From an optimization exercise on the open Yosys and OpenROAD flow, aimed at small area, a short achievable clock period and few clock cycles; shortcuts taken in it are not production practice.
In this exercise RTL edits were held to simulation tests only and were not proved equivalent to the original.
Some runs may be left out. An edit can pass the tests and still lose a function that they never use.
Power and IR-drop figures of this design are not reliable: the tool's default activity estimate is inflated in some of its runs.

### flow/design.v
module ALU32 (
    in1, in2, op, out
);
    input wire [31:0] in1, in2;
    input wire [5:0] op;
    output reg [31:0] out;
    always @(*) begin
        case(op)
				1: out = in1+in2;							 
				2: out = in1-in2;							 
				3: out = in1&in2;							 
				4: out = in1|in2;							 
				5: out = in1^in2;							 
				6: out = in1<<in2[4:0];					 
				7: out = in1>>in2[4:0];					 
				8: out = $signed(in1)>>>in2[4:0];			 
				9: out = ($signed(in1)<$signed(in2))? 1:0;	 
				10: out = (in1<in2)? 1:0;					 
				11: out = (in1==in2) ? 1:0; 					 
				12: out = (in1!=in2) ? 1:0; 					 
				13: out = ($signed(in1)>=$signed(in2))? 1:0;	 
				14: out = (in1>=in2)? 1:0;					 
				15: out = in2;
				default: out = 0;
		  endcase
    end
endmodule
module Decoder (
    input [31:0] idata,
    output reg [5:0] op,         
    output reg alu_in2_sel,
    output reg [31:0] imm,
    output reg [4:0] ld_st,     
    output reg [1:0] rd_sel,
    output we_rf,            
    output reg [1:0] pc_sel     
);
    reg rf_we;
    assign we_rf = rf_we&(idata[11:7]!=0);
    always @(*) begin
        imm=0;
        op=0;
        alu_in2_sel=1; 
        rd_sel=0;   
        rf_we=0;    
        pc_sel=0;   
        ld_st=0;
        casez (idata[6:0])
            7'b0110111: begin  
                            imm = idata&32'hfffff000;
                            op = 15;
                            rf_we=1;
                        end
            7'b0010111: begin  
                            imm = idata&32'hfffff000;
                            rd_sel = 3;
                            rf_we=1;
                        end 
            7'b1101111: begin   
                            rf_we = 1;
                            rd_sel = 2;
                            pc_sel = 1;
                            imm = {{12{idata[31]}},idata[19:12],idata[20],idata[30:21],1'b0};
                        end
            7'b1100111: begin  
                            rf_we = 1;
                            rd_sel = 2;
                            pc_sel = 2;  
                            op=1;        
                            imm = {{20{idata[31]}},idata[31:20]};
                        end
            7'b1100011: begin
                            imm = {{20{idata[31]}},idata[7],idata[30:25],idata[11:8],1'b0};
                            case (idata[14:12])
                                3'b000 : op=11;     
                                3'b001 : op=12;     
                                3'b100 : op=9;      
                                3'b101 : op=13;     
                                3'b110 : op=10;      
                                3'b111 : op=14;     
                                default: op=0;
                            endcase
                            alu_in2_sel=0;  
                            pc_sel =3;  
                        end
            7'b0000011: begin 
                        imm = {{20{idata[31]}},idata[31:20]}; 
                        op=1 ;  
                        rd_sel=1;
                        ld_st[4]=idata[14];  
                        rf_we=1;  
                        casez (idata[14:12])
                            3'bz00: ld_st[3:2]=1;  
                            3'bz01: ld_st[3:2]=2;  
                            3'b010: ld_st[3:2]=3;    
                            default: begin ld_st[3:2]=0;
                                        rf_we=0; 
                                     end
                        endcase
                        end
            7'b0100011: begin  
                        imm = {{20{idata[31]}},idata[31:25],idata[11:7]};
                        op=1;
                        case (idata[14:12])
                            3'b000: ld_st[1:0]=1;
                            3'b001: ld_st[1:0]=2;
                            3'b010: ld_st[1:0]=3;
                            default: begin ld_st[1:0]=0;
                                     end
                        endcase                     
                        end
            7'b0010011: begin
                rf_we = 1;  
                rd_sel = 0;  
                alu_in2_sel =1; 
                casez({idata[31:25],idata[14:12]})
                    10'bzzzzzzz000: begin op=1;  
                                        imm = {{20{idata[31]}},idata[31:20]};
                                    end
                    10'bzzzzzzz010: begin op=9;  
                                        imm = {{20{idata[31]}},idata[31:20]};
                                    end
                    10'bzzzzzzz011: begin op=10;  
                                        imm = {{20{idata[31]}},idata[31:20]};  
                                    end
                    10'bzzzzzzz100: begin op=5;  
                                        imm = {{20{idata[31]}},idata[31:20]};  
                                    end
                    10'bzzzzzzz110: begin op=4;  
                                        imm = {{20{idata[31]}},idata[31:20]};
                                    end
                    10'bzzzzzzz111: begin op=3;  
                                        imm = {{20{idata[31]}},idata[31:20]};
                                    end
                    10'b0000000001: begin op=6;  
                                        imm = {27'b0,idata[24:20]};
                                    end 
                    10'b0000000101: begin op=7;  
                                        imm = {27'b0,idata[24:20]};
                                    end
                    10'b0100000101: begin op=8;  
                                        imm = {27'b0,idata[24:20]};
                                    end
                    default: rf_we = 0; 
                endcase
                end
            7'b0110011: begin
                rf_we = 1;
                rd_sel = 0;  
                alu_in2_sel =0;
                case({idata[31:25],idata[14:12]})
                    10'b0000000000: op=1;  
                    10'b0100000000: op=2;  
                    17'b0000000001: op=6;  
                    17'b0000000010: op=9;  
                    17'b0000000011: op=10;  
                    17'b0000000100: op=5;  
                    17'b0000000101: op=7;  
                    17'b0100000101: op=8;  
                    17'b0000000110: op=4;  
                    17'b0000000111: op=3;  
                    default: rf_we=0;
                endcase
                end
            default: op=0;
        endcase
    end
endmodule
module forwarder(
	input [4:0] rs1,rs2,   
	input [4:0] rd1,rd2,		 
	input rd_valid1,rd_valid2,	
	output reg [1:0] rv1_sel,rv2_sel
);
	always @(*) begin
		if (rs1==rd1 && rd_valid1==1)
			rv1_sel=1;
		else if (rs1==rd2 && rd_valid2==1) 
			rv1_sel=2;	
		else
			rv1_sel=0;
		if (rs2==rd1 && rd_valid1==1)
			rv2_sel=1; 
		else if (rs2==rd2 && rd_valid2==1) 
			rv2_sel=2; 
		else
			rv2_sel=0; 
	end
endmodule
module RF (
    input wire [4:0] rs1,rs2,rd,
    input wire we,
    input clk,
    input wire [31:0] rwdata,
    output wire [31:0] rv1,rv2,x31
);
    reg[31:0] rf_mem [0:31];
    assign x31 = rf_mem[5'b11111];
    assign rv1 = (rs1==0) ? 32'b0 : rf_mem[rs1];
    assign rv2 = (rs2==0) ? 32'b0 : rf_mem[rs2];
    always @(posedge clk) begin
        if (we==1) begin
            if(rd)
                rf_mem[rd]<=rwdata;
            else
                rf_mem[rd]<=0;
        end
    end
endmodule
module shifter(
    input [31:0] rv2,
    output reg [31:0] mod_drdata,
    input [4:0] ld_st,
    input [31:0] daddr,
    input [31:0] drdata,
    output reg [3:0] we,
    output reg [31:0] dwdata
);
    always @(*) begin
    dwdata=0;
    mod_drdata=0;
    we=0;
    casez({ld_st[1:0],daddr[1:0]}) 
        4'b0100: begin dwdata[7:0]  =rv2[7:0];  we=1; end
        4'b0101: begin dwdata[15:8] =rv2[7:0];  we=2; end
        4'b0110: begin dwdata[23:16]=rv2[7:0];  we=4; end
        4'b0111: begin dwdata[31:24]=rv2[7:0];  we=8; end
        4'b100z: begin dwdata[15:0] =rv2[15:0]; we=3; end
        4'b101z: begin dwdata[31:16]=rv2[15:0]; we=12; end
        4'b11zz: begin dwdata=rv2; we=15; end
    endcase
    casez({ld_st[3:2],daddr[1:0]}) 
        4'b0100: mod_drdata = {{24{ld_st[4]? 1'b0:drdata[7]}},drdata[7:0]};
        4'b0101: mod_drdata = {{24{ld_st[4]? 1'b0:drdata[15]}},drdata[15:8]};
        4'b0110: mod_drdata = {{24{ld_st[4]? 1'b0:drdata[23]}},drdata[23:16]};
        4'b0111: mod_drdata = {{24{ld_st[4]? 1'b0:drdata[31]}},drdata[31:24]};
        4'b100z: mod_drdata = {{16{ld_st[4]? 1'b0:drdata[15]}},drdata[15:0]};
        4'b101z: mod_drdata = {{16{ld_st[4]? 1'b0:drdata[31]}},drdata[31:16]};
        4'b11zz: mod_drdata = drdata;
    endcase
    end
endmodule
module stage1(
    input clk,reset,
    input stall, 
    input [31:0] idata, 
    output [31:0] idata_out, 
    input branch_taken, 
    input [31:0] branch_addr, 
    output [31:0] iaddr,
    output reg [31:0] pc,
    output [31:0] address_predicted 
);
    reg [31:0] imm;
    assign iaddr = pc;
    assign idata_out = idata;
    assign address_predicted = pc + imm;
    always @(*) begin
        imm = 32'h4;
        case(idata[6:0])
            7'b1101111 : imm = {{12{idata[31]}},idata[19:12],idata[20],idata[30:21],1'b0}; 
            7'b1100011 : imm = {{20{idata[31]}},idata[7],idata[30:25],idata[11:8],1'b0}; 
        endcase
    end
    always @(posedge clk) begin
        if(reset) begin
            pc <= 0;
        end else begin
            casez ({stall,branch_taken})
                2'b0z : pc <= pc;                
                2'b11 : pc <= branch_addr;       
                2'b10 : pc <= address_predicted; 
            endcase
        end
    end
endmodule
module stage2(
	input [31:0] idata, 
	input branch_taken, state1,  
    output [1:0] rd_sel,
    output reg [1:0] pc_sel,
	output alu_in2_sel,
	output [5:0] op,
	output [31:0] imm,
	output reg [4:0] ld_st,
  	output [4:0] rs1,rs2,rd,
    output reg we_rf,            
	output reg next_state1,
	input we_rf_prev,
	input [1:0] rd_sel_prev,
	input [4:0] rd_prev,
	output reg stall
);
	reg set_nop;
	wire [4:0] ld_st_d; 
	wire we_rf_d;	    
	wire [1:0] pc_sel_d; 
	Decoder dut(.idata(idata),.op(op),.alu_in2_sel(alu_in2_sel),.imm(imm),
			.ld_st(ld_st_d),.rd_sel(rd_sel),.pc_sel(pc_sel_d),.we_rf(we_rf_d));
	assign rs1 = idata[19:15];
	assign rs2 = idata[24:20];
	assign rd  = idata[11:7];
	always @ (*) begin
		case((rd_sel_prev==1)&&(we_rf_prev)&&((rs1==rd_prev)||((alu_in2_sel==0||ld_st_d[1:0]!=0)&&(rs2==rd_prev))))
			1'b0 : stall = 1;  
			1'b1 : stall = 0;  
		endcase
		casez({branch_taken,state1}) 
			2'b1z : begin next_state1 = 1; set_nop = 1; end
			2'b01 : begin next_state1 = 0; set_nop = 1; end
			2'b00 : begin next_state1 = 0; set_nop = 0; end		
		endcase
		case({set_nop,stall}) 
			2'b01: begin we_rf=we_rf_d; ld_st=ld_st_d;pc_sel=pc_sel_d; end
			default: begin we_rf=0; ld_st=0;pc_sel=0; end
		endcase
	end
endmodule
module stage3(
    input [5:0] op,
    input alu_in2_sel,
    input [31:0] imm,  
    output [31:0] alu_out,
    input [31:0] rv1, rv2,
    input [4:0] rs1,rs2,
    input [4:0] rd_em,
    input [31:0] rwdata_em,
    input rd_valid_em,  
    input [4:0] rd_mw,
    input [31:0] rwdata_mw,
    input rd_valid_mw,
    output reg [31:0] frv2, 
    input we_rf, 
    input [1:0] rd_sel,
    output reg rd_valid,
    output reg [31:0] rwdata,
    input [31:0] pc,
    input [1:0] pc_sel,
    input [31:0] address_predicted,
    output reg branch_taken,
    output reg [31:0] branch_address
);
    reg [31:0] in2;
    reg [31:0] frv1;
    wire [1:0] rv1_sel,rv2_sel;
    ALU32 a1(.in1(frv1),.in2(in2),.op(op),.out(alu_out));
    forwarder alu_f1(.rs1(rs1),.rs2(rs2),.rd1(rd_em),.rd2(rd_mw),
        .rd_valid1(rd_valid_em),.rd_valid2(rd_valid_mw),
        .rv1_sel(rv1_sel),.rv2_sel(rv2_sel));
    always @(*) begin
        case(rv1_sel)
            1: frv1 = rwdata_em;
            2: frv1 = rwdata_mw;
            default: frv1 = rv1;
        endcase
        case(rv2_sel)
            1: frv2 = rwdata_em;
            2: frv2 = rwdata_mw;
            default: frv2 = rv2;
        endcase
        case(alu_in2_sel)
            1'b0: in2=frv2;
            1'b1: in2=imm;
        endcase
        rd_valid = 0;
        rwdata = 0;
            case({we_rf,rd_sel})
                3'b100 : begin rd_valid=1; rwdata=alu_out; end           
                3'b110 : begin rd_valid=1; rwdata=pc+4; end  
                3'b111 : begin rd_valid=1; rwdata=pc+imm; end  
            endcase
        branch_taken = 0;  
        casez(pc_sel)
            2'b00 : begin branch_address = pc+4; end 
            2'b01 : begin branch_address = pc+imm; end 
            2'b10 : begin branch_address = (alu_out)&32'hfffffffe; end  
            2'b11 : case (alu_out[0])
                        1'b0: branch_address = pc+4;
                        1'b1: branch_address = pc + imm;
                    endcase
        endcase
        branch_taken = (pc_sel!=0)&&(branch_address!=address_predicted);
    end
endmodule
module stage4(
	input [1:0] rd_sel,
	input [31:0] rwdata_em,
	input [31:0] rv2,
	output reg [31:0] rwdata,
	input [31:0] daddr,
    input [4:0] ld_st,
	input [31:0] drdata,
	output [3:0] we,
	output [31:0] dwdata
);
	wire [31:0] mod_drdata;
	shifter s1(.rv2(rv2),.mod_drdata(mod_drdata),.ld_st(ld_st),.daddr(daddr),
			   .drdata(drdata),.we(we),.dwdata(dwdata));
	always @(*) begin
		casez(rd_sel)
			2'b01 : rwdata = mod_drdata;
			default : rwdata = rwdata_em;
		endcase
	end
endmodule
module CPU(
    input clk,
    input reset,
    input [31:0] idata,    
    output [31:0] iaddr,   
    input [31:0] drdata,   
    output [31:0] daddr,   
    output [31:0] dwdata,  
    output [3:0] we,       
    output [31:0] x31,
    output [31:0] pc    
);  
wire stall;
    wire [95:0] wire1;
    wire [192:0] wire2;
    wire [142:0] wire3;
    wire [37:0] wire4;
    reg [95:0] buf1;
    reg [192:0] buf2;
    reg [109:0] buf3;
    reg [37:0] buf4;
assign daddr = buf3[102:71];
    stage1 I1(.clk(clk),.reset(reset),.idata(idata),.idata_out(wire1[63:32]),
        .address_predicted(wire1[95:64]),.branch_taken(wire3[110]),
        .branch_addr(wire3[142:111]),.iaddr(iaddr),.pc(wire1[31:0]),.stall(stall));
    stage2 I2 (.idata(buf1[63:32]),.branch_taken(wire3[110]),.state1(buf2[0]),
        .rd_sel(wire2[154:153]),.pc_sel(wire2[152:151]),.alu_in2_sel(wire2[7]),.op(wire2[6:1]),
        .imm(wire2[39:8]),.ld_st(wire2[160:156]),.rs1(wire2[108:104]),.rs2(wire2[113:109]),.rd(wire2[118:114]),
        .we_rf(wire2[155]),.next_state1(wire2[0]),
        .we_rf_prev(buf2[155]),.rd_sel_prev(buf2[154:153]),.rd_prev(buf2[118:114]),.stall(stall));
    RF R1(.rs1(wire2[108:104]),.rs2(wire2[113:109]),
        .clk(clk),.rv1(wire2[71:40]),.rv2(wire2[103:72]),.x31(x31),
        .rd(wire4[4:0]),.we(wire4[37]),.rwdata(wire4[36:5]));
    stage3 I3(.op(buf2[6:1]),
              .alu_in2_sel(buf2[7]),
              .imm(buf2[39:8]),
              .alu_out(wire3[102:71]),
              .rv1(buf2[71:40]),
              .rv2(buf2[103:72]),
              .rs1(buf2[108:104]),
              .rs2(buf2[113:109]),
              .rd_em(buf3[4:0]),
              .rwdata_em(buf3[36:5]),
              .rd_valid_em(buf3[37]),
              .rd_mw(buf4[4:0]),
              .rwdata_mw(buf4[36:5]),
              .rd_valid_mw(buf4[37]),
              .frv2(wire3[70:39]),
              .we_rf(buf2[155]),
              .rd_sel(buf2[154:153]),
              .rd_valid(wire3[37]),
              .rwdata(wire3[36:5]),
              .pc(buf2[150:119]),
              .pc_sel(buf2[152:151]),
              .branch_taken(wire3[110]),
              .branch_address(wire3[142:111]),
              .address_predicted(buf2[192:161])
              );
    stage4 I4(.rd_sel(buf3[109:108]),
              .rwdata_em(buf3[36:5]),
              .rv2(buf3[70:39]),
              .rwdata(wire4[36:5]),
              .ld_st(buf3[107:103]),
              .drdata(drdata),
              .we(we),
              .daddr(buf3[102:71]),
              .dwdata(dwdata)
              );
assign pc = wire1[31:0];
assign wire2[192:161] = buf1[95:64]; 
assign wire2[150:119] = buf1[31:0]; 
assign wire3[4:0] = buf2[118:114]; 
assign wire3[38] = buf2[155]; 
assign wire3[107:103] = buf2[160:156]; 
assign wire3[109:108] = buf2[154:153]; 
assign wire4[4:0] = buf3[4:0]; 
assign wire4[37] = buf3[38]; 
always @(posedge clk) begin
    if(reset) begin
        buf1 <= 0;
        buf2 <= 0;
        buf3 <= 0;
        buf4 <= 0;
    end else begin
        if(stall) begin 
            buf1 <= wire1;
        end
            buf2 <= wire2;
            buf3 <= wire3[109:0];
            buf4 <= wire4;
    end
end
endmodule
### flow/config.mk
export PLATFORM = sky130hd
export DESIGN_NAME = CPU
export DESIGN_NICKNAME = CPU
export VERILOG_FILES = /design/flow/design.v
export SDC_FILE = /design/flow/constraint.sdc
export NUM_CORES = 4
export LEC_CHECK = 0
export CAP_MARGIN = 20
export CORE_MARGIN = 2
export CORE_UTILIZATION = 40
export PLACE_DENSITY = 0.6
export SLEW_MARGIN = 20
### flow/constraint.sdc
create_clock -name core_clock -period 10.0 [get_ports {clk}]
set_input_delay 2.0000 -clock core_clock [delete_from_list [all_inputs] [get_ports {clk}]]
set_output_delay 2.0000 -clock core_clock [all_outputs]
set_load 0.01 [all_outputs]
### flow/run.sh
#!/bin/bash
# synth_recipe.tcl (not shown) runs the flow's synth.tcl, then flattens the netlist and writes it again
# the make line also repeats each setting of config.mk as NAME=value (left out here)
make -C /OpenROAD-flow-scripts/flow DESIGN_CONFIG=/design/flow/config.mk WORK_HOME=/design/flow/orfs CLKGATE_MAP_FILE= SYNTH_SCRIPT=/design/flow/synth_recipe.tcl finish
Fig. 1: run 1, I/O nets highlighted
The bar under the picture is 100 um long.
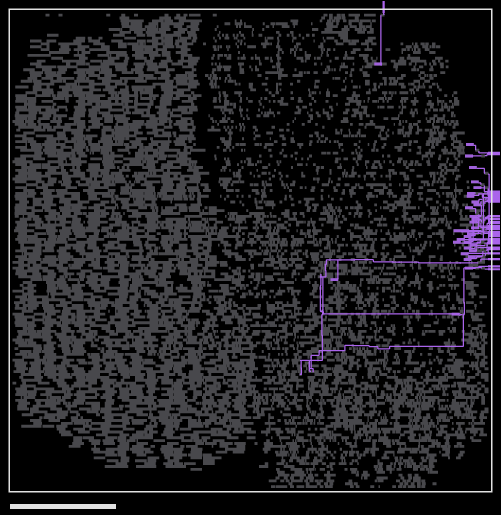
colour	port	direction	end cells	buffers	wire
purple	`daddr`	output	32	33	1480 um
port buffer count: 229
# IOs: 230

Fig. 2: run 1, IR drop over the die
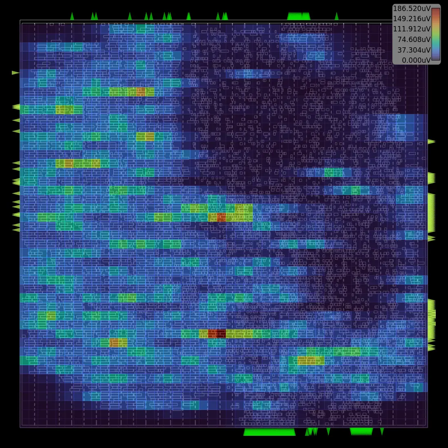

==> run notes, run 1 <==
Hold Slack=432.5 ps; Hold/Removal Path Class=reg2reg; H-tree levels=4; final slew viol count=0; clk_skew=64.84 ps; most used cell, CP=mux2i_1; Worst path slowest cell=nor2_4; Root Buffer=clkbuf_16; worst skew pair latency=860 ps; CP top delay family=simple AND/OR/NAND/NOR gates; Buffers excl. clock=538; vias per cell=6.725; post-synth top area cell=edfxtp_1; DRC violations left=0; met2 wire len=166.7 mm; GR Util met2=0.5438; hold wc startpoint=buf1[73]$_SDFFE_PP0N_; row count=165; cells after synthesis=6847; crit path to=buf2[157]$_SDFF_PP0_; Finish-stage setup viols=0; initial antenna violation count=18; total gr overflow=0; multi-input gates=4647; most frequent cells in the layout=edfxtp_1 (1024), mux4_2 (508), a21oi_1 (465), nor2_1 (463), dfxtp_1 (453); seq_cells=1489; crit end category=register; Clock-cell share=0.05705; #FFs+latches synth=1489; Die H=455.0 um; Slew @ Worst Pin=1243 ps; most frequent cell after synthesis=edfxtp_1; FF-to-FF setup slack=880 ps; n_diodes=5; Initial Utilization=0.4026; Fmax achieved=109.6 MHz; die area=0.2071 sq mm; cell area after synthesis=0.08138 sq mm; layout cells sized above 1=0.1879; Post-CTS Setup Repair Bufs=0; hold endpoint=buf2[170]$_SDFF_PP0_; MaxCap Viol Count=0; met1 WL=148.4 mm; gpl congestion=1.086; ys async rst share=0; CP peak stage delay=630 ps; Hold Path Cell Cnt=1; Worst setup SP type=register; Rel. slew slack=0.1625; routing usage on met3=0.08250; Synth warnings=10; NumNets Final=7215; CTS tree=yes; status=timing/DRC/antenna clean; post-CTS sizing=0; hold_buf cts=0; Reg-to-Reg Start=buf4[1]$_SDFF_PP0_; most common library cell in the layout ignoring fill and taps=edfxtp_1; signal buffers share of area=0.05074; Setup crit start=buf4[1]$_SDFF_PP0_; Fillers=18270; Avg Cell Area, Syn=11.89 sq um; clock net sink count=1489; Routed Antenna Nets=0; vias in the first global route=63050; dominant class by area=flip-flops and latches
Testbench counts for the RTL of run 1, summed over its fixed seeds: cycles 46,718.
Fig. 3: run 1, met1 routing
The bar under the picture is 100 um long.
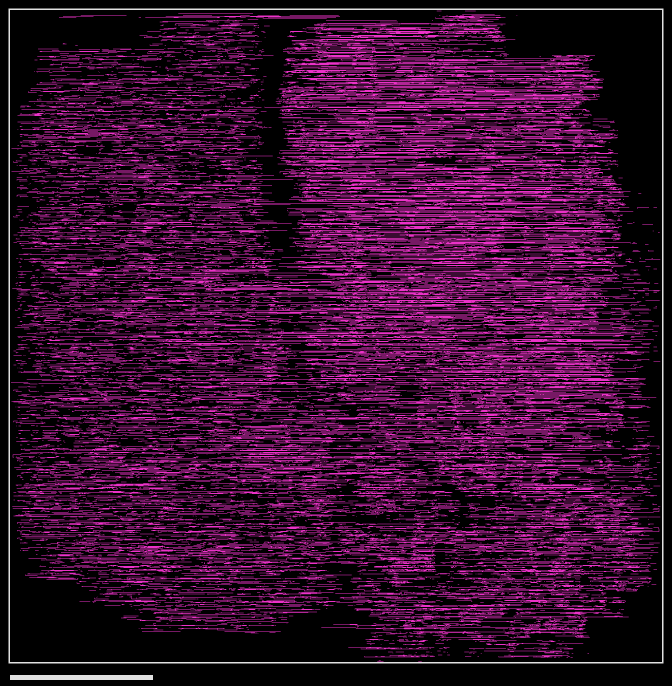
main direction	horizontal
longest straight run	172 um
nets with wire on the layer	6868
wire length on this layer	148 mm
DR vias: 65890
met1 Usage GRT: 0.4785
DRT Wirelength: 379.6 mm

Fig. 4: run 1, wiring by layer
The bar under the picture is 100 um long.
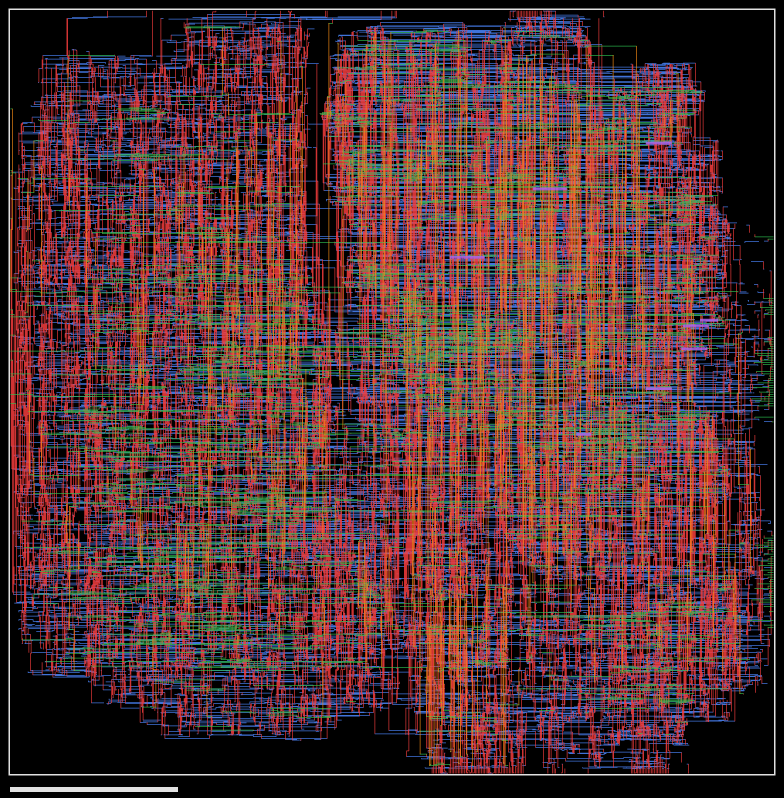
colour	layer	wire length
purple	met5	110 um
orange	met4	26.4 mm
green	met3	38.0 mm
blue	met1	148 mm
red	met2	167 mm
GRT Util Overall: 0.3608
DR WL/cell: 38.75 um

-- run 1: sequential cells by signal, summed over array words and instances, names as in the netlist --
register and cells:
I1.pc 32, R1.rf_mem 1024, buf1 95, buf2 190, buf3 110, buf4 38
-- run 1: metrics by stage --
step / std cells / worst slack [ps] / util / instance area, sq um
after floorplan: 6847 / 2486 / - / 81380
after global placement: 9490 / 1222 / 0.4330 / 87520
after detailed placement: 9493 / 1159 / 0.4333 / 87580
after CTS: 9789 / 1041 / 0.4596 / 92890
after global routing: 9793 / 338.0 / 0.4605 / 93070
final: 9797 / 877.4 / 0.4605 / 93080
-- run 1: cell families (layout without fill, tap and decap cells) --
logic type,Yosys count,count (layout),share of synthesized area
xor+xnor,136,136,0.01482
mux,816,816,0.1797
other cells,0,5,0
simple gates,1815,1815,0.1069
buf+inv,711,984,0.03675
fa+ha+maj,163,163,0.02543
flops,1489,1489,0.4923
compound gates,1717,1717,0.1441
==> run 2: a larger rewrite; changed files in full <==
==> flow/design.v <==
module CPU(
    input clk,
    input reset,
    input [31:0] idata,    
    output [31:0] iaddr,   
    input [31:0] drdata,   
    output [31:0] daddr,   
    output [31:0] dwdata,  
    output [3:0] we,       
    output [31:0] x31,
    output [31:0] pc
);
    reg  [31:2] f_pc;
    assign iaddr = {f_pc, 2'b00};
    assign pc    = iaddr;
    reg  [31:0] d_ins;
    reg         d_v;
    reg d_lui, d_auipc, d_jal, d_jalr, d_br, d_load, d_store, d_opimm, d_op;
    reg d_use1, d_use2, d_wr;
    reg  [31:0] e_a, e_b, e_c;
    reg         e_fam, e_fbm, e_fcm;    
    reg  [4:0]  e_rd;
    reg         e_wen, e_load, e_store, e_br, e_jalr;
    reg  [2:0]  e_f3;
    reg         e_sub, e_sra, e_sgn;
    reg  [7:0]  e_sel;               
    reg  [31:0] m_res;
    reg  [31:0] m_sd;
    reg  [3:0]  m_we;
    reg  [4:0]  m_rd;
    reg         m_wen;
    reg         m_res_sel;                      
    reg  [3:0]  m_b0;                           
    reg         m_b1_1, m_b1_3, m_b1_sx;        
    reg         m_hi_d, m_hi_sx;                
    reg  [3:0]  m_sg;                           
    wire [31:0] d = drdata;
    wire ld_sign = |(m_sg & {d[31], d[23], d[15], d[7]});
    wire [31:0] m_val;
    assign m_val[7:0]   = ({8{m_b0[0]}} & d[7:0])   | ({8{m_b0[1]}} & d[15:8]) |
                          ({8{m_b0[2]}} & d[23:16]) | ({8{m_b0[3]}} & d[31:24]) |
                          ({8{m_res_sel}} & m_res[7:0]);
    assign m_val[15:8]  = ({8{m_b1_1}} & d[15:8]) | ({8{m_b1_3}} & d[31:24]) |
                          ({8{m_b1_sx & ld_sign}}) |
                          ({8{m_res_sel}} & m_res[15:8]);
    assign m_val[31:16] = ({16{m_hi_d}} & d[31:16]) |
                          ({16{m_hi_sx & ld_sign}}) |
                          ({16{m_res_sel}} & m_res[31:16]);
    reg [31:0] rf [1:31];
    genvar gi;
    generate
        for (gi = 1; gi < 32; gi = gi + 1) begin : g_rf
            always @(posedge clk)
                if (m_wen && m_rd == gi)
                    rf[gi] <= m_val;
        end
    endgenerate
    assign x31 = rf[31];
    wire [4:0] rs1  = d_ins[19:15];
    wire [4:0] rs2  = d_ins[24:20];
    wire [4:0] rd   = d_ins[11:7];
    wire [2:0] f3   = d_ins[14:12];
    wire is_lui   = d_lui;
    wire is_auipc = d_auipc;
    wire is_jal   = d_jal;
    wire is_jalr  = d_jalr;
    wire is_br    = d_br;
    wire is_load  = d_load;
    wire is_store = d_store;
    wire is_opimm = d_opimm;
    wire is_op    = d_op;
    wire use1 = d_use1;
    wire use2 = d_use2;
    wire wr   = d_wr;
    wire [4:0] f_op = idata[6:2];
    wire f_lui   = f_op == 5'b01101;
    wire f_auipc = f_op == 5'b00101;
    wire f_jal   = f_op == 5'b11011;
    wire f_jalr  = f_op == 5'b11001;
    wire f_br    = f_op == 5'b11000;
    wire f_load  = f_op == 5'b00000;
    wire f_store = f_op == 5'b01000;
    wire f_opimm = f_op == 5'b00100;
    wire f_opr   = f_op == 5'b01100;
    wire [31:0] imm_i = {{20{d_ins[31]}}, d_ins[31:20]};
    wire [31:0] imm_s = {{20{d_ins[31]}}, d_ins[31:25], d_ins[11:7]};
    wire [31:0] imm_b = {{20{d_ins[31]}}, d_ins[7], d_ins[30:25], d_ins[11:8], 1'b0};
    wire [31:0] imm_u = {d_ins[31:12], 12'b0};
    wire [31:0] imm_j = {{12{d_ins[31]}}, d_ins[19:12], d_ins[20], d_ins[30:21], 1'b0};
    wire [31:0] d_rel_imm = ({32{is_jal}} & imm_j) | ({32{is_br}} & imm_b) |
                            ({32{is_auipc}} & imm_u);
    wire [31:2] rel_s = ~(f_pc ^ d_rel_imm[31:2]);
    wire [31:2] rel_c = f_pc | d_rel_imm[31:2];
    wire [31:2] rel_w = rel_s + {rel_c[30:2], 1'b0};
    wire [31:0] d_rel = {rel_w, d_rel_imm[1:0]};
    wire [31:0] rf1, rf2;
    reg  [31:0] r1, r2;
    integer k;
    always @(*) begin
        r1 = 32'b0;
        r2 = 32'b0;
        for (k = 1; k < 32; k = k + 1) begin
            r1 = r1 | ({32{rs1 == k}} & rf[k]);
            r2 = r2 | ({32{rs2 == k}} & rf[k]);
        end
    end
    assign rf1 = r1;
    assign rf2 = r2;
    wire wm1 = m_wen && (rs1 == m_rd);
    wire wm2 = m_wen && (rs2 == m_rd);
    wire [31:0] v1 = rf1;
    wire [31:0] v2 = rf2;
    wire [31:0] a_n = use1 ? v1 : 32'b0;
    wire [31:0] b_n = (is_op | is_br) ? v2 :
                      is_auipc ? d_rel :
                      is_store ? imm_s :
                      is_lui   ? imm_u : imm_i;
    wire [31:0] c_n = is_store ? v2 : is_br ? d_rel : {f_pc, 2'b00};
    wire stall = d_v && e_load && e_wen &&
                 ((use1 && rs1 == e_rd) || (use2 && rs2 == e_rd));
    wire d_jump = d_v && is_jal;
    wire [31:0] A = e_fam ? m_res : e_a;
    wire [31:0] B = e_fbm ? m_res : e_b;
    wire [31:0] C = e_fcm ? m_res : e_c;
    wire [31:0] Bx = e_sub ? ~B : B;
    wire [32:0] sum33 = {A, 1'b1} + {Bx, e_sub};
    wire [31:0] sum = sum33[32:1];
    wire [31:0] ca = {A[31] ^ e_sgn, A[30:0]};
    wire [31:0] cb = {B[31] ^ e_sgn, B[30:0]};
    wire [31:0] l0 = ~ca & cb;
    wire [31:0] g0 = ca & ~cb;
    wire [15:0] l1, g1;
    wire [7:0]  l2, g2;
    wire [3:0]  l3, g3;
    wire [1:0]  l4, g4;
    genvar gc;
    generate
        for (gc = 0; gc < 16; gc = gc + 1) begin : g_c1
            assign l1[gc] = l0[2*gc+1] | (~g0[2*gc+1] & l0[2*gc]);
            assign g1[gc] = g0[2*gc+1] | (~l0[2*gc+1] & g0[2*gc]);
        end
        for (gc = 0; gc < 8; gc = gc + 1) begin : g_c2
            assign l2[gc] = l1[2*gc+1] | (~g1[2*gc+1] & l1[2*gc]);
            assign g2[gc] = g1[2*gc+1] | (~l1[2*gc+1] & g1[2*gc]);
        end
        for (gc = 0; gc < 4; gc = gc + 1) begin : g_c3
            assign l3[gc] = l2[2*gc+1] | (~g2[2*gc+1] & l2[2*gc]);
            assign g3[gc] = g2[2*gc+1] | (~l2[2*gc+1] & g2[2*gc]);
        end
        for (gc = 0; gc < 2; gc = gc + 1) begin : g_c4
            assign l4[gc] = l3[2*gc+1] | (~g3[2*gc+1] & l3[2*gc]);
            assign g4[gc] = g3[2*gc+1] | (~l3[2*gc+1] & g3[2*gc]);
        end
    endgenerate
    wire lt = l4[1] | (~g4[1] & l4[0]);
    wire gt = g4[1] | (~l4[1] & g4[0]);
    wire eq = ~(lt | gt);
    wire [4:0]  sh  = B[4:0];
    wire [31:0] sll = A << sh;
    wire [63:0] srx = {{32{e_sra & A[31]}}, A} >> sh;
    wire [31:0] sr  = srx[31:0];
    wire [31:0] res = ({32{e_sel[0]}} & sum)
                    | ({32{e_sel[1]}} & {31'b0, lt})
                    | ({32{e_sel[2]}} & (A ^ B))
                    | ({32{e_sel[3]}} & (A | B))
                    | ({32{e_sel[4]}} & (A & B))
                    | ({32{e_sel[5]}} & sll)
                    | ({32{e_sel[6]}} & sr)
                    | ({32{e_sel[7]}} & C);
    wire cond  = (e_f3[2] ? lt : eq) ^ e_f3[0];
    wire redir = (e_br & cond) | e_jalr;
    wire [31:2] redir_pc = e_jalr ? sum[31:2] : e_c[31:2];
    wire ld_b = e_f3[1:0] == 2'b00;
    wire ld_h = e_f3[1:0] == 2'b01;
    wire ld_w = e_f3[1];
    reg [3:0] be;
    always @(*) begin
        case (e_f3[1:0])
            2'b00:   be = 4'b0001 << sum[1:0];
            2'b01:   be = sum[1] ? 4'b1100 : 4'b0011;
            default: be = 4'b1111;
        endcase
    end
    wire [31:0] sd = (e_f3[1:0] == 2'b00) ? {4{C[7:0]}} :
                     (e_f3[1:0] == 2'b01) ? {2{C[15:0]}} : C;
    always @(posedge clk) begin
        if (reset)
            f_pc <= 30'b0;
        else if (redir)
            f_pc <= redir_pc;
        else if (!stall) begin
            if (d_jump)
                f_pc <= d_rel[31:2];
            else
                f_pc <= f_pc + 30'd1;
        end
        if (reset || redir)
            d_v <= 1'b0;
        else if (!stall)
            d_v <= !d_jump;
        if (!stall) begin
            d_ins   <= idata;
            d_lui   <= f_lui;
            d_auipc <= f_auipc;
            d_jal   <= f_jal;
            d_jalr  <= f_jalr;
            d_br    <= f_br;
            d_load  <= f_load;
            d_store <= f_store;
            d_opimm <= f_opimm;
            d_op    <= f_opr;
            d_use1  <= ~(f_lui | f_auipc | f_jal);
            d_use2  <= f_br | f_store | f_opr;
            d_wr    <= ~(f_br | f_store) & (idata[11:7] != 5'd0);
        end
        e_a  <= (use1 && wm1) ? m_val : a_n;
        e_b  <= ((is_op | is_br) && wm2) ? m_val : b_n;
        e_c  <= (is_store && wm2) ? m_val : c_n;
        e_fam <= use1 && e_wen && (rs1 == e_rd);
        e_fbm <= (is_op | is_br) && e_wen && (rs2 == e_rd);
        e_fcm <= is_store && e_wen && (rs2 == e_rd);
        e_rd <= rd;
        e_f3 <= f3;
        e_sub <= is_op && d_ins[30] && f3 == 3'b000;
        e_sra <= d_ins[30];
        e_sgn <= is_br ? ~f3[1] : ~f3[0];
        e_sel[0] <= ~((is_op | is_opimm) && f3 != 3'b000) & ~(is_jal | is_jalr);
        e_sel[1] <= (is_op | is_opimm) && f3[2:1] == 2'b01;
        e_sel[2] <= (is_op | is_opimm) && f3 == 3'b100;
        e_sel[3] <= (is_op | is_opimm) && f3 == 3'b110;
        e_sel[4] <= (is_op | is_opimm) && f3 == 3'b111;
        e_sel[5] <= (is_op | is_opimm) && f3 == 3'b001;
        e_sel[6] <= (is_op | is_opimm) && f3 == 3'b101;
        e_sel[7] <= is_jal | is_jalr;
        if (reset || redir || stall || !d_v) begin
            e_wen   <= 1'b0;
            e_load  <= 1'b0;
            e_store <= 1'b0;
            e_br    <= 1'b0;
            e_jalr  <= 1'b0;
        end else begin
            e_wen   <= wr;
            e_load  <= is_load;
            e_store <= is_store;
            e_br    <= is_br;
            e_jalr  <= is_jalr;
        end
        m_res  <= res;
        m_sd   <= sd;
        m_rd   <= e_rd;
        m_res_sel <= ~e_load;
        m_b0[0] <= e_load & (ld_w | (ld_h & ~sum[1]) | (ld_b & sum[1:0] == 2'd0));
        m_b0[1] <= e_load & ld_b & sum[1:0] == 2'd1;
        m_b0[2] <= e_load & ((ld_b & sum[1:0] == 2'd2) | (ld_h & sum[1]));
        m_b0[3] <= e_load & ld_b & sum[1:0] == 2'd3;
        m_b1_1  <= e_load & (ld_w | (ld_h & ~sum[1]));
        m_b1_3  <= e_load & ld_h & sum[1];
        m_b1_sx <= e_load & ld_b & ~e_f3[2];
        m_hi_d  <= e_load & ld_w;
        m_hi_sx <= e_load & ~ld_w & ~e_f3[2];
        m_sg[0] <= ld_b & sum[1:0] == 2'd0;
        m_sg[1] <= (ld_b & sum[1:0] == 2'd1) | (ld_h & ~sum[1]);
        m_sg[2] <= ld_b & sum[1:0] == 2'd2;
        m_sg[3] <= (ld_b & sum[1:0] == 2'd3) | (ld_h & sum[1]);
        if (reset) begin
            m_wen <= 1'b0;
            m_we  <= 4'b0;
        end else begin
            m_wen <= e_wen;
            m_we  <= e_store ? be : 4'b0;
        end
    end
    assign daddr  = m_res;
    assign dwdata = m_sd;
    assign we     = m_we;
endmodule
==> flow/config.mk <==
export PLATFORM = sky130hd
export DESIGN_NAME = CPU
export DESIGN_NICKNAME = CPU
export VERILOG_FILES = /design/flow/design.v
export SDC_FILE = /design/flow/constraint.sdc
export NUM_CORES = 4
export LEC_CHECK = 0
export CAP_MARGIN = 20
export CORE_MARGIN = 2
export CORE_UTILIZATION = 40
export PLACE_DENSITY = 0.6
export SETUP_SLACK_MARGIN = 5
export SLEW_MARGIN = 20
Fig. 5: run 2, placed cells, one colour a class
Fill, decap, tap and diode cells in grey.
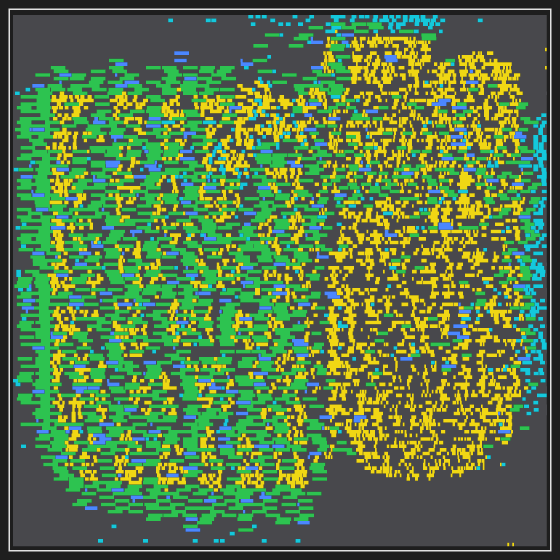
colour	class	cells
blue	clock drivers and dummy loads	257
green	flip-flops	1271
yellow	all other logic	3863
cyan	other buffers and delay cells	450
sequential cell area share: 0.4784
Finished Core Util: 0.4719
row count: 146
cell area after layout: 0.07474 sq mm
Core ar.: 0.1584 sq mm

Fig. 6: run 2, wiring by layer
The bar under the picture is 100 um long.
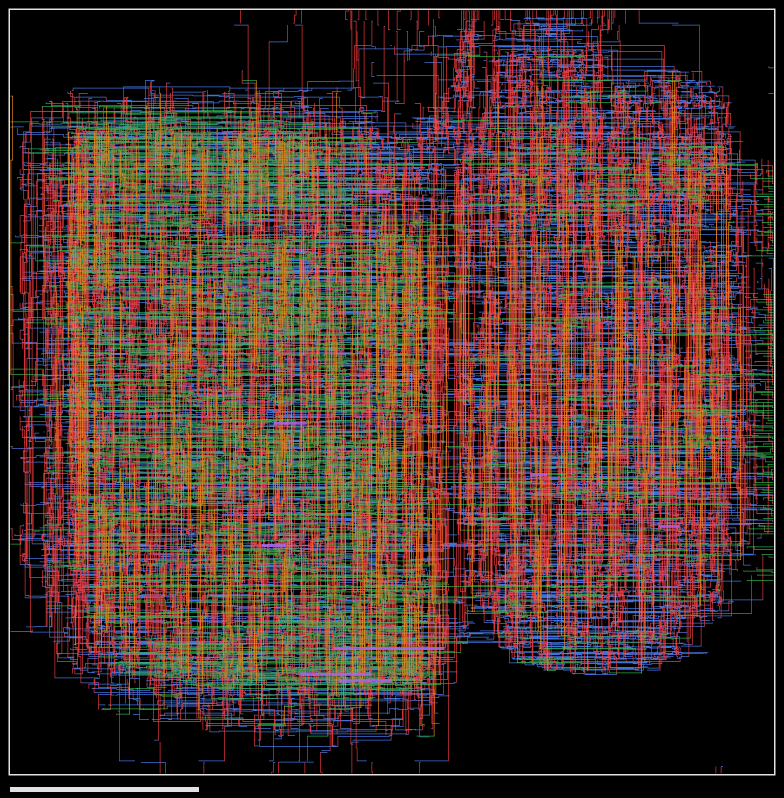
colour	layer	wire length
blue	met1	112 mm
red	met2	137 mm
orange	met4	31.5 mm
green	met3	52.4 mm
purple	met5	173 um
DRT Wirelength: 333.1 mm
DR WL/cell: 42.05 um

==> run notes, run 2 <==
status=timing/DRC/antenna clean; die area=0.1629 sq mm; port buffer count=223; initial antenna violation count=21; hold_buf cts=0; Total Neg Setup Slack=0 ps; Post-CTS Setup Repair Bufs=1; signal buffers share of area=0.05451; routing usage on met3=0.1574; largest cells by area after synthesis=edfxtp_1 (48%), dfxtp_1 (7.6%), a22oi_1 (5.1%), ha_1 (4.2%), a221oi_1 (3.6%); Worst setup SP type=register; Final HPWL DP=205.0 mm; H-tree levels=4; GRT Util Overall=0.3939; layout cells sized above 1=0.1186; Placed Area=0.06931 sq mm; most common library cell in the layout ignoring fill and taps=edfxtp_1; n_diodes=8; DRC violations left=0; met1 WL=112.1 mm; max reg flops=992; seq_cells=1271; clk slew on worst S/H paths=60 ps; Avg Cell Area, Syn=11.49 sq um; worst skew pair latency=830 ps; CTS tree=yes; post-route insts no fill=7921; Routed Antenna Nets=0; #FFs+latches synth=1271; # IOs=230; multi-input gates=3667; CP top delay family=compound AO/OA/AOI/OAI gates; ys async rst share=0; crit end category=register; GR Util met2=0.5736; MaxCap Viol Count=0; die width=403.6 um; Hold Slack=401.9 ps; Clock buffer cells=181; Max FO, Critical Path=49; number of instances in the placed design=7633; met2 wire len=137.0 mm; FF+latch area=0.03576 sq mm; dominant class by area=flip-flops and latches; total gr overflow=0; CP peak stage delay=590 ps; Finish-stage setup viols=0; P&R area growth vs syn=17.04%; Die H=403.6 um; Slew @ Worst Pin=1334 ps; Primary FF master, synth=edfxtp_1; min Tclk post-route=5026 ps; Fillers=14250; most frequent cells in the layout=edfxtp_1 (1029), a22oi_1 (434), nand2_1 (339), nor2_1 (270), a21oi_1 (270); Initial Utilization=0.4032; most frequent cell after synthesis=edfxtp_1; clk_skew=53.43 ps; Synth warnings=2; post-CTS sizing=31; critical path class=reg2reg; gpl congestion=1.034; Pre-antenna DRT Iters=13; Post-Place Setup Slack=3974 ps; cell area after synthesis=0.06386 sq mm; cells after synthesis=5559; clock net sink count=1271; Hold/Removal Path Class=reg2reg; NumNets Final=6009; Clock-cell share=0.06566; Worst path slowest cell=dfxtp_4; vias per cell=7.350; DRT iter0 DRCs=13170; final slew viol count=0; invs w/o clock=196; Buffers excl. clock=450; setup ws final=4974 ps; Rel. slew slack=0.1042; vias in the first global route=53650; Fmax achieved=199.0 MHz; CP required=10690 ps; Root Buffer=clkbuf_16; RSZ-0062 raised after global routing=yes; post-synth top area cell=edfxtp_1; clk buf depth=3; Top reg by flops=rf
Testbench counts for the RTL of run 2, summed over its fixed seeds: cycles 50,036.
Fig. 7: run 2, met1 routing
The bar under the picture is 100 um long.
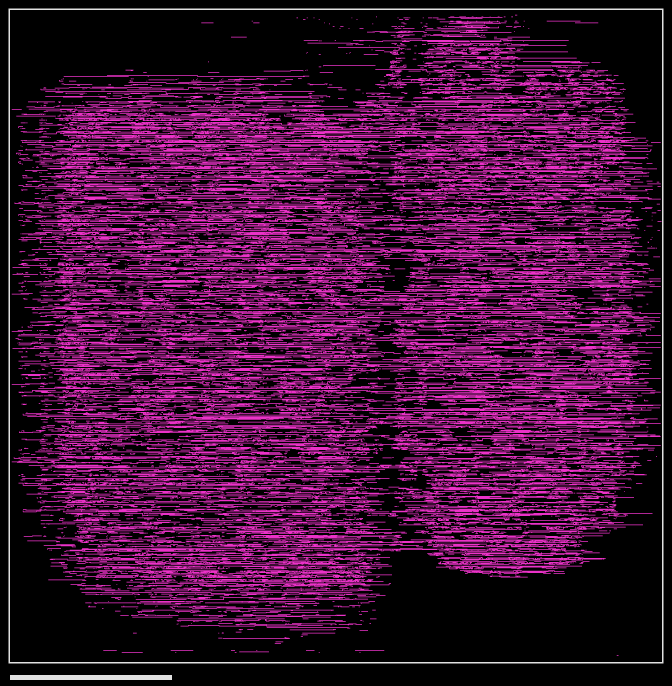
longest straight run	107 um
wire length on this layer	112 mm
DR vias: 58220
met1 Usage GRT: 0.4720

## run 2: logic make-up after synthesis
group | Yosys count | share of synthesized area
compound gates | 1916 | 0.2218
buf+inv | 624 | 0.03927
flops | 1271 | 0.5598
simple gates | 1217 | 0.08851
other cells | 1 | 0.00005873
xor+xnor | 124 | 0.01701
fa+ha+maj | 216 | 0.04244
mux | 190 | 0.03115
## run 2: final timing paths
| path | from | end | slack [ps] | cells past startpoint |
|---|---|---|---|---|
| max | e_fbm$_DFF_P_ | f_pc[27]$_SDFFE_PP0P_ | 4970 | 16 |
| min | e_rd[0]$_DFF_P_ | m_rd[0]$_DFF_P_ | 400 | 0 |
| max reg2reg | e_fbm$_DFF_P_ | f_pc[27]$_SDFFE_PP0P_ | 4970 | 16 |
| min reg2reg | e_rd[0]$_DFF_P_ | m_rd[0]$_DFF_P_ | 400 | 0 |
--- run 3 (diff from run 2) ---
--- a/flow/design.v
+++ b/flow/design.v
@@ -17,12 +17,15 @@
     reg         d_v;
     reg d_lui, d_auipc, d_jal, d_jalr, d_br, d_load, d_store, d_opimm, d_op;
     reg d_use1, d_use2, d_wr;
+    reg  [31:2] d_rel;       
+    reg  [31:2] d_link;      
+    reg         d_pred;      
     reg  [31:0] e_a, e_b, e_c;
     reg         e_fam, e_fbm, e_fcm;    
     reg  [4:0]  e_rd;
     reg         e_wen, e_load, e_store, e_br, e_jalr;
     reg  [2:0]  e_f3;
-    reg         e_sub, e_sra, e_sgn;
+    reg         e_sub, e_sra, e_sgn, e_pred;
     reg  [7:0]  e_sel;               
     reg  [31:0] m_res;
     reg  [31:0] m_sd;
@@ -87,12 +90,18 @@
     wire [31:0] imm_b = {{20{d_ins[31]}}, d_ins[7], d_ins[30:25], d_ins[11:8], 1'b0};
     wire [31:0] imm_u = {d_ins[31:12], 12'b0};
     wire [31:0] imm_j = {{12{d_ins[31]}}, d_ins[19:12], d_ins[20], d_ins[30:21], 1'b0};
-    wire [31:0] d_rel_imm = ({32{is_jal}} & imm_j) | ({32{is_br}} & imm_b) |
-                            ({32{is_auipc}} & imm_u);
-    wire [31:2] rel_s = ~(f_pc ^ d_rel_imm[31:2]);
-    wire [31:2] rel_c = f_pc | d_rel_imm[31:2];
-    wire [31:2] rel_w = rel_s + {rel_c[30:2], 1'b0};
-    wire [31:0] d_rel = {rel_w, d_rel_imm[1:0]};
+    wire [31:0] f_imm_j = {{12{idata[31]}}, idata[19:12], idata[20], idata[30:21], 1'b0};
+    wire [31:0] f_imm_b = {{20{idata[31]}}, idata[7], idata[30:25], idata[11:8], 1'b0};
+    wire [31:0] f_imm_u = {idata[31:12], 12'b0};
+    wire f_sel_j = idata[6] & idata[3];
+    wire f_sel_b = idata[6] & ~idata[3];
+    wire f_sel_u = ~idata[6];
+    wire [31:2] f_imm = ({30{f_sel_j}} & f_imm_j[31:2]) | ({30{f_sel_b}} & f_imm_b[31:2]) |
+                        ({30{f_sel_u}} & f_imm_u[31:2]);
+    wire [31:2] f_rel = f_pc + f_imm;
+    wire [31:2] f_inc = f_pc + 30'd1;
+    wire f_taken = idata[6] & idata[5] &
+                   (idata[3] | (~idata[2] & (idata[31] | idata[12])));
     wire [31:0] rf1, rf2;
     reg  [31:0] r1, r2;
     integer k;
@@ -112,13 +121,12 @@
     wire [31:0] v2 = rf2;
     wire [31:0] a_n = use1 ? v1 : 32'b0;
     wire [31:0] b_n = (is_op | is_br) ? v2 :
-                      is_auipc ? d_rel :
+                      is_auipc ? {d_rel, 2'b00} :
                       is_store ? imm_s :
                       is_lui   ? imm_u : imm_i;
-    wire [31:0] c_n = is_store ? v2 : is_br ? d_rel : {f_pc, 2'b00};
+    wire [31:0] c_n = is_store ? v2 : (is_br & ~d_pred) ? {d_rel, 2'b00} : {d_link, 2'b00};
     wire stall = d_v && e_load && e_wen &&
                  ((use1 && rs1 == e_rd) || (use2 && rs2 == e_rd));
-    wire d_jump = d_v && is_jal;
     wire [31:0] A = e_fam ? m_res : e_a;
     wire [31:0] B = e_fbm ? m_res : e_b;
     wire [31:0] C = e_fcm ? m_res : e_c;
@@ -168,7 +176,7 @@
                     | ({32{e_sel[6]}} & sr)
                     | ({32{e_sel[7]}} & C);
     wire cond  = (e_f3[2] ? lt : eq) ^ e_f3[0];
-    wire redir = (e_br & cond) | e_jalr;
+    wire redir = (e_br & (cond ^ e_pred)) | e_jalr;
     wire [31:2] redir_pc = e_jalr ? sum[31:2] : e_c[31:2];
     wire ld_b = e_f3[1:0] == 2'b00;
     wire ld_h = e_f3[1:0] == 2'b01;
@@ -189,17 +197,20 @@
         else if (redir)
             f_pc <= redir_pc;
         else if (!stall) begin
-            if (d_jump)
-                f_pc <= d_rel[31:2];
+            if (f_taken)
+                f_pc <= f_rel;
             else
-                f_pc <= f_pc + 30'd1;
+                f_pc <= f_inc;
         end
         if (reset || redir)
             d_v <= 1'b0;
         else if (!stall)
-            d_v <= !d_jump;
+            d_v <= 1'b1;
         if (!stall) begin
             d_ins   <= idata;
+            d_rel   <= f_rel;
+            d_link  <= f_inc;
+            d_pred  <= f_taken;
             d_lui   <= f_lui;
             d_auipc <= f_auipc;
             d_jal   <= f_jal;
@@ -223,6 +234,7 @@
         e_f3 <= f3;
         e_sub <= is_op && d_ins[30] && f3 == 3'b000;
         e_sra <= d_ins[30];
+        e_pred <= d_pred;
         e_sgn <= is_br ? ~f3[1] : ~f3[0];
         e_sel[0] <= ~((is_op | is_opimm) && f3 != 3'b000) & ~(is_jal | is_jalr);
         e_sel[1] <= (is_op | is_opimm) && f3[2:1] == 2'b01;
Fig. 8: run 3, IR drop over the die
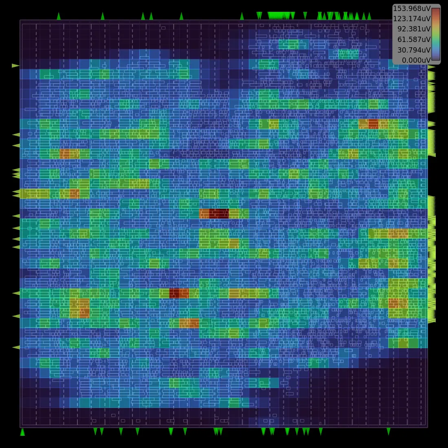

Fig. 9: run 3, met1 routing
The bar under the picture is 100 um long.
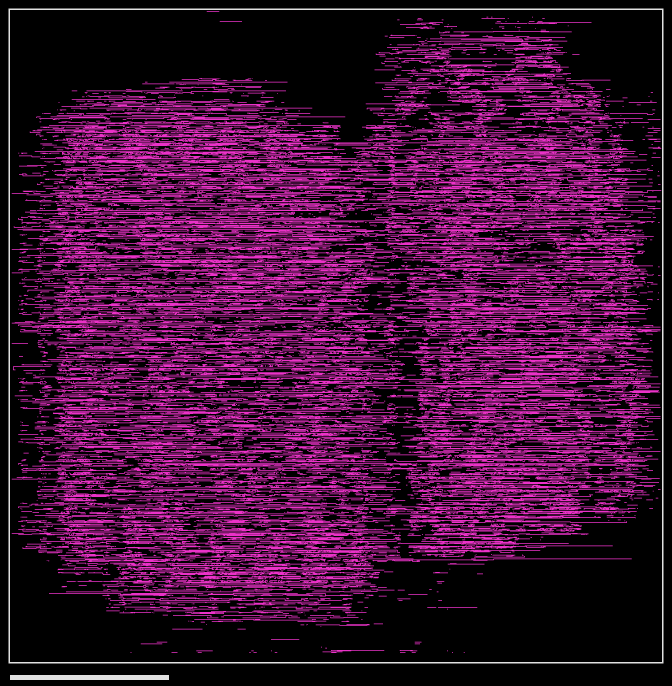
nets with wire on the layer	5564
main direction	horizontal
wire length on this layer	111 mm
longest straight run	163 um
share of all routed wire	33%
DRT Wirelength: 334.0 mm
met1 Usage GRT: 0.4616
DR vias: 59340

==> run notes, run 3 <==
fraction of area in multi-input gates=0.3491; Post-Place Setup Slack=3406 ps; Synth warnings=2; dominant class by area=flip-flops and latches; Buffers excl. clock=451; DR WL/cell=41.52 um; RSZ-0062 raised after global routing=yes; port buffer count=223; Total Neg Setup Slack=0 ps; met1 WL=111.1 mm; die width=409.3 um; Root Buffer=clkbuf_16; GRT Util Overall=0.3819; CP top delay family=compound AO/OA/AOI/OAI gates; post-route insts no fill=8044; worst skew pair latency=830 ps; Primary FF master, synth=edfxtp_1; Fin. Hold Viols=0; ys async rst share=0; critical path class=in2reg; Initial Utilization=0.4033; status=finished with violations; CTS tree=yes; first-pass GRT wire length=446.2 mm; DRT iter0 DRCs=14300; Pre-antenna DRT Iters=13; Clock-cell share=0.06298; Finish-stage setup viols=0; n_diodes=4; Core ar.=0.1630 sq mm; Hold Slack=400.0 ps; FF+latch area=0.03761 sq mm; vias in the first global route=54990; SO Viols=capacitance limit, slew limit; multi-input gates=3662; Final HPWL DP=203.0 mm; Clock buffer cells=166; met2 wire len=135.3 mm; cells after synthesis=5591; CP required=10730 ps; signal buffers share of area=0.05238; FF-to-FF setup slack=5110 ps; Die H=409.3 um; # IOs=230; clock net sink count=1333; hold_buf cts=0; Fillers=14690; clk_skew=63.39 ps; Routed Antenna Nets=0; most used cell, CP=o21ai_0; Fmax achieved=202.9 MHz; P&R area growth vs syn=16.36%; most common library cell in the layout ignoring fill and taps=edfxtp_1; MaxCap Viol Count=1; clk buf depth=3; setup ws final=5071 ps; DRC violations left=0; most frequent cell after synthesis=edfxtp_1; NumNets Final=6005; routing usage on met3=0.1672; # Taps=2175; layout cells sized above 1=0.1192; clk slew on worst S/H paths=60 ps; max reg flops=992; crit end category=register; largest cells by area after synthesis=edfxtp_1 (50%), dfxtp_1 (7.4%), a22oi_1 (4.8%), a221oi_1 (3.8%), ha_1 (3.6%); most frequent cells in the layout=edfxtp_1 (1090), a22oi_1 (423), nand2_1 (350), a221oi_1 (288), o21ai_0 (273); Hold/Removal Path Class=reg2reg; gpl congestion=1.022; vias per cell=7.376; Slew @ Worst Pin=1482 ps; Placed Area=0.07127 sq mm; Max FO, Critical Path=4; #FFs+latches synth=1333; Worst path slowest cell=clkdlybuf4s50_1; number of instances in the placed design=7763; cell area after synthesis=0.06571 sq mm; GR Util met2=0.5462; min Tclk post-route=4929 ps; H-tree levels=4; initial antenna violation count=28; worst-path cell chain=clkdlybuf4s50_1 -> mux2i_1 -> nor2_1 -> ha_1 -> fa_2 -> a211oi_2 -> o21ai_0 -> a32o_1 -> o2111a_1 -> o21ai_0 -> a21boi_0 -> o31a_1 -> a21oi_1 -> nand3_1 -> a31oi_1; Worst setup SP type=input pin; post-synth top area cell=edfxtp_1; Post-CTS Setup Repair Bufs=0; invs w/o clock=161; Top reg by flops=rf; Rel. slew slack=-0.0007913; total gr overflow=0; Avg Cell Area, Syn=11.75 sq um; largest net degree at the start of global routing=120; post-CTS sizing=26; die area=0.1675 sq mm; Post-synth EDFFs=1090; final slew viol count=1; CP peak stage delay=490 ps; seq_cells=1333
Testbench counts for the RTL of run 3, summed over its fixed seeds: cycles 45,895.
Fig. 10: run 3, placed cells, one colour a class
Fill, decap, tap and diode cells in grey.
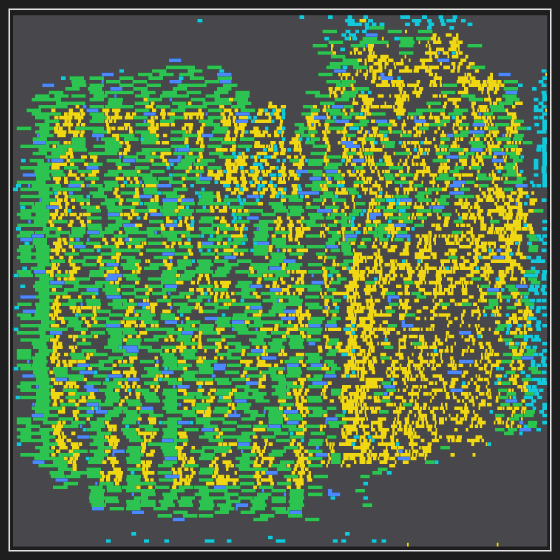
colour	class	cells
green	flip-flops	1333
blue	clock drivers and dummy loads	258
yellow	all other logic	3823
cyan	other buffers and delay cells	451
row count: 148
Finished Core Util: 0.4692
sequential cell area share: 0.4918
cell area after layout: 0.07646 sq mm

==> run 3: changes by cell type after synthesis, moves of 27 or more <==
cell / change
inv_1: -39
a21oi_1: -38
edfxtp_1: +61
o311ai_0: +30
nor3_1: -27
ha_1: -28
==> run 3: cells by family after synthesis <==
logic type / share of synthesized area
flip-flops: 0.5721
adder cells (fa/ha/maj): 0.03591
AND/OR/NAND/NOR: 0.08753
AO/OA/AOI/OAI: 0.2165
XOR/XNOR: 0.01799
multiplexers: 0.03294
other: 0.00005707
buffers and inverters: 0.03694
==> run 3: final timing paths <==
path | start | endpoint | cells after the start
worst max-delay path | idata[22] | f_pc[30]$_SDFFE_PP0P_ | 15
worst min-delay path | e_rd[0]$_DFF_P_ | m_rd[0]$_DFF_P_ | 0
worst max register to register | e_fam$_DFF_P_ | f_pc[11]$_SDFFE_PP0P_ | 14
worst min register to register | e_rd[0]$_DFF_P_ | m_rd[0]$_DFF_P_ | 0
--- run 4 (diff from run 3) ---
--- a/flow/design.v
+++ b/flow/design.v
@@ -17,8 +17,7 @@
     reg         d_v;
     reg d_lui, d_auipc, d_jal, d_jalr, d_br, d_load, d_store, d_opimm, d_op;
     reg d_use1, d_use2, d_wr;
-    reg  [31:2] d_rel;       
-    reg  [31:2] d_link;      
+    reg  [31:2] d_alt;
     reg         d_pred;      
     reg  [31:0] e_a, e_b, e_c;
     reg         e_fam, e_fbm, e_fcm;    
@@ -100,8 +99,15 @@
                         ({30{f_sel_u}} & f_imm_u[31:2]);
     wire [31:2] f_rel = f_pc + f_imm;
     wire [31:2] f_inc = f_pc + 30'd1;
+    wire f_same  = idata[19:15] == idata[24:20];
+    wire f_br_t  = f_same ? ~(idata[14] ^ idata[12]) : (idata[31] | idata[12]);
+    wire f_fuse  = idata[6] & idata[5] & idata[2] & ~idata[3] &
+                   d_v & d_auipc & (d_ins[11:7] == idata[19:15]) &
+                   (idata[19:15] != 5'd0);
+    wire [31:2] f_jt = d_alt + {{10{idata[31]}}, idata[31:22]};
     wire f_taken = idata[6] & idata[5] &
-                   (idata[3] | (~idata[2] & (idata[31] | idata[12])));
+                   (idata[3] | (~idata[2] & f_br_t));
+    wire f_link  = idata[6] & idata[5] & (idata[3] | idata[2] | f_br_t);
     wire [31:0] rf1, rf2;
     reg  [31:0] r1, r2;
     integer k;
@@ -121,10 +127,10 @@
     wire [31:0] v2 = rf2;
     wire [31:0] a_n = use1 ? v1 : 32'b0;
     wire [31:0] b_n = (is_op | is_br) ? v2 :
-                      is_auipc ? {d_rel, 2'b00} :
+                      is_auipc ? {d_alt, 2'b00} :
                       is_store ? imm_s :
                       is_lui   ? imm_u : imm_i;
-    wire [31:0] c_n = is_store ? v2 : (is_br & ~d_pred) ? {d_rel, 2'b00} : {d_link, 2'b00};
+    wire [31:0] c_n = is_store ? v2 : {d_alt, 2'b00};
     wire stall = d_v && e_load && e_wen &&
                  ((use1 && rs1 == e_rd) || (use2 && rs2 == e_rd));
     wire [31:0] A = e_fam ? m_res : e_a;
@@ -176,7 +182,7 @@
                     | ({32{e_sel[6]}} & sr)
                     | ({32{e_sel[7]}} & C);
     wire cond  = (e_f3[2] ? lt : eq) ^ e_f3[0];
-    wire redir = (e_br & (cond ^ e_pred)) | e_jalr;
+    wire redir = (e_br & (cond ^ e_pred)) | (e_jalr & ~e_pred);
     wire [31:2] redir_pc = e_jalr ? sum[31:2] : e_c[31:2];
     wire ld_b = e_f3[1:0] == 2'b00;
     wire ld_h = e_f3[1:0] == 2'b01;
@@ -199,6 +205,8 @@
         else if (!stall) begin
             if (f_taken)
                 f_pc <= f_rel;
+            else if (f_fuse)
+                f_pc <= f_jt;
             else
                 f_pc <= f_inc;
         end
@@ -208,9 +216,8 @@
             d_v <= 1'b1;
         if (!stall) begin
             d_ins   <= idata;
-            d_rel   <= f_rel;
-            d_link  <= f_inc;
-            d_pred  <= f_taken;
+            d_alt   <= f_link ? f_inc : f_rel;
+            d_pred  <= f_taken | f_fuse;
             d_lui   <= f_lui;
             d_auipc <= f_auipc;
             d_jal   <= f_jal;
--- a/flow/config.mk
+++ b/flow/config.mk
@@ -5,9 +5,9 @@
 export SDC_FILE = /design/flow/constraint.sdc
 export NUM_CORES = 4
 export LEC_CHECK = 0
-export CAP_MARGIN = 20
+export CAP_MARGIN = 30
 export CORE_MARGIN = 2
 export CORE_UTILIZATION = 40
 export PLACE_DENSITY = 0.6
 export SETUP_SLACK_MARGIN = 5
-export SLEW_MARGIN = 20
+export SLEW_MARGIN = 30
Fig. 11: run 4, wiring by layer
The bar under the picture is 100 um long.
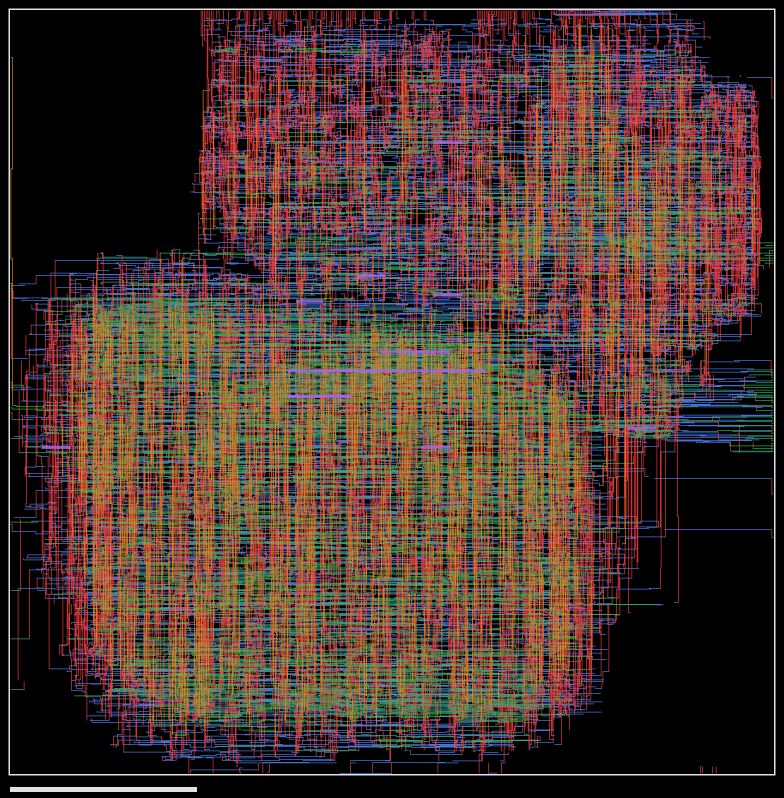
colour	layer	wire length
red	met2	130 mm
green	met3	56.8 mm
purple	met5	270 um
orange	met4	30.0 mm
blue	met1	115 mm
DRT Wirelength: 332.2 mm
DR WL/cell: 40.76 um
DR vias: 59850

Fig. 12: run 4, met1 routing
The bar under the picture is 100 um long.
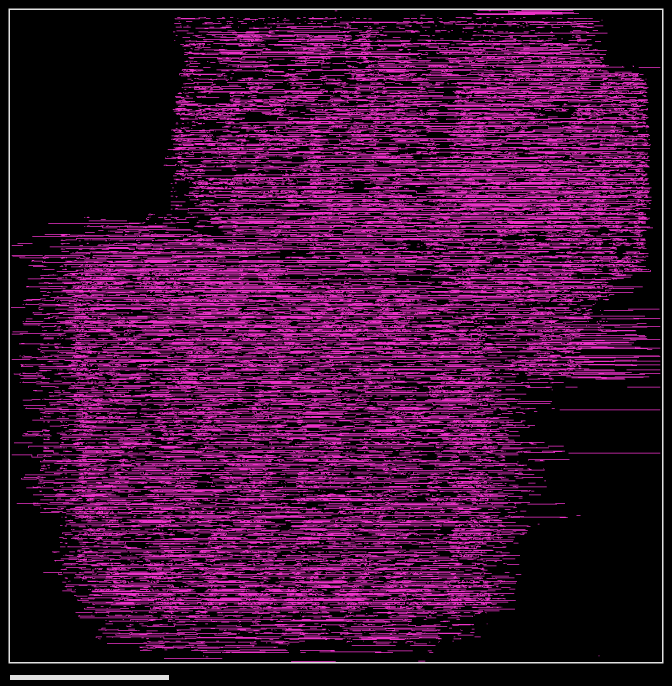
wire length on this layer	115 mm
longest straight run	111 um
nets with wire on the layer	5767
share of all routed wire	35%
met1 Usage GRT: 0.4839

==> run notes, run 4 <==
status=timing/DRC/antenna clean; RSZ-0062 raised after global routing=no; signal buffers share of area=0.05150; FF-to-FF End=e_wen$_SDFF_PP0_; Post-synth EDFFs=1060; Post-Synth XOR/XNOR Area=0.02265; largest family of logic cells by synthesized area=compound AO/OA/AOI/OAI gates; total gr overflow=0; # IOs=230; Synth warnings=2; clk buf depth=3; Clock buffer cells=189; Clock-cell share=0.06145; sequential cell area share=0.4794; Top reg by flops=rf; NumNets Final=6121; P&R area growth vs syn=16.48%; CP required=10690 ps; Setup crit start=m_res[20]$_DFF_P_; Buffers excl. clock=429; largest net degree at the start of global routing=76; hold endpoint=e_pred$_DFF_P_; Final HPWL DP=200.7 mm; Initial Utilization=0.4033; Compound-Gate Fraction of Synth Area=0.2211; crit end category=register; first-pass GRT wire length=444.8 mm; ys async rst share=0; Hold/Removal Path Class=reg2reg; most common library cell in the layout ignoring fill and taps=edfxtp_1; post-synth top area cell=edfxtp_1; initial antenna violation count=15; DRT iter0 DRCs=14030; final slew viol count=0; mux share of post-synthesis cell area=0.03147; Reg-to-Reg Start=m_res[20]$_DFF_P_; n_diodes=12; Post-Place Setup Slack=3706 ps; vias per cell=7.344; Fin. Hold Viols=0; Primary FF master, synth=edfxtp_1; Max FO, Critical Path=7; invs w/o clock=126; DRC violations left=0; most frequent cell after synthesis=edfxtp_1; gpl congestion=1.019; post-route insts no fill=8149; Hold Path Cell Cnt=0; vias in the first global route=54550; Rel. slew slack=0.1947; Worst setup SP type=register; H-tree levels=4; GRT Util Overall=0.3802; largest cells by area after synthesis=edfxtp_1 (48%), dfxtp_1 (7.4%), a221oi_1 (4.1%), ha_1 (3.9%), a22o_1 (3.9%); r2r worst-path depth=14; dominant class by area=flip-flops and latches; layout cells sized above 1=0.1171; crit path to=e_wen$_SDFF_PP0_; Die H=409.4 um; fraction of area in multi-input gates=0.3655; most frequent cells in the layout=edfxtp_1 (1060), nand2_1 (382), a22oi_1 (333), a21oi_1 (309), a221oi_1 (306); Pre-antenna DRT Iters=13; Slew @ Worst Pin=1195 ps; Fmax achieved=201.6 MHz; Core ar.=0.1630 sq mm; #FFs+latches synth=1303; min Tclk post-route=4961 ps; Synth Area in Simple Gates=0.09181; clk_skew=62.92 ps; CTS tree=yes; seq_cells=1303; cells after synthesis=5708; Finished Core Util=0.4698; cell area after layout=0.07656 sq mm; # Taps=2175; post-synth cell types=87; number of instances in the placed design=7871; cell area after synthesis=0.06573 sq mm; hold wc startpoint=d_pred$_DFFE_PN_; setup ws final=5039 ps; Finish-stage setup viols=0; Routed Antenna Nets=0; Placed Area=0.07130 sq mm; FF+latch area=0.03670 sq mm; max reg flops=992; Critical Path AT=5650 ps; multi-input gates=3846; worst skew pair latency=820 ps; row count=148; FF-to-FF setup slack=5040 ps; die area=0.1676 sq mm; clk slew on worst S/H paths=60 ps; MaxCap Viol Count=0; Fillers=14710
Testbench counts for the RTL of run 4, summed over its fixed seeds: cycles 44,035.
Fig. 13: run 4, I/O nets highlighted
The bar under the picture is 100 um long.
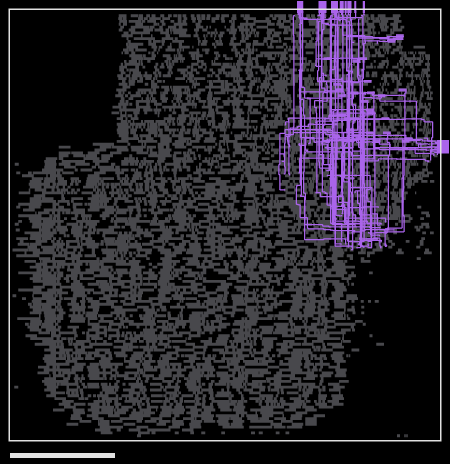
colour	port	direction	end cells	buffers	wire
purple	`daddr`	output	32	35	9760 um
port buffer count: 223

-- run 4: cell types whose count changed after synthesis, moves of 31 or more --
cell,delta
o311ai_0,-33
a211oi_1,+45
a21oi_1,+84
mux2i_1,-31
a22o_1,+38
nand3_1,-46
a22oi_1,-90
inv_1,-32
-- run 4: worst max-delay path, cell delays in order (launching register included) --
cell	delay [ps]
dfxtp_1	810
mux2i_2	440
inv_1	230
ha_1	170
nand2b_1	60
a221oi_1	410
a22oi_1	210
a311oi_2	470
o221ai_1	250
nand3_1	290
a21oi_1	70
or3_1	410
or3_1	520
clkinv_2	200
and4_1	290
-- run 4: repair_timing --
action | CTS | global route
gates cloned | 0 | 1
pin swaps | 2 | 10
hold buffers | 0 | 0
setup buffers | 3 | 3
resized for setup | 56 | 55
endpoints found under the setup margin | 45 | 39
-- run 4: per-layer routing --
metal  routed length [um]  up-vias  track usage  share of wire
met1               115200    28570       0.4839           0.35
li1                     -    23010            -              -
met3                56820     1830       0.1590           0.17
met4                29950       21       0.2533          0.090
met5                  269        -      0.01178        0.00081
met2               129900     6412       0.5227           0.39
--- run 5 (diff from run 4) ---
==> flow/flow/run.sh (new file) <==
#!/bin/bash
set -euo pipefail
bash standard.sh SETUP_SLACK_MARGIN=6 finish > standard_flow.log 2>&1
==> flow/standard.sh (new file) <==
#!/bin/bash
# synth_recipe.tcl (not shown) runs the flow's synth.tcl, then flattens the netlist and writes it again
# the make line also repeats each setting of config.mk as NAME=value (left out here)
make -C /OpenROAD-flow-scripts/flow DESIGN_CONFIG=/design/flow/config.mk WORK_HOME=/design/flow/orfs CLKGATE_MAP_FILE= SYNTH_SCRIPT=/design/flow/synth_recipe.tcl "${@:-finish}"
--- a/flow/config.mk
+++ b/flow/config.mk
@@ -9,5 +9,4 @@
 export CORE_MARGIN = 2
 export CORE_UTILIZATION = 40
 export PLACE_DENSITY = 0.6
-export SETUP_SLACK_MARGIN = 5
 export SLEW_MARGIN = 30
removed: flow/run.sh
Fig. 14: run 5, I/O nets highlighted
The bar under the picture is 100 um long.
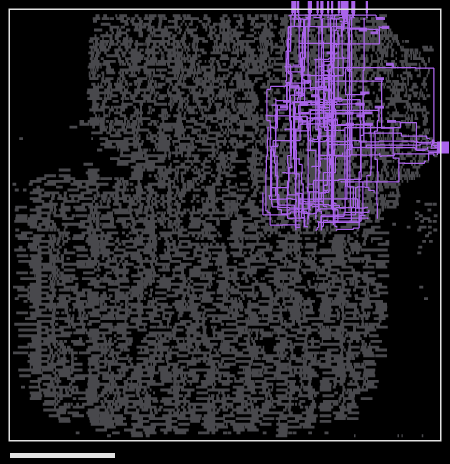
colour	port	direction	end cells	buffers	wire
purple	`daddr`	output	32	41	9530 um

Fig. 15: run 5, placed cells, one colour a class
Fill, decap, tap and diode cells in grey.
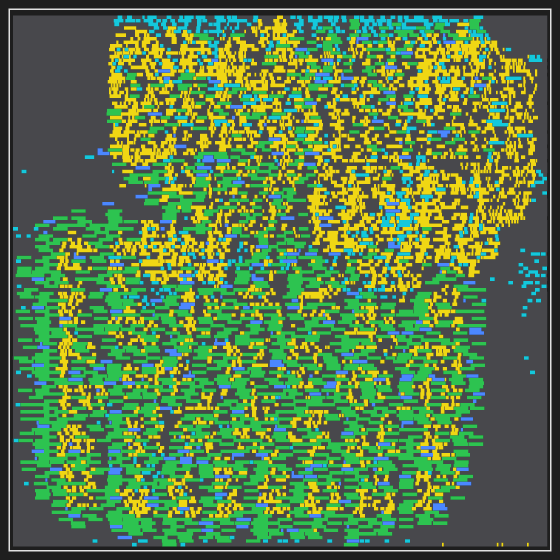
colour	class	cells
blue	clock drivers and dummy loads	255
cyan	other buffers and delay cells	691
green	flip-flops	1303
yellow	all other logic	3972
cell area after layout: 0.08185 sq mm
Finished Core Util: 0.5023
sequential cell area share: 0.4493
Core ar.: 0.1630 sq mm

==> run notes, run 5 <==
Pre-antenna DRT Iters=10; post-synth top area cell=edfxtp_1; post-CTS sizing=518; Compound-Gate Fraction of Synth Area=0.2211; port buffer count=223; Die H=409.4 um; Finish-stage setup viols=0; vias in the first global route=56280; ys async rst share=0; #FFs+latches synth=1303; crit end category=register; met2 wire len=138.7 mm; critical path class=reg2reg; most used cell, CP=buf_6; MaxCap Viol Count=0; Final HPWL DP=211.9 mm; worst-path cell chain=buf_6 -> buf_16 -> mux2i_4 -> inv_2 -> ha_4 -> nand2b_4 -> a221o_1 -> a22oi_2 -> a311oi_4 -> buf_6 -> buf_6 -> o221ai_4 -> nand3_2 -> o221a_1 -> or3_4 -> nor2_4 -> buf_6 -> buf_16 -> and4_4 -> a2111oi_4; Fillers=14280; number of instances in the placed design=7877; largest cells by area after synthesis=edfxtp_1 (48%), dfxtp_1 (7.4%), a221oi_1 (4.1%), ha_1 (3.9%), a22o_1 (3.9%); Rel. slew slack=0.2695; first-pass GRT wire length=467.6 mm; Root Buffer=clkbuf_16; met1 WL=123.4 mm; Primary FF master, synth=edfxtp_1; status=timing/DRC/antenna clean; Hold/Removal Path Class=reg2reg; Initial Utilization=0.4033; post-synth cell types=87; Post-Place Setup Slack=3718 ps; Slew @ Worst Pin=1096 ps; uppermost layer routed=met5; DRC violations left=0; Hold Slack=313.8 ps; P&R area growth vs syn=24.52%; die area=0.1676 sq mm; initial antenna violation count=23; DRT iter0 DRCs=13810; clock net sink count=1303; clk_skew=57.59 ps; Fin. Hold Viols=0; die width=409.4 um; Post-Synth XOR/XNOR Area=0.02265; Max FO, Critical Path=6; CP peak stage delay=440 ps; max reg flops=992; # IOs=230; final slew viol count=0; most frequent cell after synthesis=edfxtp_1; Synth warnings=2; Placed Area=0.07148 sq mm; Routed Antenna Nets=0; setup ws final=5635 ps; GRT Util Overall=0.4026; most frequent cells in the layout=edfxtp_1 (1060), buf_4 (365), nand2_1 (363), a22oi_1 (331), a221oi_1 (300); Post-CTS Setup Repair Bufs=146; mux share of post-synthesis cell area=0.03147; gpl congestion=1.025; clk buf depth=3
Fig. 16: run 5, wiring by layer
The bar under the picture is 100 um long.
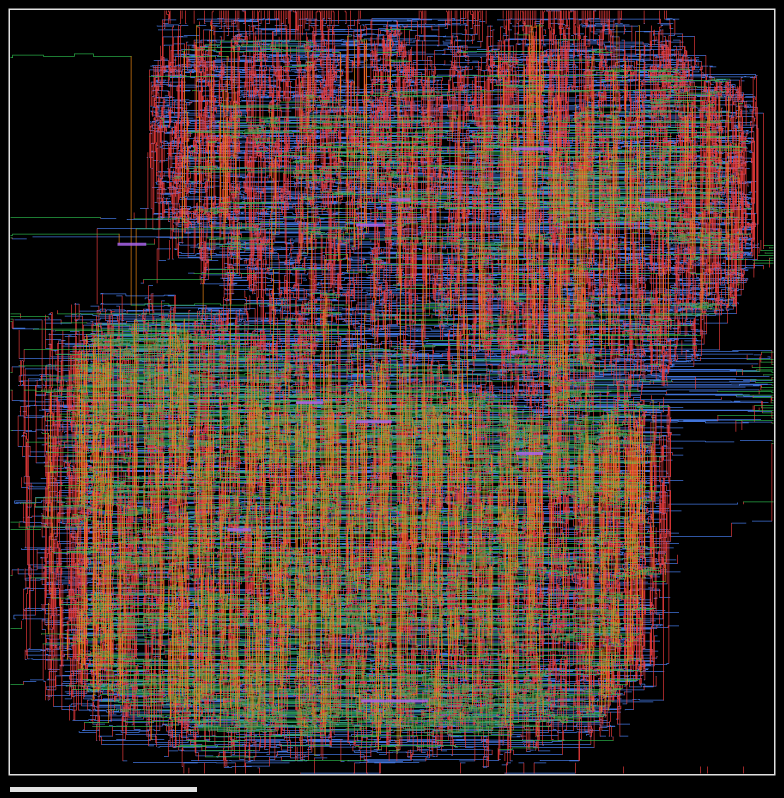
colour	layer	wire length
blue	met1	123 mm
orange	met4	31.6 mm
green	met3	59.3 mm
purple	met5	167 um
red	met2	139 mm
DRT Wirelength: 353.1 mm
DR WL/cell: 41.98 um

[run 5: path summary, 6_finish.rpt]
kind	from	end	slack (ps)	cells after the start
worst max-delay path	e_fam$_DFF_P_	f_pc[31]$_SDFFE_PP0P_	5640	20
worst min-delay path	d_pred$_DFFE_PN_	e_pred$_DFF_P_	310	0
worst max register to register	e_fam$_DFF_P_	f_pc[31]$_SDFFE_PP0P_	5640	20
worst min register to register	d_pred$_DFFE_PN_	e_pred$_DFF_P_	310	0
[run 5: area by class of cell]
| class | count | area [sq um] | area share |
|---|---|---|---|
| tap | 2175 | 2721 | 0.03325 |
| sequential | 1303 | 36780 | 0.4493 |
| clock buffer | 171 | 3752 | 0.04585 |
| clock inverter | 84 | 1017 | 0.01243 |
| multi-input combinational | 3846 | 30320 | 0.3704 |
| inverter | 126 | 516.7 | 0.006314 |
| antenna | 15 | 37.54 | 0.0004586 |
| timing repair buffer | 691 | 6709 | 0.08197 |
[run 5: routing by layer]
| layer | vias up | global-route usage |
|---|---|---|
| met3 | 1838 | 0.1739 |
| li1 | 23530 | - |
| met1 | 29850 | 0.5123 |
| met4 | 22 | 0.2706 |
| met2 | 6607 | 0.5497 |
| met5 | - | 0 |
--- run 6 (diff from run 5) ---
--- a/flow/design.v
+++ b/flow/design.v
@@ -24,7 +24,7 @@
     reg  [4:0]  e_rd;
     reg         e_wen, e_load, e_store, e_br, e_jalr;
     reg  [2:0]  e_f3;
-    reg         e_sub, e_sra, e_sgn, e_pred;
+    reg         e_sub, e_sra, e_sgn, e_inv;    
     reg  [7:0]  e_sel;               
     reg  [31:0] m_res;
     reg  [31:0] m_sd;
@@ -89,22 +89,28 @@
     wire [31:0] imm_b = {{20{d_ins[31]}}, d_ins[7], d_ins[30:25], d_ins[11:8], 1'b0};
     wire [31:0] imm_u = {d_ins[31:12], 12'b0};
     wire [31:0] imm_j = {{12{d_ins[31]}}, d_ins[19:12], d_ins[20], d_ins[30:21], 1'b0};
-    wire [31:0] f_imm_j = {{12{idata[31]}}, idata[19:12], idata[20], idata[30:21], 1'b0};
-    wire [31:0] f_imm_b = {{20{idata[31]}}, idata[7], idata[30:25], idata[11:8], 1'b0};
-    wire [31:0] f_imm_u = {idata[31:12], 12'b0};
-    wire f_sel_j = idata[6] & idata[3];
-    wire f_sel_b = idata[6] & ~idata[3];
-    wire f_sel_u = ~idata[6];
-    wire [31:2] f_imm = ({30{f_sel_j}} & f_imm_j[31:2]) | ({30{f_sel_b}} & f_imm_b[31:2]) |
-                        ({30{f_sel_u}} & f_imm_u[31:2]);
-    wire [31:2] f_rel = f_pc + f_imm;
+    wire [20:2] f_off = idata[3] ?
+        {idata[31], idata[19:12], idata[20], idata[30:25], idata[24:22]} :
+        {{9{idata[31]}}, idata[7], idata[30:25], idata[11:9]};
+    wire [19:0] f_lo = {1'b0, f_pc[20:2]} + {1'b0, f_off};
+    wire [31:21] f_hi_p1 = f_pc[31:21] + 11'd1;
+    wire [31:21] f_hi_m1 = f_pc[31:21] - 11'd1;
+    wire [31:21] f_hi = (f_lo[19] & ~idata[31]) ? f_hi_p1 :
+                        (~f_lo[19] & idata[31]) ? f_hi_m1 : f_pc[31:21];
+    wire [31:2] f_rel = {f_hi, f_lo[18:0]};        
+    wire [31:2] f_relu = {f_pc[31:12] + idata[31:12], f_pc[11:2]};
     wire [31:2] f_inc = f_pc + 30'd1;
     wire f_same  = idata[19:15] == idata[24:20];
     wire f_br_t  = f_same ? ~(idata[14] ^ idata[12]) : (idata[31] | idata[12]);
     wire f_fuse  = idata[6] & idata[5] & idata[2] & ~idata[3] &
                    d_v & d_auipc & (d_ins[11:7] == idata[19:15]) &
                    (idata[19:15] != 5'd0);
-    wire [31:2] f_jt = d_alt + {{10{idata[31]}}, idata[31:22]};
+    wire [10:0] f_jlo = {1'b0, d_alt[11:2]} + {1'b0, idata[31:22]};
+    wire [31:12] d_alt_p1 = d_alt[31:12] + 20'd1;
+    wire [31:12] d_alt_m1 = d_alt[31:12] - 20'd1;
+    wire [31:12] f_jhi = (f_jlo[10] & ~idata[31]) ? d_alt_p1 :
+                         (~f_jlo[10] & idata[31]) ? d_alt_m1 : d_alt[31:12];
+    wire [31:2] f_jt = {f_jhi, f_jlo[9:0]};
     wire f_taken = idata[6] & idata[5] &
                    (idata[3] | (~idata[2] & f_br_t));
     wire f_link  = idata[6] & idata[5] & (idata[3] | idata[2] | f_br_t);
@@ -181,8 +187,7 @@
                     | ({32{e_sel[5]}} & sll)
                     | ({32{e_sel[6]}} & sr)
                     | ({32{e_sel[7]}} & C);
-    wire cond  = (e_f3[2] ? lt : eq) ^ e_f3[0];
-    wire redir = (e_br & (cond ^ e_pred)) | (e_jalr & ~e_pred);
+    wire redir = (e_br & ((e_f3[2] ? lt : eq) ^ e_inv)) | e_jalr;
     wire [31:2] redir_pc = e_jalr ? sum[31:2] : e_c[31:2];
     wire ld_b = e_f3[1:0] == 2'b00;
     wire ld_h = e_f3[1:0] == 2'b01;
@@ -216,7 +221,7 @@
             d_v <= 1'b1;
         if (!stall) begin
             d_ins   <= idata;
-            d_alt   <= f_link ? f_inc : f_rel;
+            d_alt   <= f_link ? f_inc : idata[6] ? f_rel : f_relu;
             d_pred  <= f_taken | f_fuse;
             d_lui   <= f_lui;
             d_auipc <= f_auipc;
@@ -241,7 +246,7 @@
         e_f3 <= f3;
         e_sub <= is_op && d_ins[30] && f3 == 3'b000;
         e_sra <= d_ins[30];
-        e_pred <= d_pred;
+        e_inv <= f3[0] ^ d_pred;
         e_sgn <= is_br ? ~f3[1] : ~f3[0];
         e_sel[0] <= ~((is_op | is_opimm) && f3 != 3'b000) & ~(is_jal | is_jalr);
         e_sel[1] <= (is_op | is_opimm) && f3[2:1] == 2'b01;
@@ -262,7 +267,7 @@
             e_load  <= is_load;
             e_store <= is_store;
             e_br    <= is_br;
-            e_jalr  <= is_jalr;
+            e_jalr  <= is_jalr & ~d_pred;
         end
         m_res  <= res;
         m_sd   <= sd;
==> flow/flow/run.sh (replaced) <==
#!/bin/bash
set -euo pipefail
bash standard.sh SETUP_SLACK_MARGIN=6 \
  "BUFFER_PORTS_ARGS=-buffer_cell sky130_fd_sc_hd__buf_1" \
  finish > standard_flow.log 2>&1
Fig. 17: run 6, placed cells, one colour a class
Fill, decap, tap and diode cells in grey.
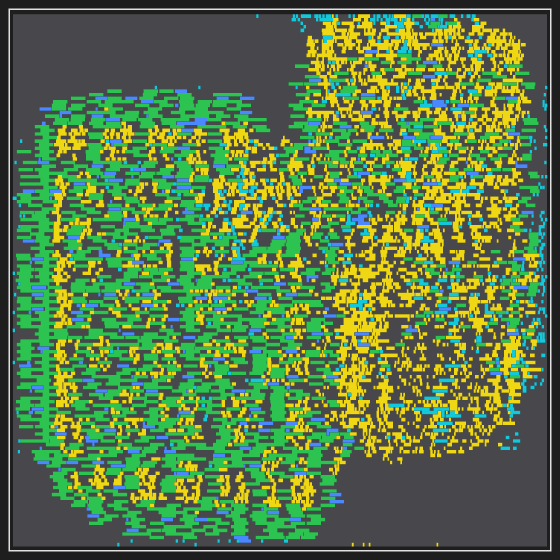
colour	class	cells
yellow	all other logic	4094
blue	clock drivers and dummy loads	258
green	flip-flops	1303
cyan	other buffers and delay cells	636
sequential cell area share: 0.4576
row count: 149
Core ar.: 0.1648 sq mm
cell area after layout: 0.08023 sq mm
Finished Core Util: 0.4868

Fig. 18: run 6, met1 routing
The bar under the picture is 100 um long.
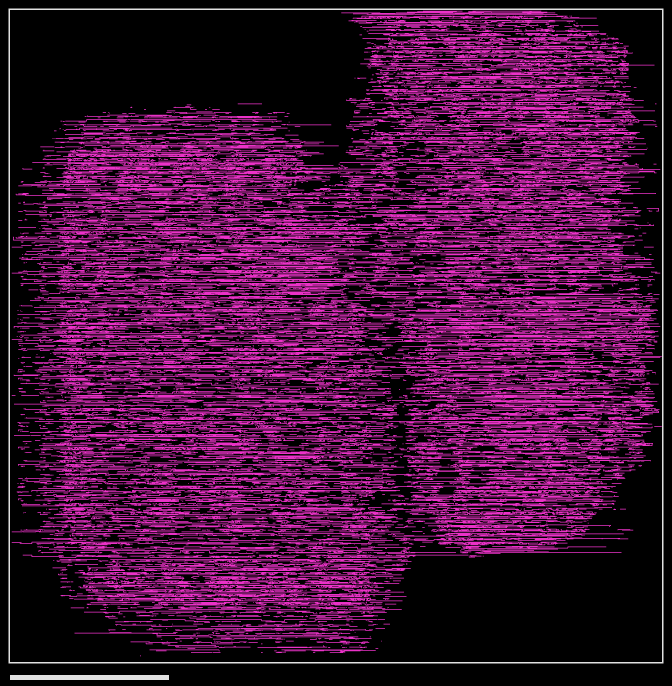
main direction	horizontal
nets with wire on the layer	5990
longest straight run	123 um
share of all routed wire	34%
DRT Wirelength: 351.6 mm
DR vias: 62350
met1 Usage GRT: 0.4871

==> run notes, run 6 <==
FF+latch area=0.03671 sq mm; DRC violations left=0; dominant class by area=flip-flops and latches; die width=411.3 um; n_diodes=8; Hold/Removal Path Class=reg2reg; largest net degree at the start of global routing=65; Clock buffer cells=170; largest family of logic cells by synthesized area=compound AO/OA/AOI/OAI gates; Post-CTS Setup Repair Bufs=133; GR Util met2=0.5657; vias in the first global route=57170; Routed met3 length=57.20 mm; CP Depth=18; Synth Area in Adders=0.04050; setup ws final=5664 ps; vias per cell=7.346; Fillers=14680; clk buf depth=3; routing usage on met3=0.1694; Worst Path Buf+Inv=5; CP top delay family=compound AO/OA/AOI/OAI gates; H-tree levels=4; most frequent cells in the layout=edfxtp_1 (1060), nand2_1 (394), a22oi_1 (394), buf_4 (326), nor2_1 (284); seq_cells=1303; Total Neg Setup Slack=0 ps; max reg flops=992; Slew @ Worst Pin=1443 ps; clk slew on worst S/H paths=60 ps; Fmax achieved=230.6 MHz; Synth warnings=2; worst-path cell chain=buf_12 -> buf_16 -> buf_8 -> mux2i_1 -> buf_4 -> xnor2_1 -> ha_1 -> a21o_1 -> a21o_1 -> a21oi_2 -> o21ai_4 -> a221oi_4 -> buf_12 -> o211ai_1 -> a31oi_2 -> mux2i_1 -> nand4_1 -> and4b_1; Setup crit start=e_fbm$_DFF_P_; die area=0.1692 sq mm; Hold Path Cell Cnt=0; Primary FF master, synth=edfxtp_1; DRT iter0 DRCs=14060; min Tclk post-route=4336 ps; Root Buffer=clkbuf_16; Worst setup SP type=register; Final HPWL DP=213.3 mm; DR WL/cell=41.43 um; MaxCap Viol Count=0; Rel. slew slack=0.02779; mux share of post-synthesis cell area=0.02991; Buffers excl. clock=636; invs w/o clock=129; Compound-Gate Fraction of Synth Area=0.2177; Synth Area in Simple Gates=0.09898; cell area after synthesis=0.06635 sq mm; met2 wire len=141.8 mm; fraction of area in multi-input gates=0.3803; Post-Synth XOR/XNOR Area=0.02442; signal buffers share of area=0.06257; post-synth cell types=93; post-synth top area cell=edfxtp_1; hold_buf cts=0; Finish-stage setup viols=0; status=timing/DRC/antenna clean; #FFs+latches synth=1303; CP peak stage delay=440 ps; P&R area growth vs syn=20.92%; met1 WL=120.2 mm; Die H=411.3 um; Pre-antenna DRT Iters=11; hold wc startpoint=e_rd[4]$_DFF_P_
Testbench counts for the RTL of run 6, summed over its fixed seeds: cycles 44,035.
Fig. 19: run 6, I/O nets highlighted
The bar under the picture is 100 um long.
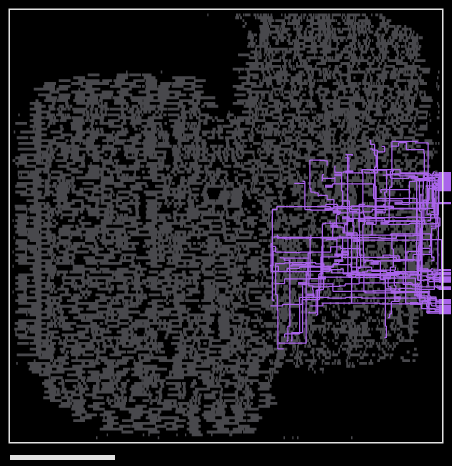
colour	port	direction	end cells	buffers	wire
purple	`daddr`	output	32	34	7720 um

-- run 6: cell count changes in the layout (fill, tap and decap cells not counted), moves of 28 or more --
cell	delta
a22o_1	-28
a22oi_1	+63
nand3_1	+42
dfxtp_1	+34
nand2_1	+31
buf_4	-39
nor2_1	+30
clkdlybuf4s50_1	-196
buf_6	-28
buf_1	+204
-- run 6: stage by stage --
step | hold slack [ps] | cells | instance area [sq um]
2_1_floorplan | 373.0 | 5846 | 66900
3_3_place_gp | 387.2 | 8009 | 70760
3_5_place_dp | 388.0 | 8011 | 70810
4_1_cts | 400.9 | 8421 | 78790
5_1_grt | 409.5 | 8481 | 80210
6_report | 402.6 | 8488 | 80230
-- run 6: cell families (layout without fill, tap and decap cells) --
family	after synthesis	after routing
compound gates	1967	1967
xor+xnor	185	185
fa+ha+maj	213	213
buf+inv	582	1023
flops	1303	1303
mux	188	188
other cells	1	12
simple gates	1404	1408
--- run 7 (diff from run 6) ---
--- a/flow/config.mk
+++ b/flow/config.mk
@@ -8,5 +8,7 @@
 export CAP_MARGIN = 30
 export CORE_MARGIN = 2
 export CORE_UTILIZATION = 40
+export CTS_CLUSTER_DIAMETER = 100
+export CTS_CLUSTER_SIZE = 24
 export PLACE_DENSITY = 0.6
 export SLEW_MARGIN = 30
Fig. 20: run 7, IR drop over the die
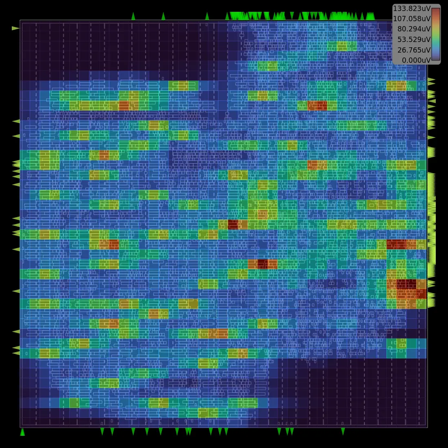

Fig. 21: run 7, met1 routing
The bar under the picture is 100 um long.
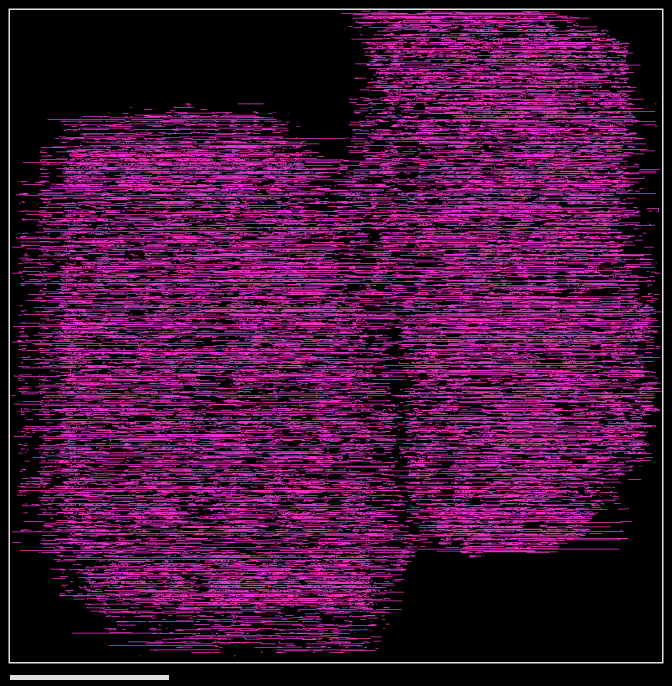
main direction	horizontal
wire length on this layer	119 mm
nets with wire on the layer	5953
DR vias: 61670
met1 Usage GRT: 0.4898
DRT Wirelength: 350.1 mm

==> run notes, run 7 <==
Setup crit start=e_fam$_DFF_P_; Hold/Removal Path Class=reg2reg; Critical Path AT=5050 ps; clock net sink count=1303; Synth Area in Simple Gates=0.09898; Buffers excl. clock=642; Rel. slew slack=0.1093; cells after synthesis=5843; final slew viol count=0; most common library cell in the layout ignoring fill and taps=edfxtp_1; port buffer count=223; Total Neg Setup Slack=0 ps; uppermost layer routed=met5; multi-input logic area=0.03062 sq mm; critical path class=reg2reg; Root Buffer=clkbuf_16; die width=411.3 um; max reg flops=992; Top reg by flops=rf; Compound-Gate Fraction of Synth Area=0.2177; r2r worst-path depth=14; post-synth top area cell=edfxtp_1; CP peak stage delay=690 ps; crit end category=register; dominant class by area=flip-flops and latches; CTS tree=yes; most frequent cells in the layout=edfxtp_1 (1060), a22oi_1 (397), nand2_1 (393), buf_4 (332), a221oi_1 (273); met2 wire len=141.2 mm; FF-to-FF End=f_pc[24]$_SDFFE_PP0P_; Fin. Hold Viols=0; CP top delay family=compound AO/OA/AOI/OAI gates; most heavily used metal layer in global routing=met2; ys async rst share=0; Avg Cell Area, Syn=11.36 sq um; DRC violations left=0; initial antenna violation count=18; worst-path cell chain=buf_12 -> mux2i_1 -> buf_4 -> clkinvlp_4 -> ha_1 -> and4_1 -> and3_1 -> o311ai_4 -> a21oi_4 -> a21o_1 -> xor2_1 -> o21a_1 -> o31a_1 -> o211a_1; DRT iter0 DRCs=13550; post-synth cell types=93; cell area after synthesis=0.06635 sq mm; FF-to-FF setup slack=5630 ps; gpl congestion=1.067; NumNets Final=6389; MaxCap Viol Count=0; Routed met3 length=57.29 mm; Slew @ Worst Pin=1322 ps; # Taps=2189; Post-Synth XOR/XNOR Area=0.02442; Fillers=14940; Core ar.=0.1648 sq mm; met1 WL=119.5 mm; Pre-antenna DRT Iters=11; Post-synth EDFFs=1060; H-tree levels=3; multi-input gates=3966; fraction of area in multi-input gates=0.3940; P&R area growth vs syn=17.11%; post-route insts no fill=8340; worst skew pair latency=760 ps; Clock-cell share=0.02628; status=timing/DRC/antenna clean; GR Util met2=0.5644; largest family of logic cells by synthesized area=compound AO/OA/AOI/OAI gates; crit path to=f_pc[24]$_SDFFE_PP0P_; Synth warnings=2; Synth Area in Adders=0.04050; DR WL/cell=41.97 um; Reg-to-Reg Start=e_fam$_DFF_P_; n_diodes=10; GRT Util Overall=0.3967; row count=149; vias in the first global route=56330; FF+latch area=0.03671 sq mm; #FFs+latches synth=1303; first-pass GRT wire length=466.3 mm; seq_cells=1303; Fmax achieved=228.6 MHz; largest net degree at the start of global routing=65; vias per cell=7.394; CP Depth=14; Worst Path Buf+Inv=3; routing usage on met3=0.1634; signal buffers share of area=0.06491; total gr overflow=0; most frequent cell after synthesis=edfxtp_1; Routed Antenna Nets=0; mux share of post-synthesis cell area=0.02991; Worst path slowest cell=xor2_1; # IOs=230; hold endpoint=m_rd[3]$_DFF_P_; RSZ-0062 raised after global routing=yes; clk slew on worst S/H paths=100 ps; Primary FF master, synth=edfxtp_1; clk_skew=65.60 ps; die area=0.1692 sq mm; number of instances in the placed design=8011; min Tclk post-route=4374 ps; hold wc startpoint=e_rd[3]$_DFF_P_; layout cells sized above 1=0.1757; largest cells by area after synthesis=edfxtp_1 (48%), dfxtp_1 (7.3%), a22oi_1 (4.5%), ha_1 (4.0%), a221oi_1 (3.7%); clk buf depth=3; Clock buffer cells=82; Hold Path Cell Cnt=0; invs w/o clock=129; Final HPWL DP=213.3 mm; Finish-stage setup viols=0; Die H=411.3 um; CP required=10680 ps; Initial Utilization=0.4026; Worst setup SP type=register
Fig. 22: run 7, placed cells, one colour a class
Fill, decap, tap and diode cells in grey.
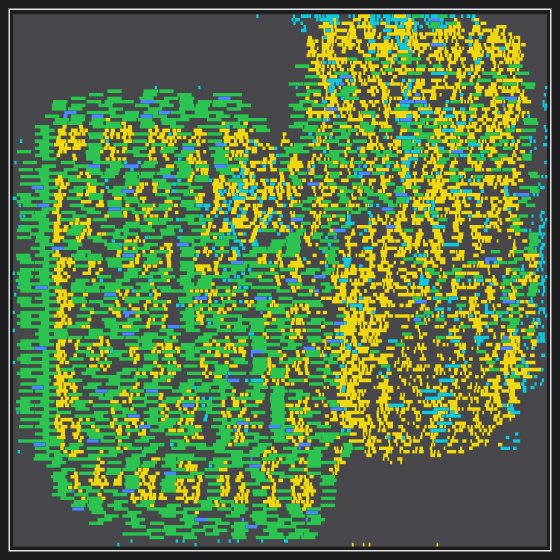
colour	class	cells
cyan	other buffers and delay cells	642
blue	clock drivers and dummy loads	101
yellow	all other logic	4095
green	flip-flops	1303
sequential cell area share: 0.4725
cell area after layout: 0.07770 sq mm
Finished Core Util: 0.4715

==> run 7: changes by cell type in the layout (fill, tap and decap cells not counted), sizes merged <==
cell	previous run	this run
bufinv	9	0
clkinvlp	13	4
clkbuf	181	84
diode	8	10
clkinv	66	10
inv	129	134
bufbuf	12	14
buf	613	626
and3	34	35
==> run 7: per-stage QoR <==
stage	utilization	setup slack [ps]	instance area, sq um	hold WS (ps)
2_1_floorplan	-	5311	66900	373.0
3_3_place_gp	0.4294	3386	70760	387.2
3_5_place_dp	0.4297	3610	70810	388.0
4_1_cts	0.4635	5689	76380	406.2
5_1_grt	0.4713	5589	77680	415.5
6_report	0.4715	5626	77700	407.7
==> run 7: timing repair <==
action                                  CTS  global route
cloned                                   24             0
pin swaps                                91            89
gates resized for setup                 384           144
endpoints found under the setup margin  142           116
hold buffers                              0             0
setup buffers                           130            61
--- run 8 (diff from run 7) ---
--- a/flow/config.mk
+++ b/flow/config.mk
@@ -7,8 +7,8 @@
 export LEC_CHECK = 0
 export CAP_MARGIN = 30
 export CORE_MARGIN = 2
-export CORE_UTILIZATION = 40
+export CORE_UTILIZATION = 50
 export CTS_CLUSTER_DIAMETER = 100
 export CTS_CLUSTER_SIZE = 24
-export PLACE_DENSITY = 0.6
+export PLACE_DENSITY = 0.65
 export SLEW_MARGIN = 30
Fig. 23: run 8, wiring by layer
The bar under the picture is 100 um long.
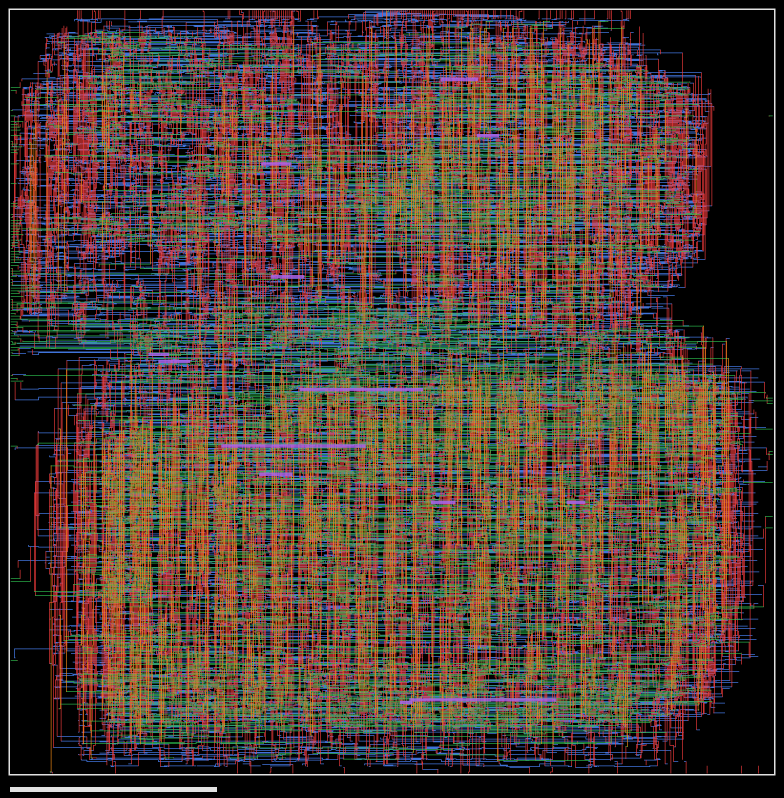
colour	layer	wire length
green	met3	66.8 mm
red	met2	126 mm
purple	met5	309 um
blue	met1	116 mm
orange	met4	30.3 mm
DRT Wirelength: 339.5 mm
GRT Util Overall: 0.4827
DR WL/cell: 42.79 um
DR vias: 62580

Fig. 24: run 8, met1 routing
The bar under the picture is 100 um long.
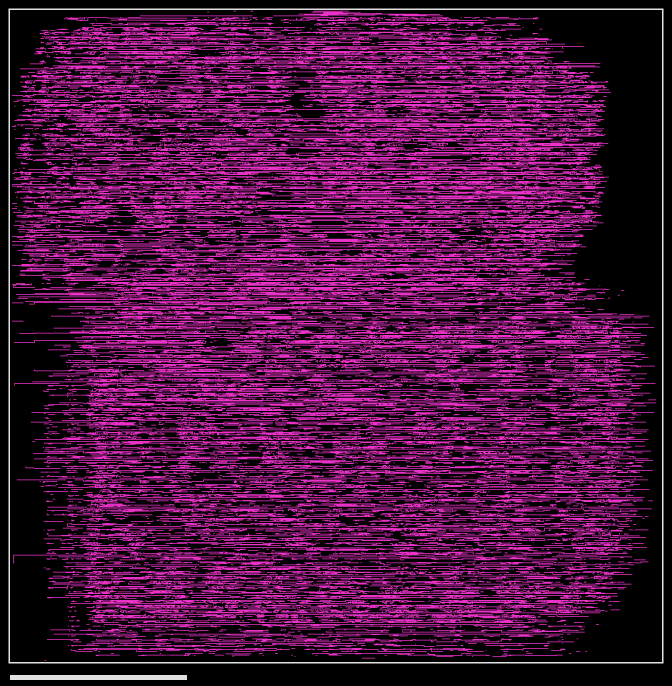
nets with wire on the layer	5978
main direction	horizontal
share of all routed wire	34%
wire length on this layer	116 mm
met1 Usage GRT: 0.6367

==> run notes, run 8 <==
port buffer count=223; vias in the first global route=56820; CP top delay family=compound AO/OA/AOI/OAI gates; Post-Synth XOR/XNOR Area=0.02442; Die H=368.3 um; clk slew on worst S/H paths=100 ps; Root Buffer=clkbuf_16; Total Neg Setup Slack=0 ps; Critical Path AT=4960 ps; die area=0.1356 sq mm; post-synth cell types=93; sequential area share after synthesis=0.5530; layout cells sized above 1=0.1905; Post-synth EDFFs=1060; Worst path slowest cell=dfxtp_1; Finish-stage setup viols=0; NumNets Final=6419; RSZ-0062 raised after global routing=yes; DRT iter0 DRCs=15020; largest net degree at the start of global routing=65; total gr overflow=0; # IOs=230; Avg Cell Area, Syn=11.36 sq um; Slew @ Worst Pin=1179 ps; Final HPWL DP=201.7 mm; CTS tree=yes; Synth warnings=2; ys async rst share=0; post-route insts no fill=7933; Core ar.=0.1316 sq mm; Hold/Removal Path Class=reg2reg; Max FO, Critical Path=7; post-CTS sizing=424; Compound-Gate Fraction of Synth Area=0.2177; status=timing/DRC/antenna clean; Hold Slack=397.2 ps; Routed Antenna Nets=0; MaxCap Viol Count=0; Pre-antenna DRT Iters=12; Post-Place Setup Slack=3608 ps; most common library cell in the layout ignoring fill and taps=edfxtp_1; final slew viol count=0; die width=368.3 um; P&R area growth vs syn=17.24%; Synth Area in Simple Gates=0.09898; CP required=10630 ps; Rel. slew slack=0.2077; clk buf depth=3; H-tree levels=3; crit end category=register; row count=133; Worst Path Buf+Inv=3; most frequent cells in the layout=edfxtp_1 (1060), a22oi_1 (396), nand2_1 (383), buf_4 (364), nor2_1 (272); Initial Utilization=0.5041; Finished Core Util=0.5910; cell area after synthesis=0.06635 sq mm; most frequent cell after synthesis=edfxtp_1; post-synth top area cell=edfxtp_1; number of instances in the placed design=7565; mux share of post-synthesis cell area=0.02991; first-pass GRT wire length=455.6 mm; Fin. Hold Viols=0; largest family of logic cells by synthesized area=compound AO/OA/AOI/OAI gates; clock net sink count=1303; Post-CTS Setup Repair Bufs=177; clk_skew=51.20 ps; hold_buf cts=0; setup ws final=5669 ps; worst-path cell chain=mux2i_4 -> buf_4 -> ha_1 -> a21oi_1 -> o21a_1 -> a21boi_2 -> nor2_2 -> o311a_4 -> or4_4 -> a311o_2 -> buf_12 -> buf_16 -> nor2_4 -> nor4_2; worst skew pair latency=750 ps; cell area after layout=0.07779 sq mm; Synth Area in Adders=0.04050; Fmax achieved=230.9 MHz; DRC violations left=0; critical path class=reg2reg; min Tclk post-route=4331 ps; cells after synthesis=5843; CP peak stage delay=930 ps; gpl congestion=1.055; Placed Area=0.07021 sq mm; initial antenna violation count=17; #FFs+latches synth=1303; vias per cell=7.888; max reg flops=992; Worst setup SP type=register; largest cells by area after synthesis=edfxtp_1 (48%), dfxtp_1 (7.3%), a22oi_1 (4.5%), ha_1 (4.0%), a221oi_1 (3.7%); Primary FF master, synth=edfxtp_1; Top reg by flops=rf
Fig. 25: run 8, IR drop over the die
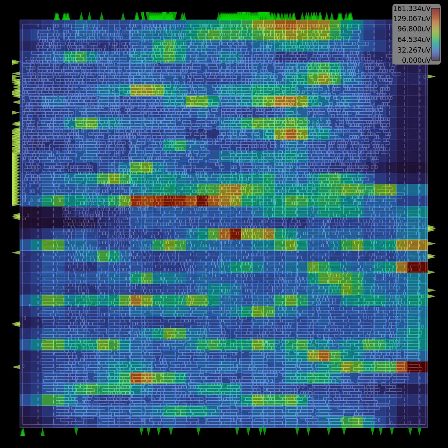

==> run 8: cell counts after synthesis <==
No cell type changed its count.
==> run 8: layer usage <==
layer,track usage,part of all wire
met5,0.007835,0.00091
met4,0.3124,0.089
met3,0.2312,0.20
met2,0.6236,0.37
met1,0.6367,0.34
==> run 8: kinds of logic after synthesis <==
logic type	count (synthesis)
simple gates	1404
compound gates	1967
fa+ha+maj	213
other cells	1
buf+inv	582
flops	1303
xor+xnor	185
mux	188
==> run 8: path summary, 6_finish.rpt <==
path | start | end | slack (ps) | cells after the start
worst min register to register | e_rd[4]$_DFF_P_ | m_rd[4]$_DFF_P_ | 400 | 0
worst max-delay path | m_res[14]$_DFF_P_ | f_pc[4]$_SDFFE_PP0P_ | 5670 | 14
worst max register to register | m_res[14]$_DFF_P_ | f_pc[4]$_SDFFE_PP0P_ | 5670 | 14
worst min-delay path | e_rd[4]$_DFF_P_ | m_rd[4]$_DFF_P_ | 400 | 0
==> run 8: final cells by class <==
class	count	area, sq um
inverters	129	546.8
clock buffers	79	1743
fillers	10640	53840
well taps	1755	2196
repair buffers	668	5286
flip-flops and latches	1303	36720
clock inverters	13	210.2
multi-input cells	3968	31000
diodes	14	35.03
repair inverters	4	50.05
--- run 9 (diff from run 8) ---
--- a/flow/design.v
+++ b/flow/design.v
@@ -17,6 +17,7 @@
     reg         d_v;
     reg d_lui, d_auipc, d_jal, d_jalr, d_br, d_load, d_store, d_opimm, d_op;
     reg d_use1, d_use2, d_wr;
+    reg  [4:0]  d_rs1, d_rs2;
     reg  [31:2] d_alt;
     reg         d_pred;      
     reg  [31:0] e_a, e_b, e_c;
@@ -31,6 +32,8 @@
     reg  [3:0]  m_we;
     reg  [4:0]  m_rd;
     reg         m_wen;
+    reg         m_jr;        
+    reg  [31:2] m_jt;
     reg         m_res_sel;                      
     reg  [3:0]  m_b0;                           
     reg         m_b1_1, m_b1_3, m_b1_sx;        
@@ -121,8 +124,8 @@
         r1 = 32'b0;
         r2 = 32'b0;
         for (k = 1; k < 32; k = k + 1) begin
-            r1 = r1 | ({32{rs1 == k}} & rf[k]);
-            r2 = r2 | ({32{rs2 == k}} & rf[k]);
+            r1 = r1 | ({32{d_rs1 == k}} & rf[k]);
+            r2 = r2 | ({32{d_rs2 == k}} & rf[k]);
         end
     end
     assign rf1 = r1;
@@ -139,6 +142,8 @@
     wire [31:0] c_n = is_store ? v2 : {d_alt, 2'b00};
     wire stall = d_v && e_load && e_wen &&
                  ((use1 && rs1 == e_rd) || (use2 && rs2 == e_rd));
+    wire [4:0] n_rs1 = stall ? rs1 : idata[19:15];
+    wire [4:0] n_rs2 = stall ? rs2 : idata[24:20];
     wire [31:0] A = e_fam ? m_res : e_a;
     wire [31:0] B = e_fbm ? m_res : e_b;
     wire [31:0] C = e_fcm ? m_res : e_c;
@@ -187,8 +192,8 @@
                     | ({32{e_sel[5]}} & sll)
                     | ({32{e_sel[6]}} & sr)
                     | ({32{e_sel[7]}} & C);
-    wire redir = (e_br & ((e_f3[2] ? lt : eq) ^ e_inv)) | e_jalr;
-    wire [31:2] redir_pc = e_jalr ? sum[31:2] : e_c[31:2];
+    wire redir = e_br & ((e_f3[2] ? lt : eq) ^ e_inv) & ~m_jr;
+    wire flush = redir | m_jr;
     wire ld_b = e_f3[1:0] == 2'b00;
     wire ld_h = e_f3[1:0] == 2'b01;
     wire ld_w = e_f3[1];
@@ -205,8 +210,10 @@
     always @(posedge clk) begin
         if (reset)
             f_pc <= 30'b0;
+        else if (m_jr)
+            f_pc <= m_jt;
         else if (redir)
-            f_pc <= redir_pc;
+            f_pc <= e_c[31:2];
         else if (!stall) begin
             if (f_taken)
                 f_pc <= f_rel;
@@ -215,7 +222,9 @@
             else
                 f_pc <= f_inc;
         end
-        if (reset || redir)
+        d_rs1 <= n_rs1;
+        d_rs2 <= n_rs2;
+        if (reset || flush)
             d_v <= 1'b0;
         else if (!stall)
             d_v <= 1'b1;
@@ -256,7 +265,7 @@
         e_sel[5] <= (is_op | is_opimm) && f3 == 3'b001;
         e_sel[6] <= (is_op | is_opimm) && f3 == 3'b101;
         e_sel[7] <= is_jal | is_jalr;
-        if (reset || redir || stall || !d_v) begin
+        if (reset || flush || stall || !d_v) begin
             e_wen   <= 1'b0;
             e_load  <= 1'b0;
             e_store <= 1'b0;
@@ -272,6 +281,7 @@
         m_res  <= res;
         m_sd   <= sd;
         m_rd   <= e_rd;
+        m_jt   <= sum[31:2];
         m_res_sel <= ~e_load;
         m_b0[0] <= e_load & (ld_w | (ld_h & ~sum[1]) | (ld_b & sum[1:0] == 2'd0));
         m_b0[1] <= e_load & ld_b & sum[1:0] == 2'd1;
@@ -289,9 +299,11 @@
         if (reset) begin
             m_wen <= 1'b0;
             m_we  <= 4'b0;
+            m_jr  <= 1'b0;
         end else begin
-            m_wen <= e_wen;
-            m_we  <= e_store ? be : 4'b0;
+            m_wen <= e_wen & ~m_jr;
+            m_we  <= (e_store & ~m_jr) ? be : 4'b0;
+            m_jr  <= e_jalr & ~m_jr;
         end
     end
     assign daddr  = m_res;
--- a/flow/config.mk
+++ b/flow/config.mk
@@ -7,8 +7,8 @@
 export LEC_CHECK = 0
 export CAP_MARGIN = 30
 export CORE_MARGIN = 2
-export CORE_UTILIZATION = 50
+export CORE_UTILIZATION = 40
 export CTS_CLUSTER_DIAMETER = 100
 export CTS_CLUSTER_SIZE = 24
-export PLACE_DENSITY = 0.65
+export PLACE_DENSITY = 0.6
 export SLEW_MARGIN = 30
Fig. 26: run 9, I/O nets highlighted
The bar under the picture is 100 um long.
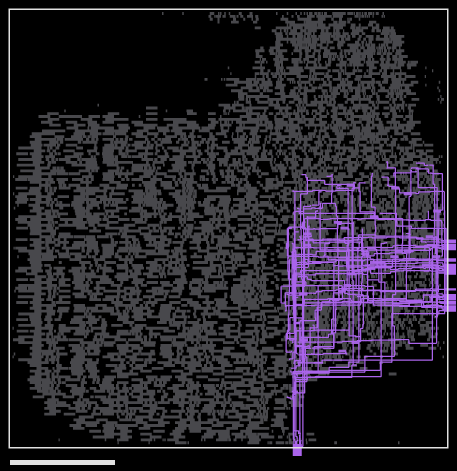
colour	port	direction	end cells	buffers	wire
purple	`daddr`	output	32	43	10300 um

Fig. 27: run 9, IR drop over the die
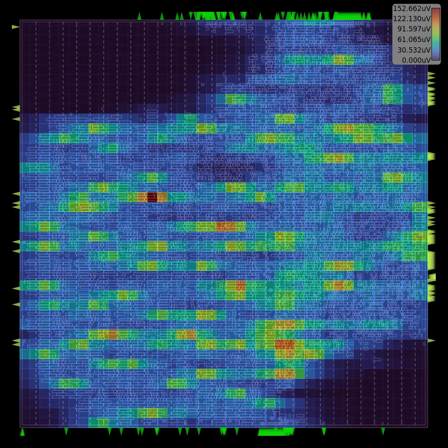

==> run notes, run 9 <==
status=timing/DRC/antenna clean; most frequent cells in the layout=edfxtp_1 (1060), nand2_1 (410), a22oi_1 (383), buf_4 (355), nor2_1 (291); first-pass GRT wire length=469.1 mm; CP Depth=18; GR Util met2=0.5546; # IOs=230; H-tree levels=3; Final HPWL DP=212.5 mm; cell area after layout=0.07906 sq mm; worst skew pair latency=800 ps; Die H=415.5 um; FF-to-FF End=f_pc[25]$_SDFFE_PP0P_; mux share of post-synthesis cell area=0.03137; DRT Wirelength=353.5 mm; Finished Core Util=0.4686; min Tclk post-route=4335 ps; Post-Place Setup Slack=4159 ps; largest cells by area after synthesis=edfxtp_1 (47%), dfxtp_1 (8.4%), a22oi_1 (4.3%), ha_1 (3.9%), a221oi_1 (3.8%); routing usage on met3=0.1723; cells after synthesis=5931; max reg flops=992; Placed Area=0.07237 sq mm; met1 Usage GRT=0.4648; clk slew on worst S/H paths=100 ps; CP top delay family=compound AO/OA/AOI/OAI gates; Top reg by flops=rf; vias per cell=7.468; r2r worst-path depth=17; gpl congestion=1.027; layout cells sized above 1=0.1786; DRT iter0 DRCs=14030; Avg Cell Area, Syn=11.42 sq um; cell area after synthesis=0.06772 sq mm; Synth Area in Simple Gates=0.09691; Post-synth EDFFs=1060; Critical Path AT=4970 ps; ys async rst share=0; post-route insts no fill=8479; Setup crit start=idata[31]; die width=415.5 um; met1 WL=115.9 mm; DRC violations left=0; crit end category=register; GRT Util Overall=0.3901; CP required=10630 ps; vias in the first global route=57240; Synth warnings=2; Max FO, Critical Path=7; DR vias=63330; MaxCap Viol Count=0; final slew viol count=0; crit path to=f_pc[25]$_SDFFE_PP0P_; Worst Path Buf+Inv=5; setup ws final=5665 ps
Testbench counts for the RTL of run 9, summed over its fixed seeds: cycles 44,035.
Fig. 28: run 9, placed cells, one colour a class
Fill, decap, tap and diode cells in grey.
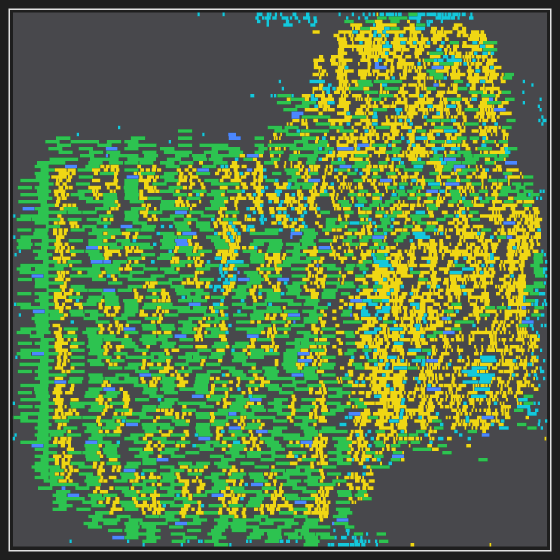
colour	class	cells
yellow	all other logic	4139
green	flip-flops	1344
blue	clock drivers and dummy loads	101
cyan	other buffers and delay cells	658
row count: 151
Core ar.: 0.1687 sq mm
sequential cell area share: 0.4748

run 9: changes by cell type after synthesis, sizes merged, moves of 10 or more:
cell / change
o211ai: +12
a221oi: +10
nand4: +12
nand2: +23
dfxtp: +41
buf: -11
nand3: -25
nor3: -25
a22oi: -15
run 9: cell type report:
cell class	count	area, sq um	share of cell area
antenna	19	47.55	0.0006014
clock buffer	81	1793	0.02268
clock inverter	20	320.3	0.004051
inverter	133	539.3	0.006821
multi-input combinational	4006	30890	0.3907
sequential	1344	37540	0.4748
tap	2218	2775	0.03510
timing repair buffer	658	5156	0.06522
run 9: kinds of logic (layout without fill, tap and decap cells):
| family | count (synthesis) | count (layout) |
|---|---|---|
| AOI/OAI and AO/OA | 2004 | 2004 |
| and+or+nand+nor | 1401 | 1401 |
| DFF | 1344 | 1344 |
| buffers and inverters | 584 | 892 |
| adders and majority gates | 213 | 213 |
| muxes | 202 | 202 |
| xor gates and xnor gates | 182 | 182 |
| other | 1 | 23 |
run 9: what timing repair did:
item,4_1_cts,5_1_grt
gates resized for setup,314,203
pin swaps,65,94
setup endpoints to repair,145,106
cloned,18,6
setup buffers,116,65

==> notes/layouts.md <==
Pictures saved along the way, in no particular order.

I/O nets highlighted.
The bar under the picture is 100 um long.
(a)
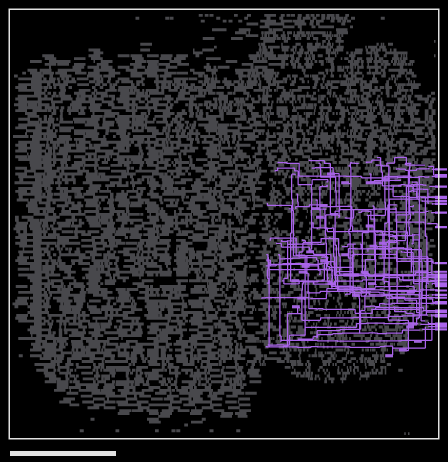
(b)
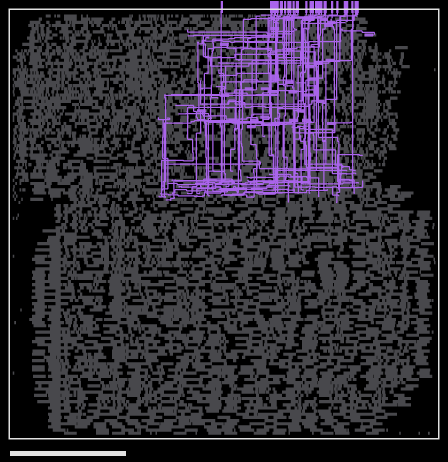
run 2: (a)
run 8: (b)
The one with the largest die is (a).

Key to (a):
colour	port	direction	end cells	buffers	wire
purple	`daddr`	output	32	33	7670 um

re-timing with driven ports:
How much do the figures lean on ideal ports? The routed layouts below were timed once more, with nothing changed but the port constraints.
Step 1, drivers: a clkbuf_16 drives clk and a buf_2 each remaining input, both assumed.
Step 2 also shifts input and output timing later by t, the mid clock arrival at the registers, as if the neighbouring blocks saw the same clock.
Three values: no drivers, after step 1, after step 2; two values: the first two.
run	t, ns	slack for setup (ns)	cell pins on the clock port's net
run 1	0.915	0.877 / 0.877 / 0.877	1
run 2	0.879	4.974 / 4.974 / 4.916	1
run 3	0.877	5.071 / 5.111 / 4.249	1
run 4	0.873	5.039 / 5.039 / 4.261	1
run 5	0.865	5.635 / 5.635 / 4.770	1
run 6	0.891	5.664 / 5.664 / 4.862	1
run 7	0.815	5.626 / 5.626 / 4.925	1
run 8	0.814	5.669 / 5.669 / 4.924	1
run 9	0.838	5.665 / 5.671 / 4.867	1
For run 5, which loses most, drivers alone change the setup slack by 0.000 ns; drivers and shift together by -0.865 ns.
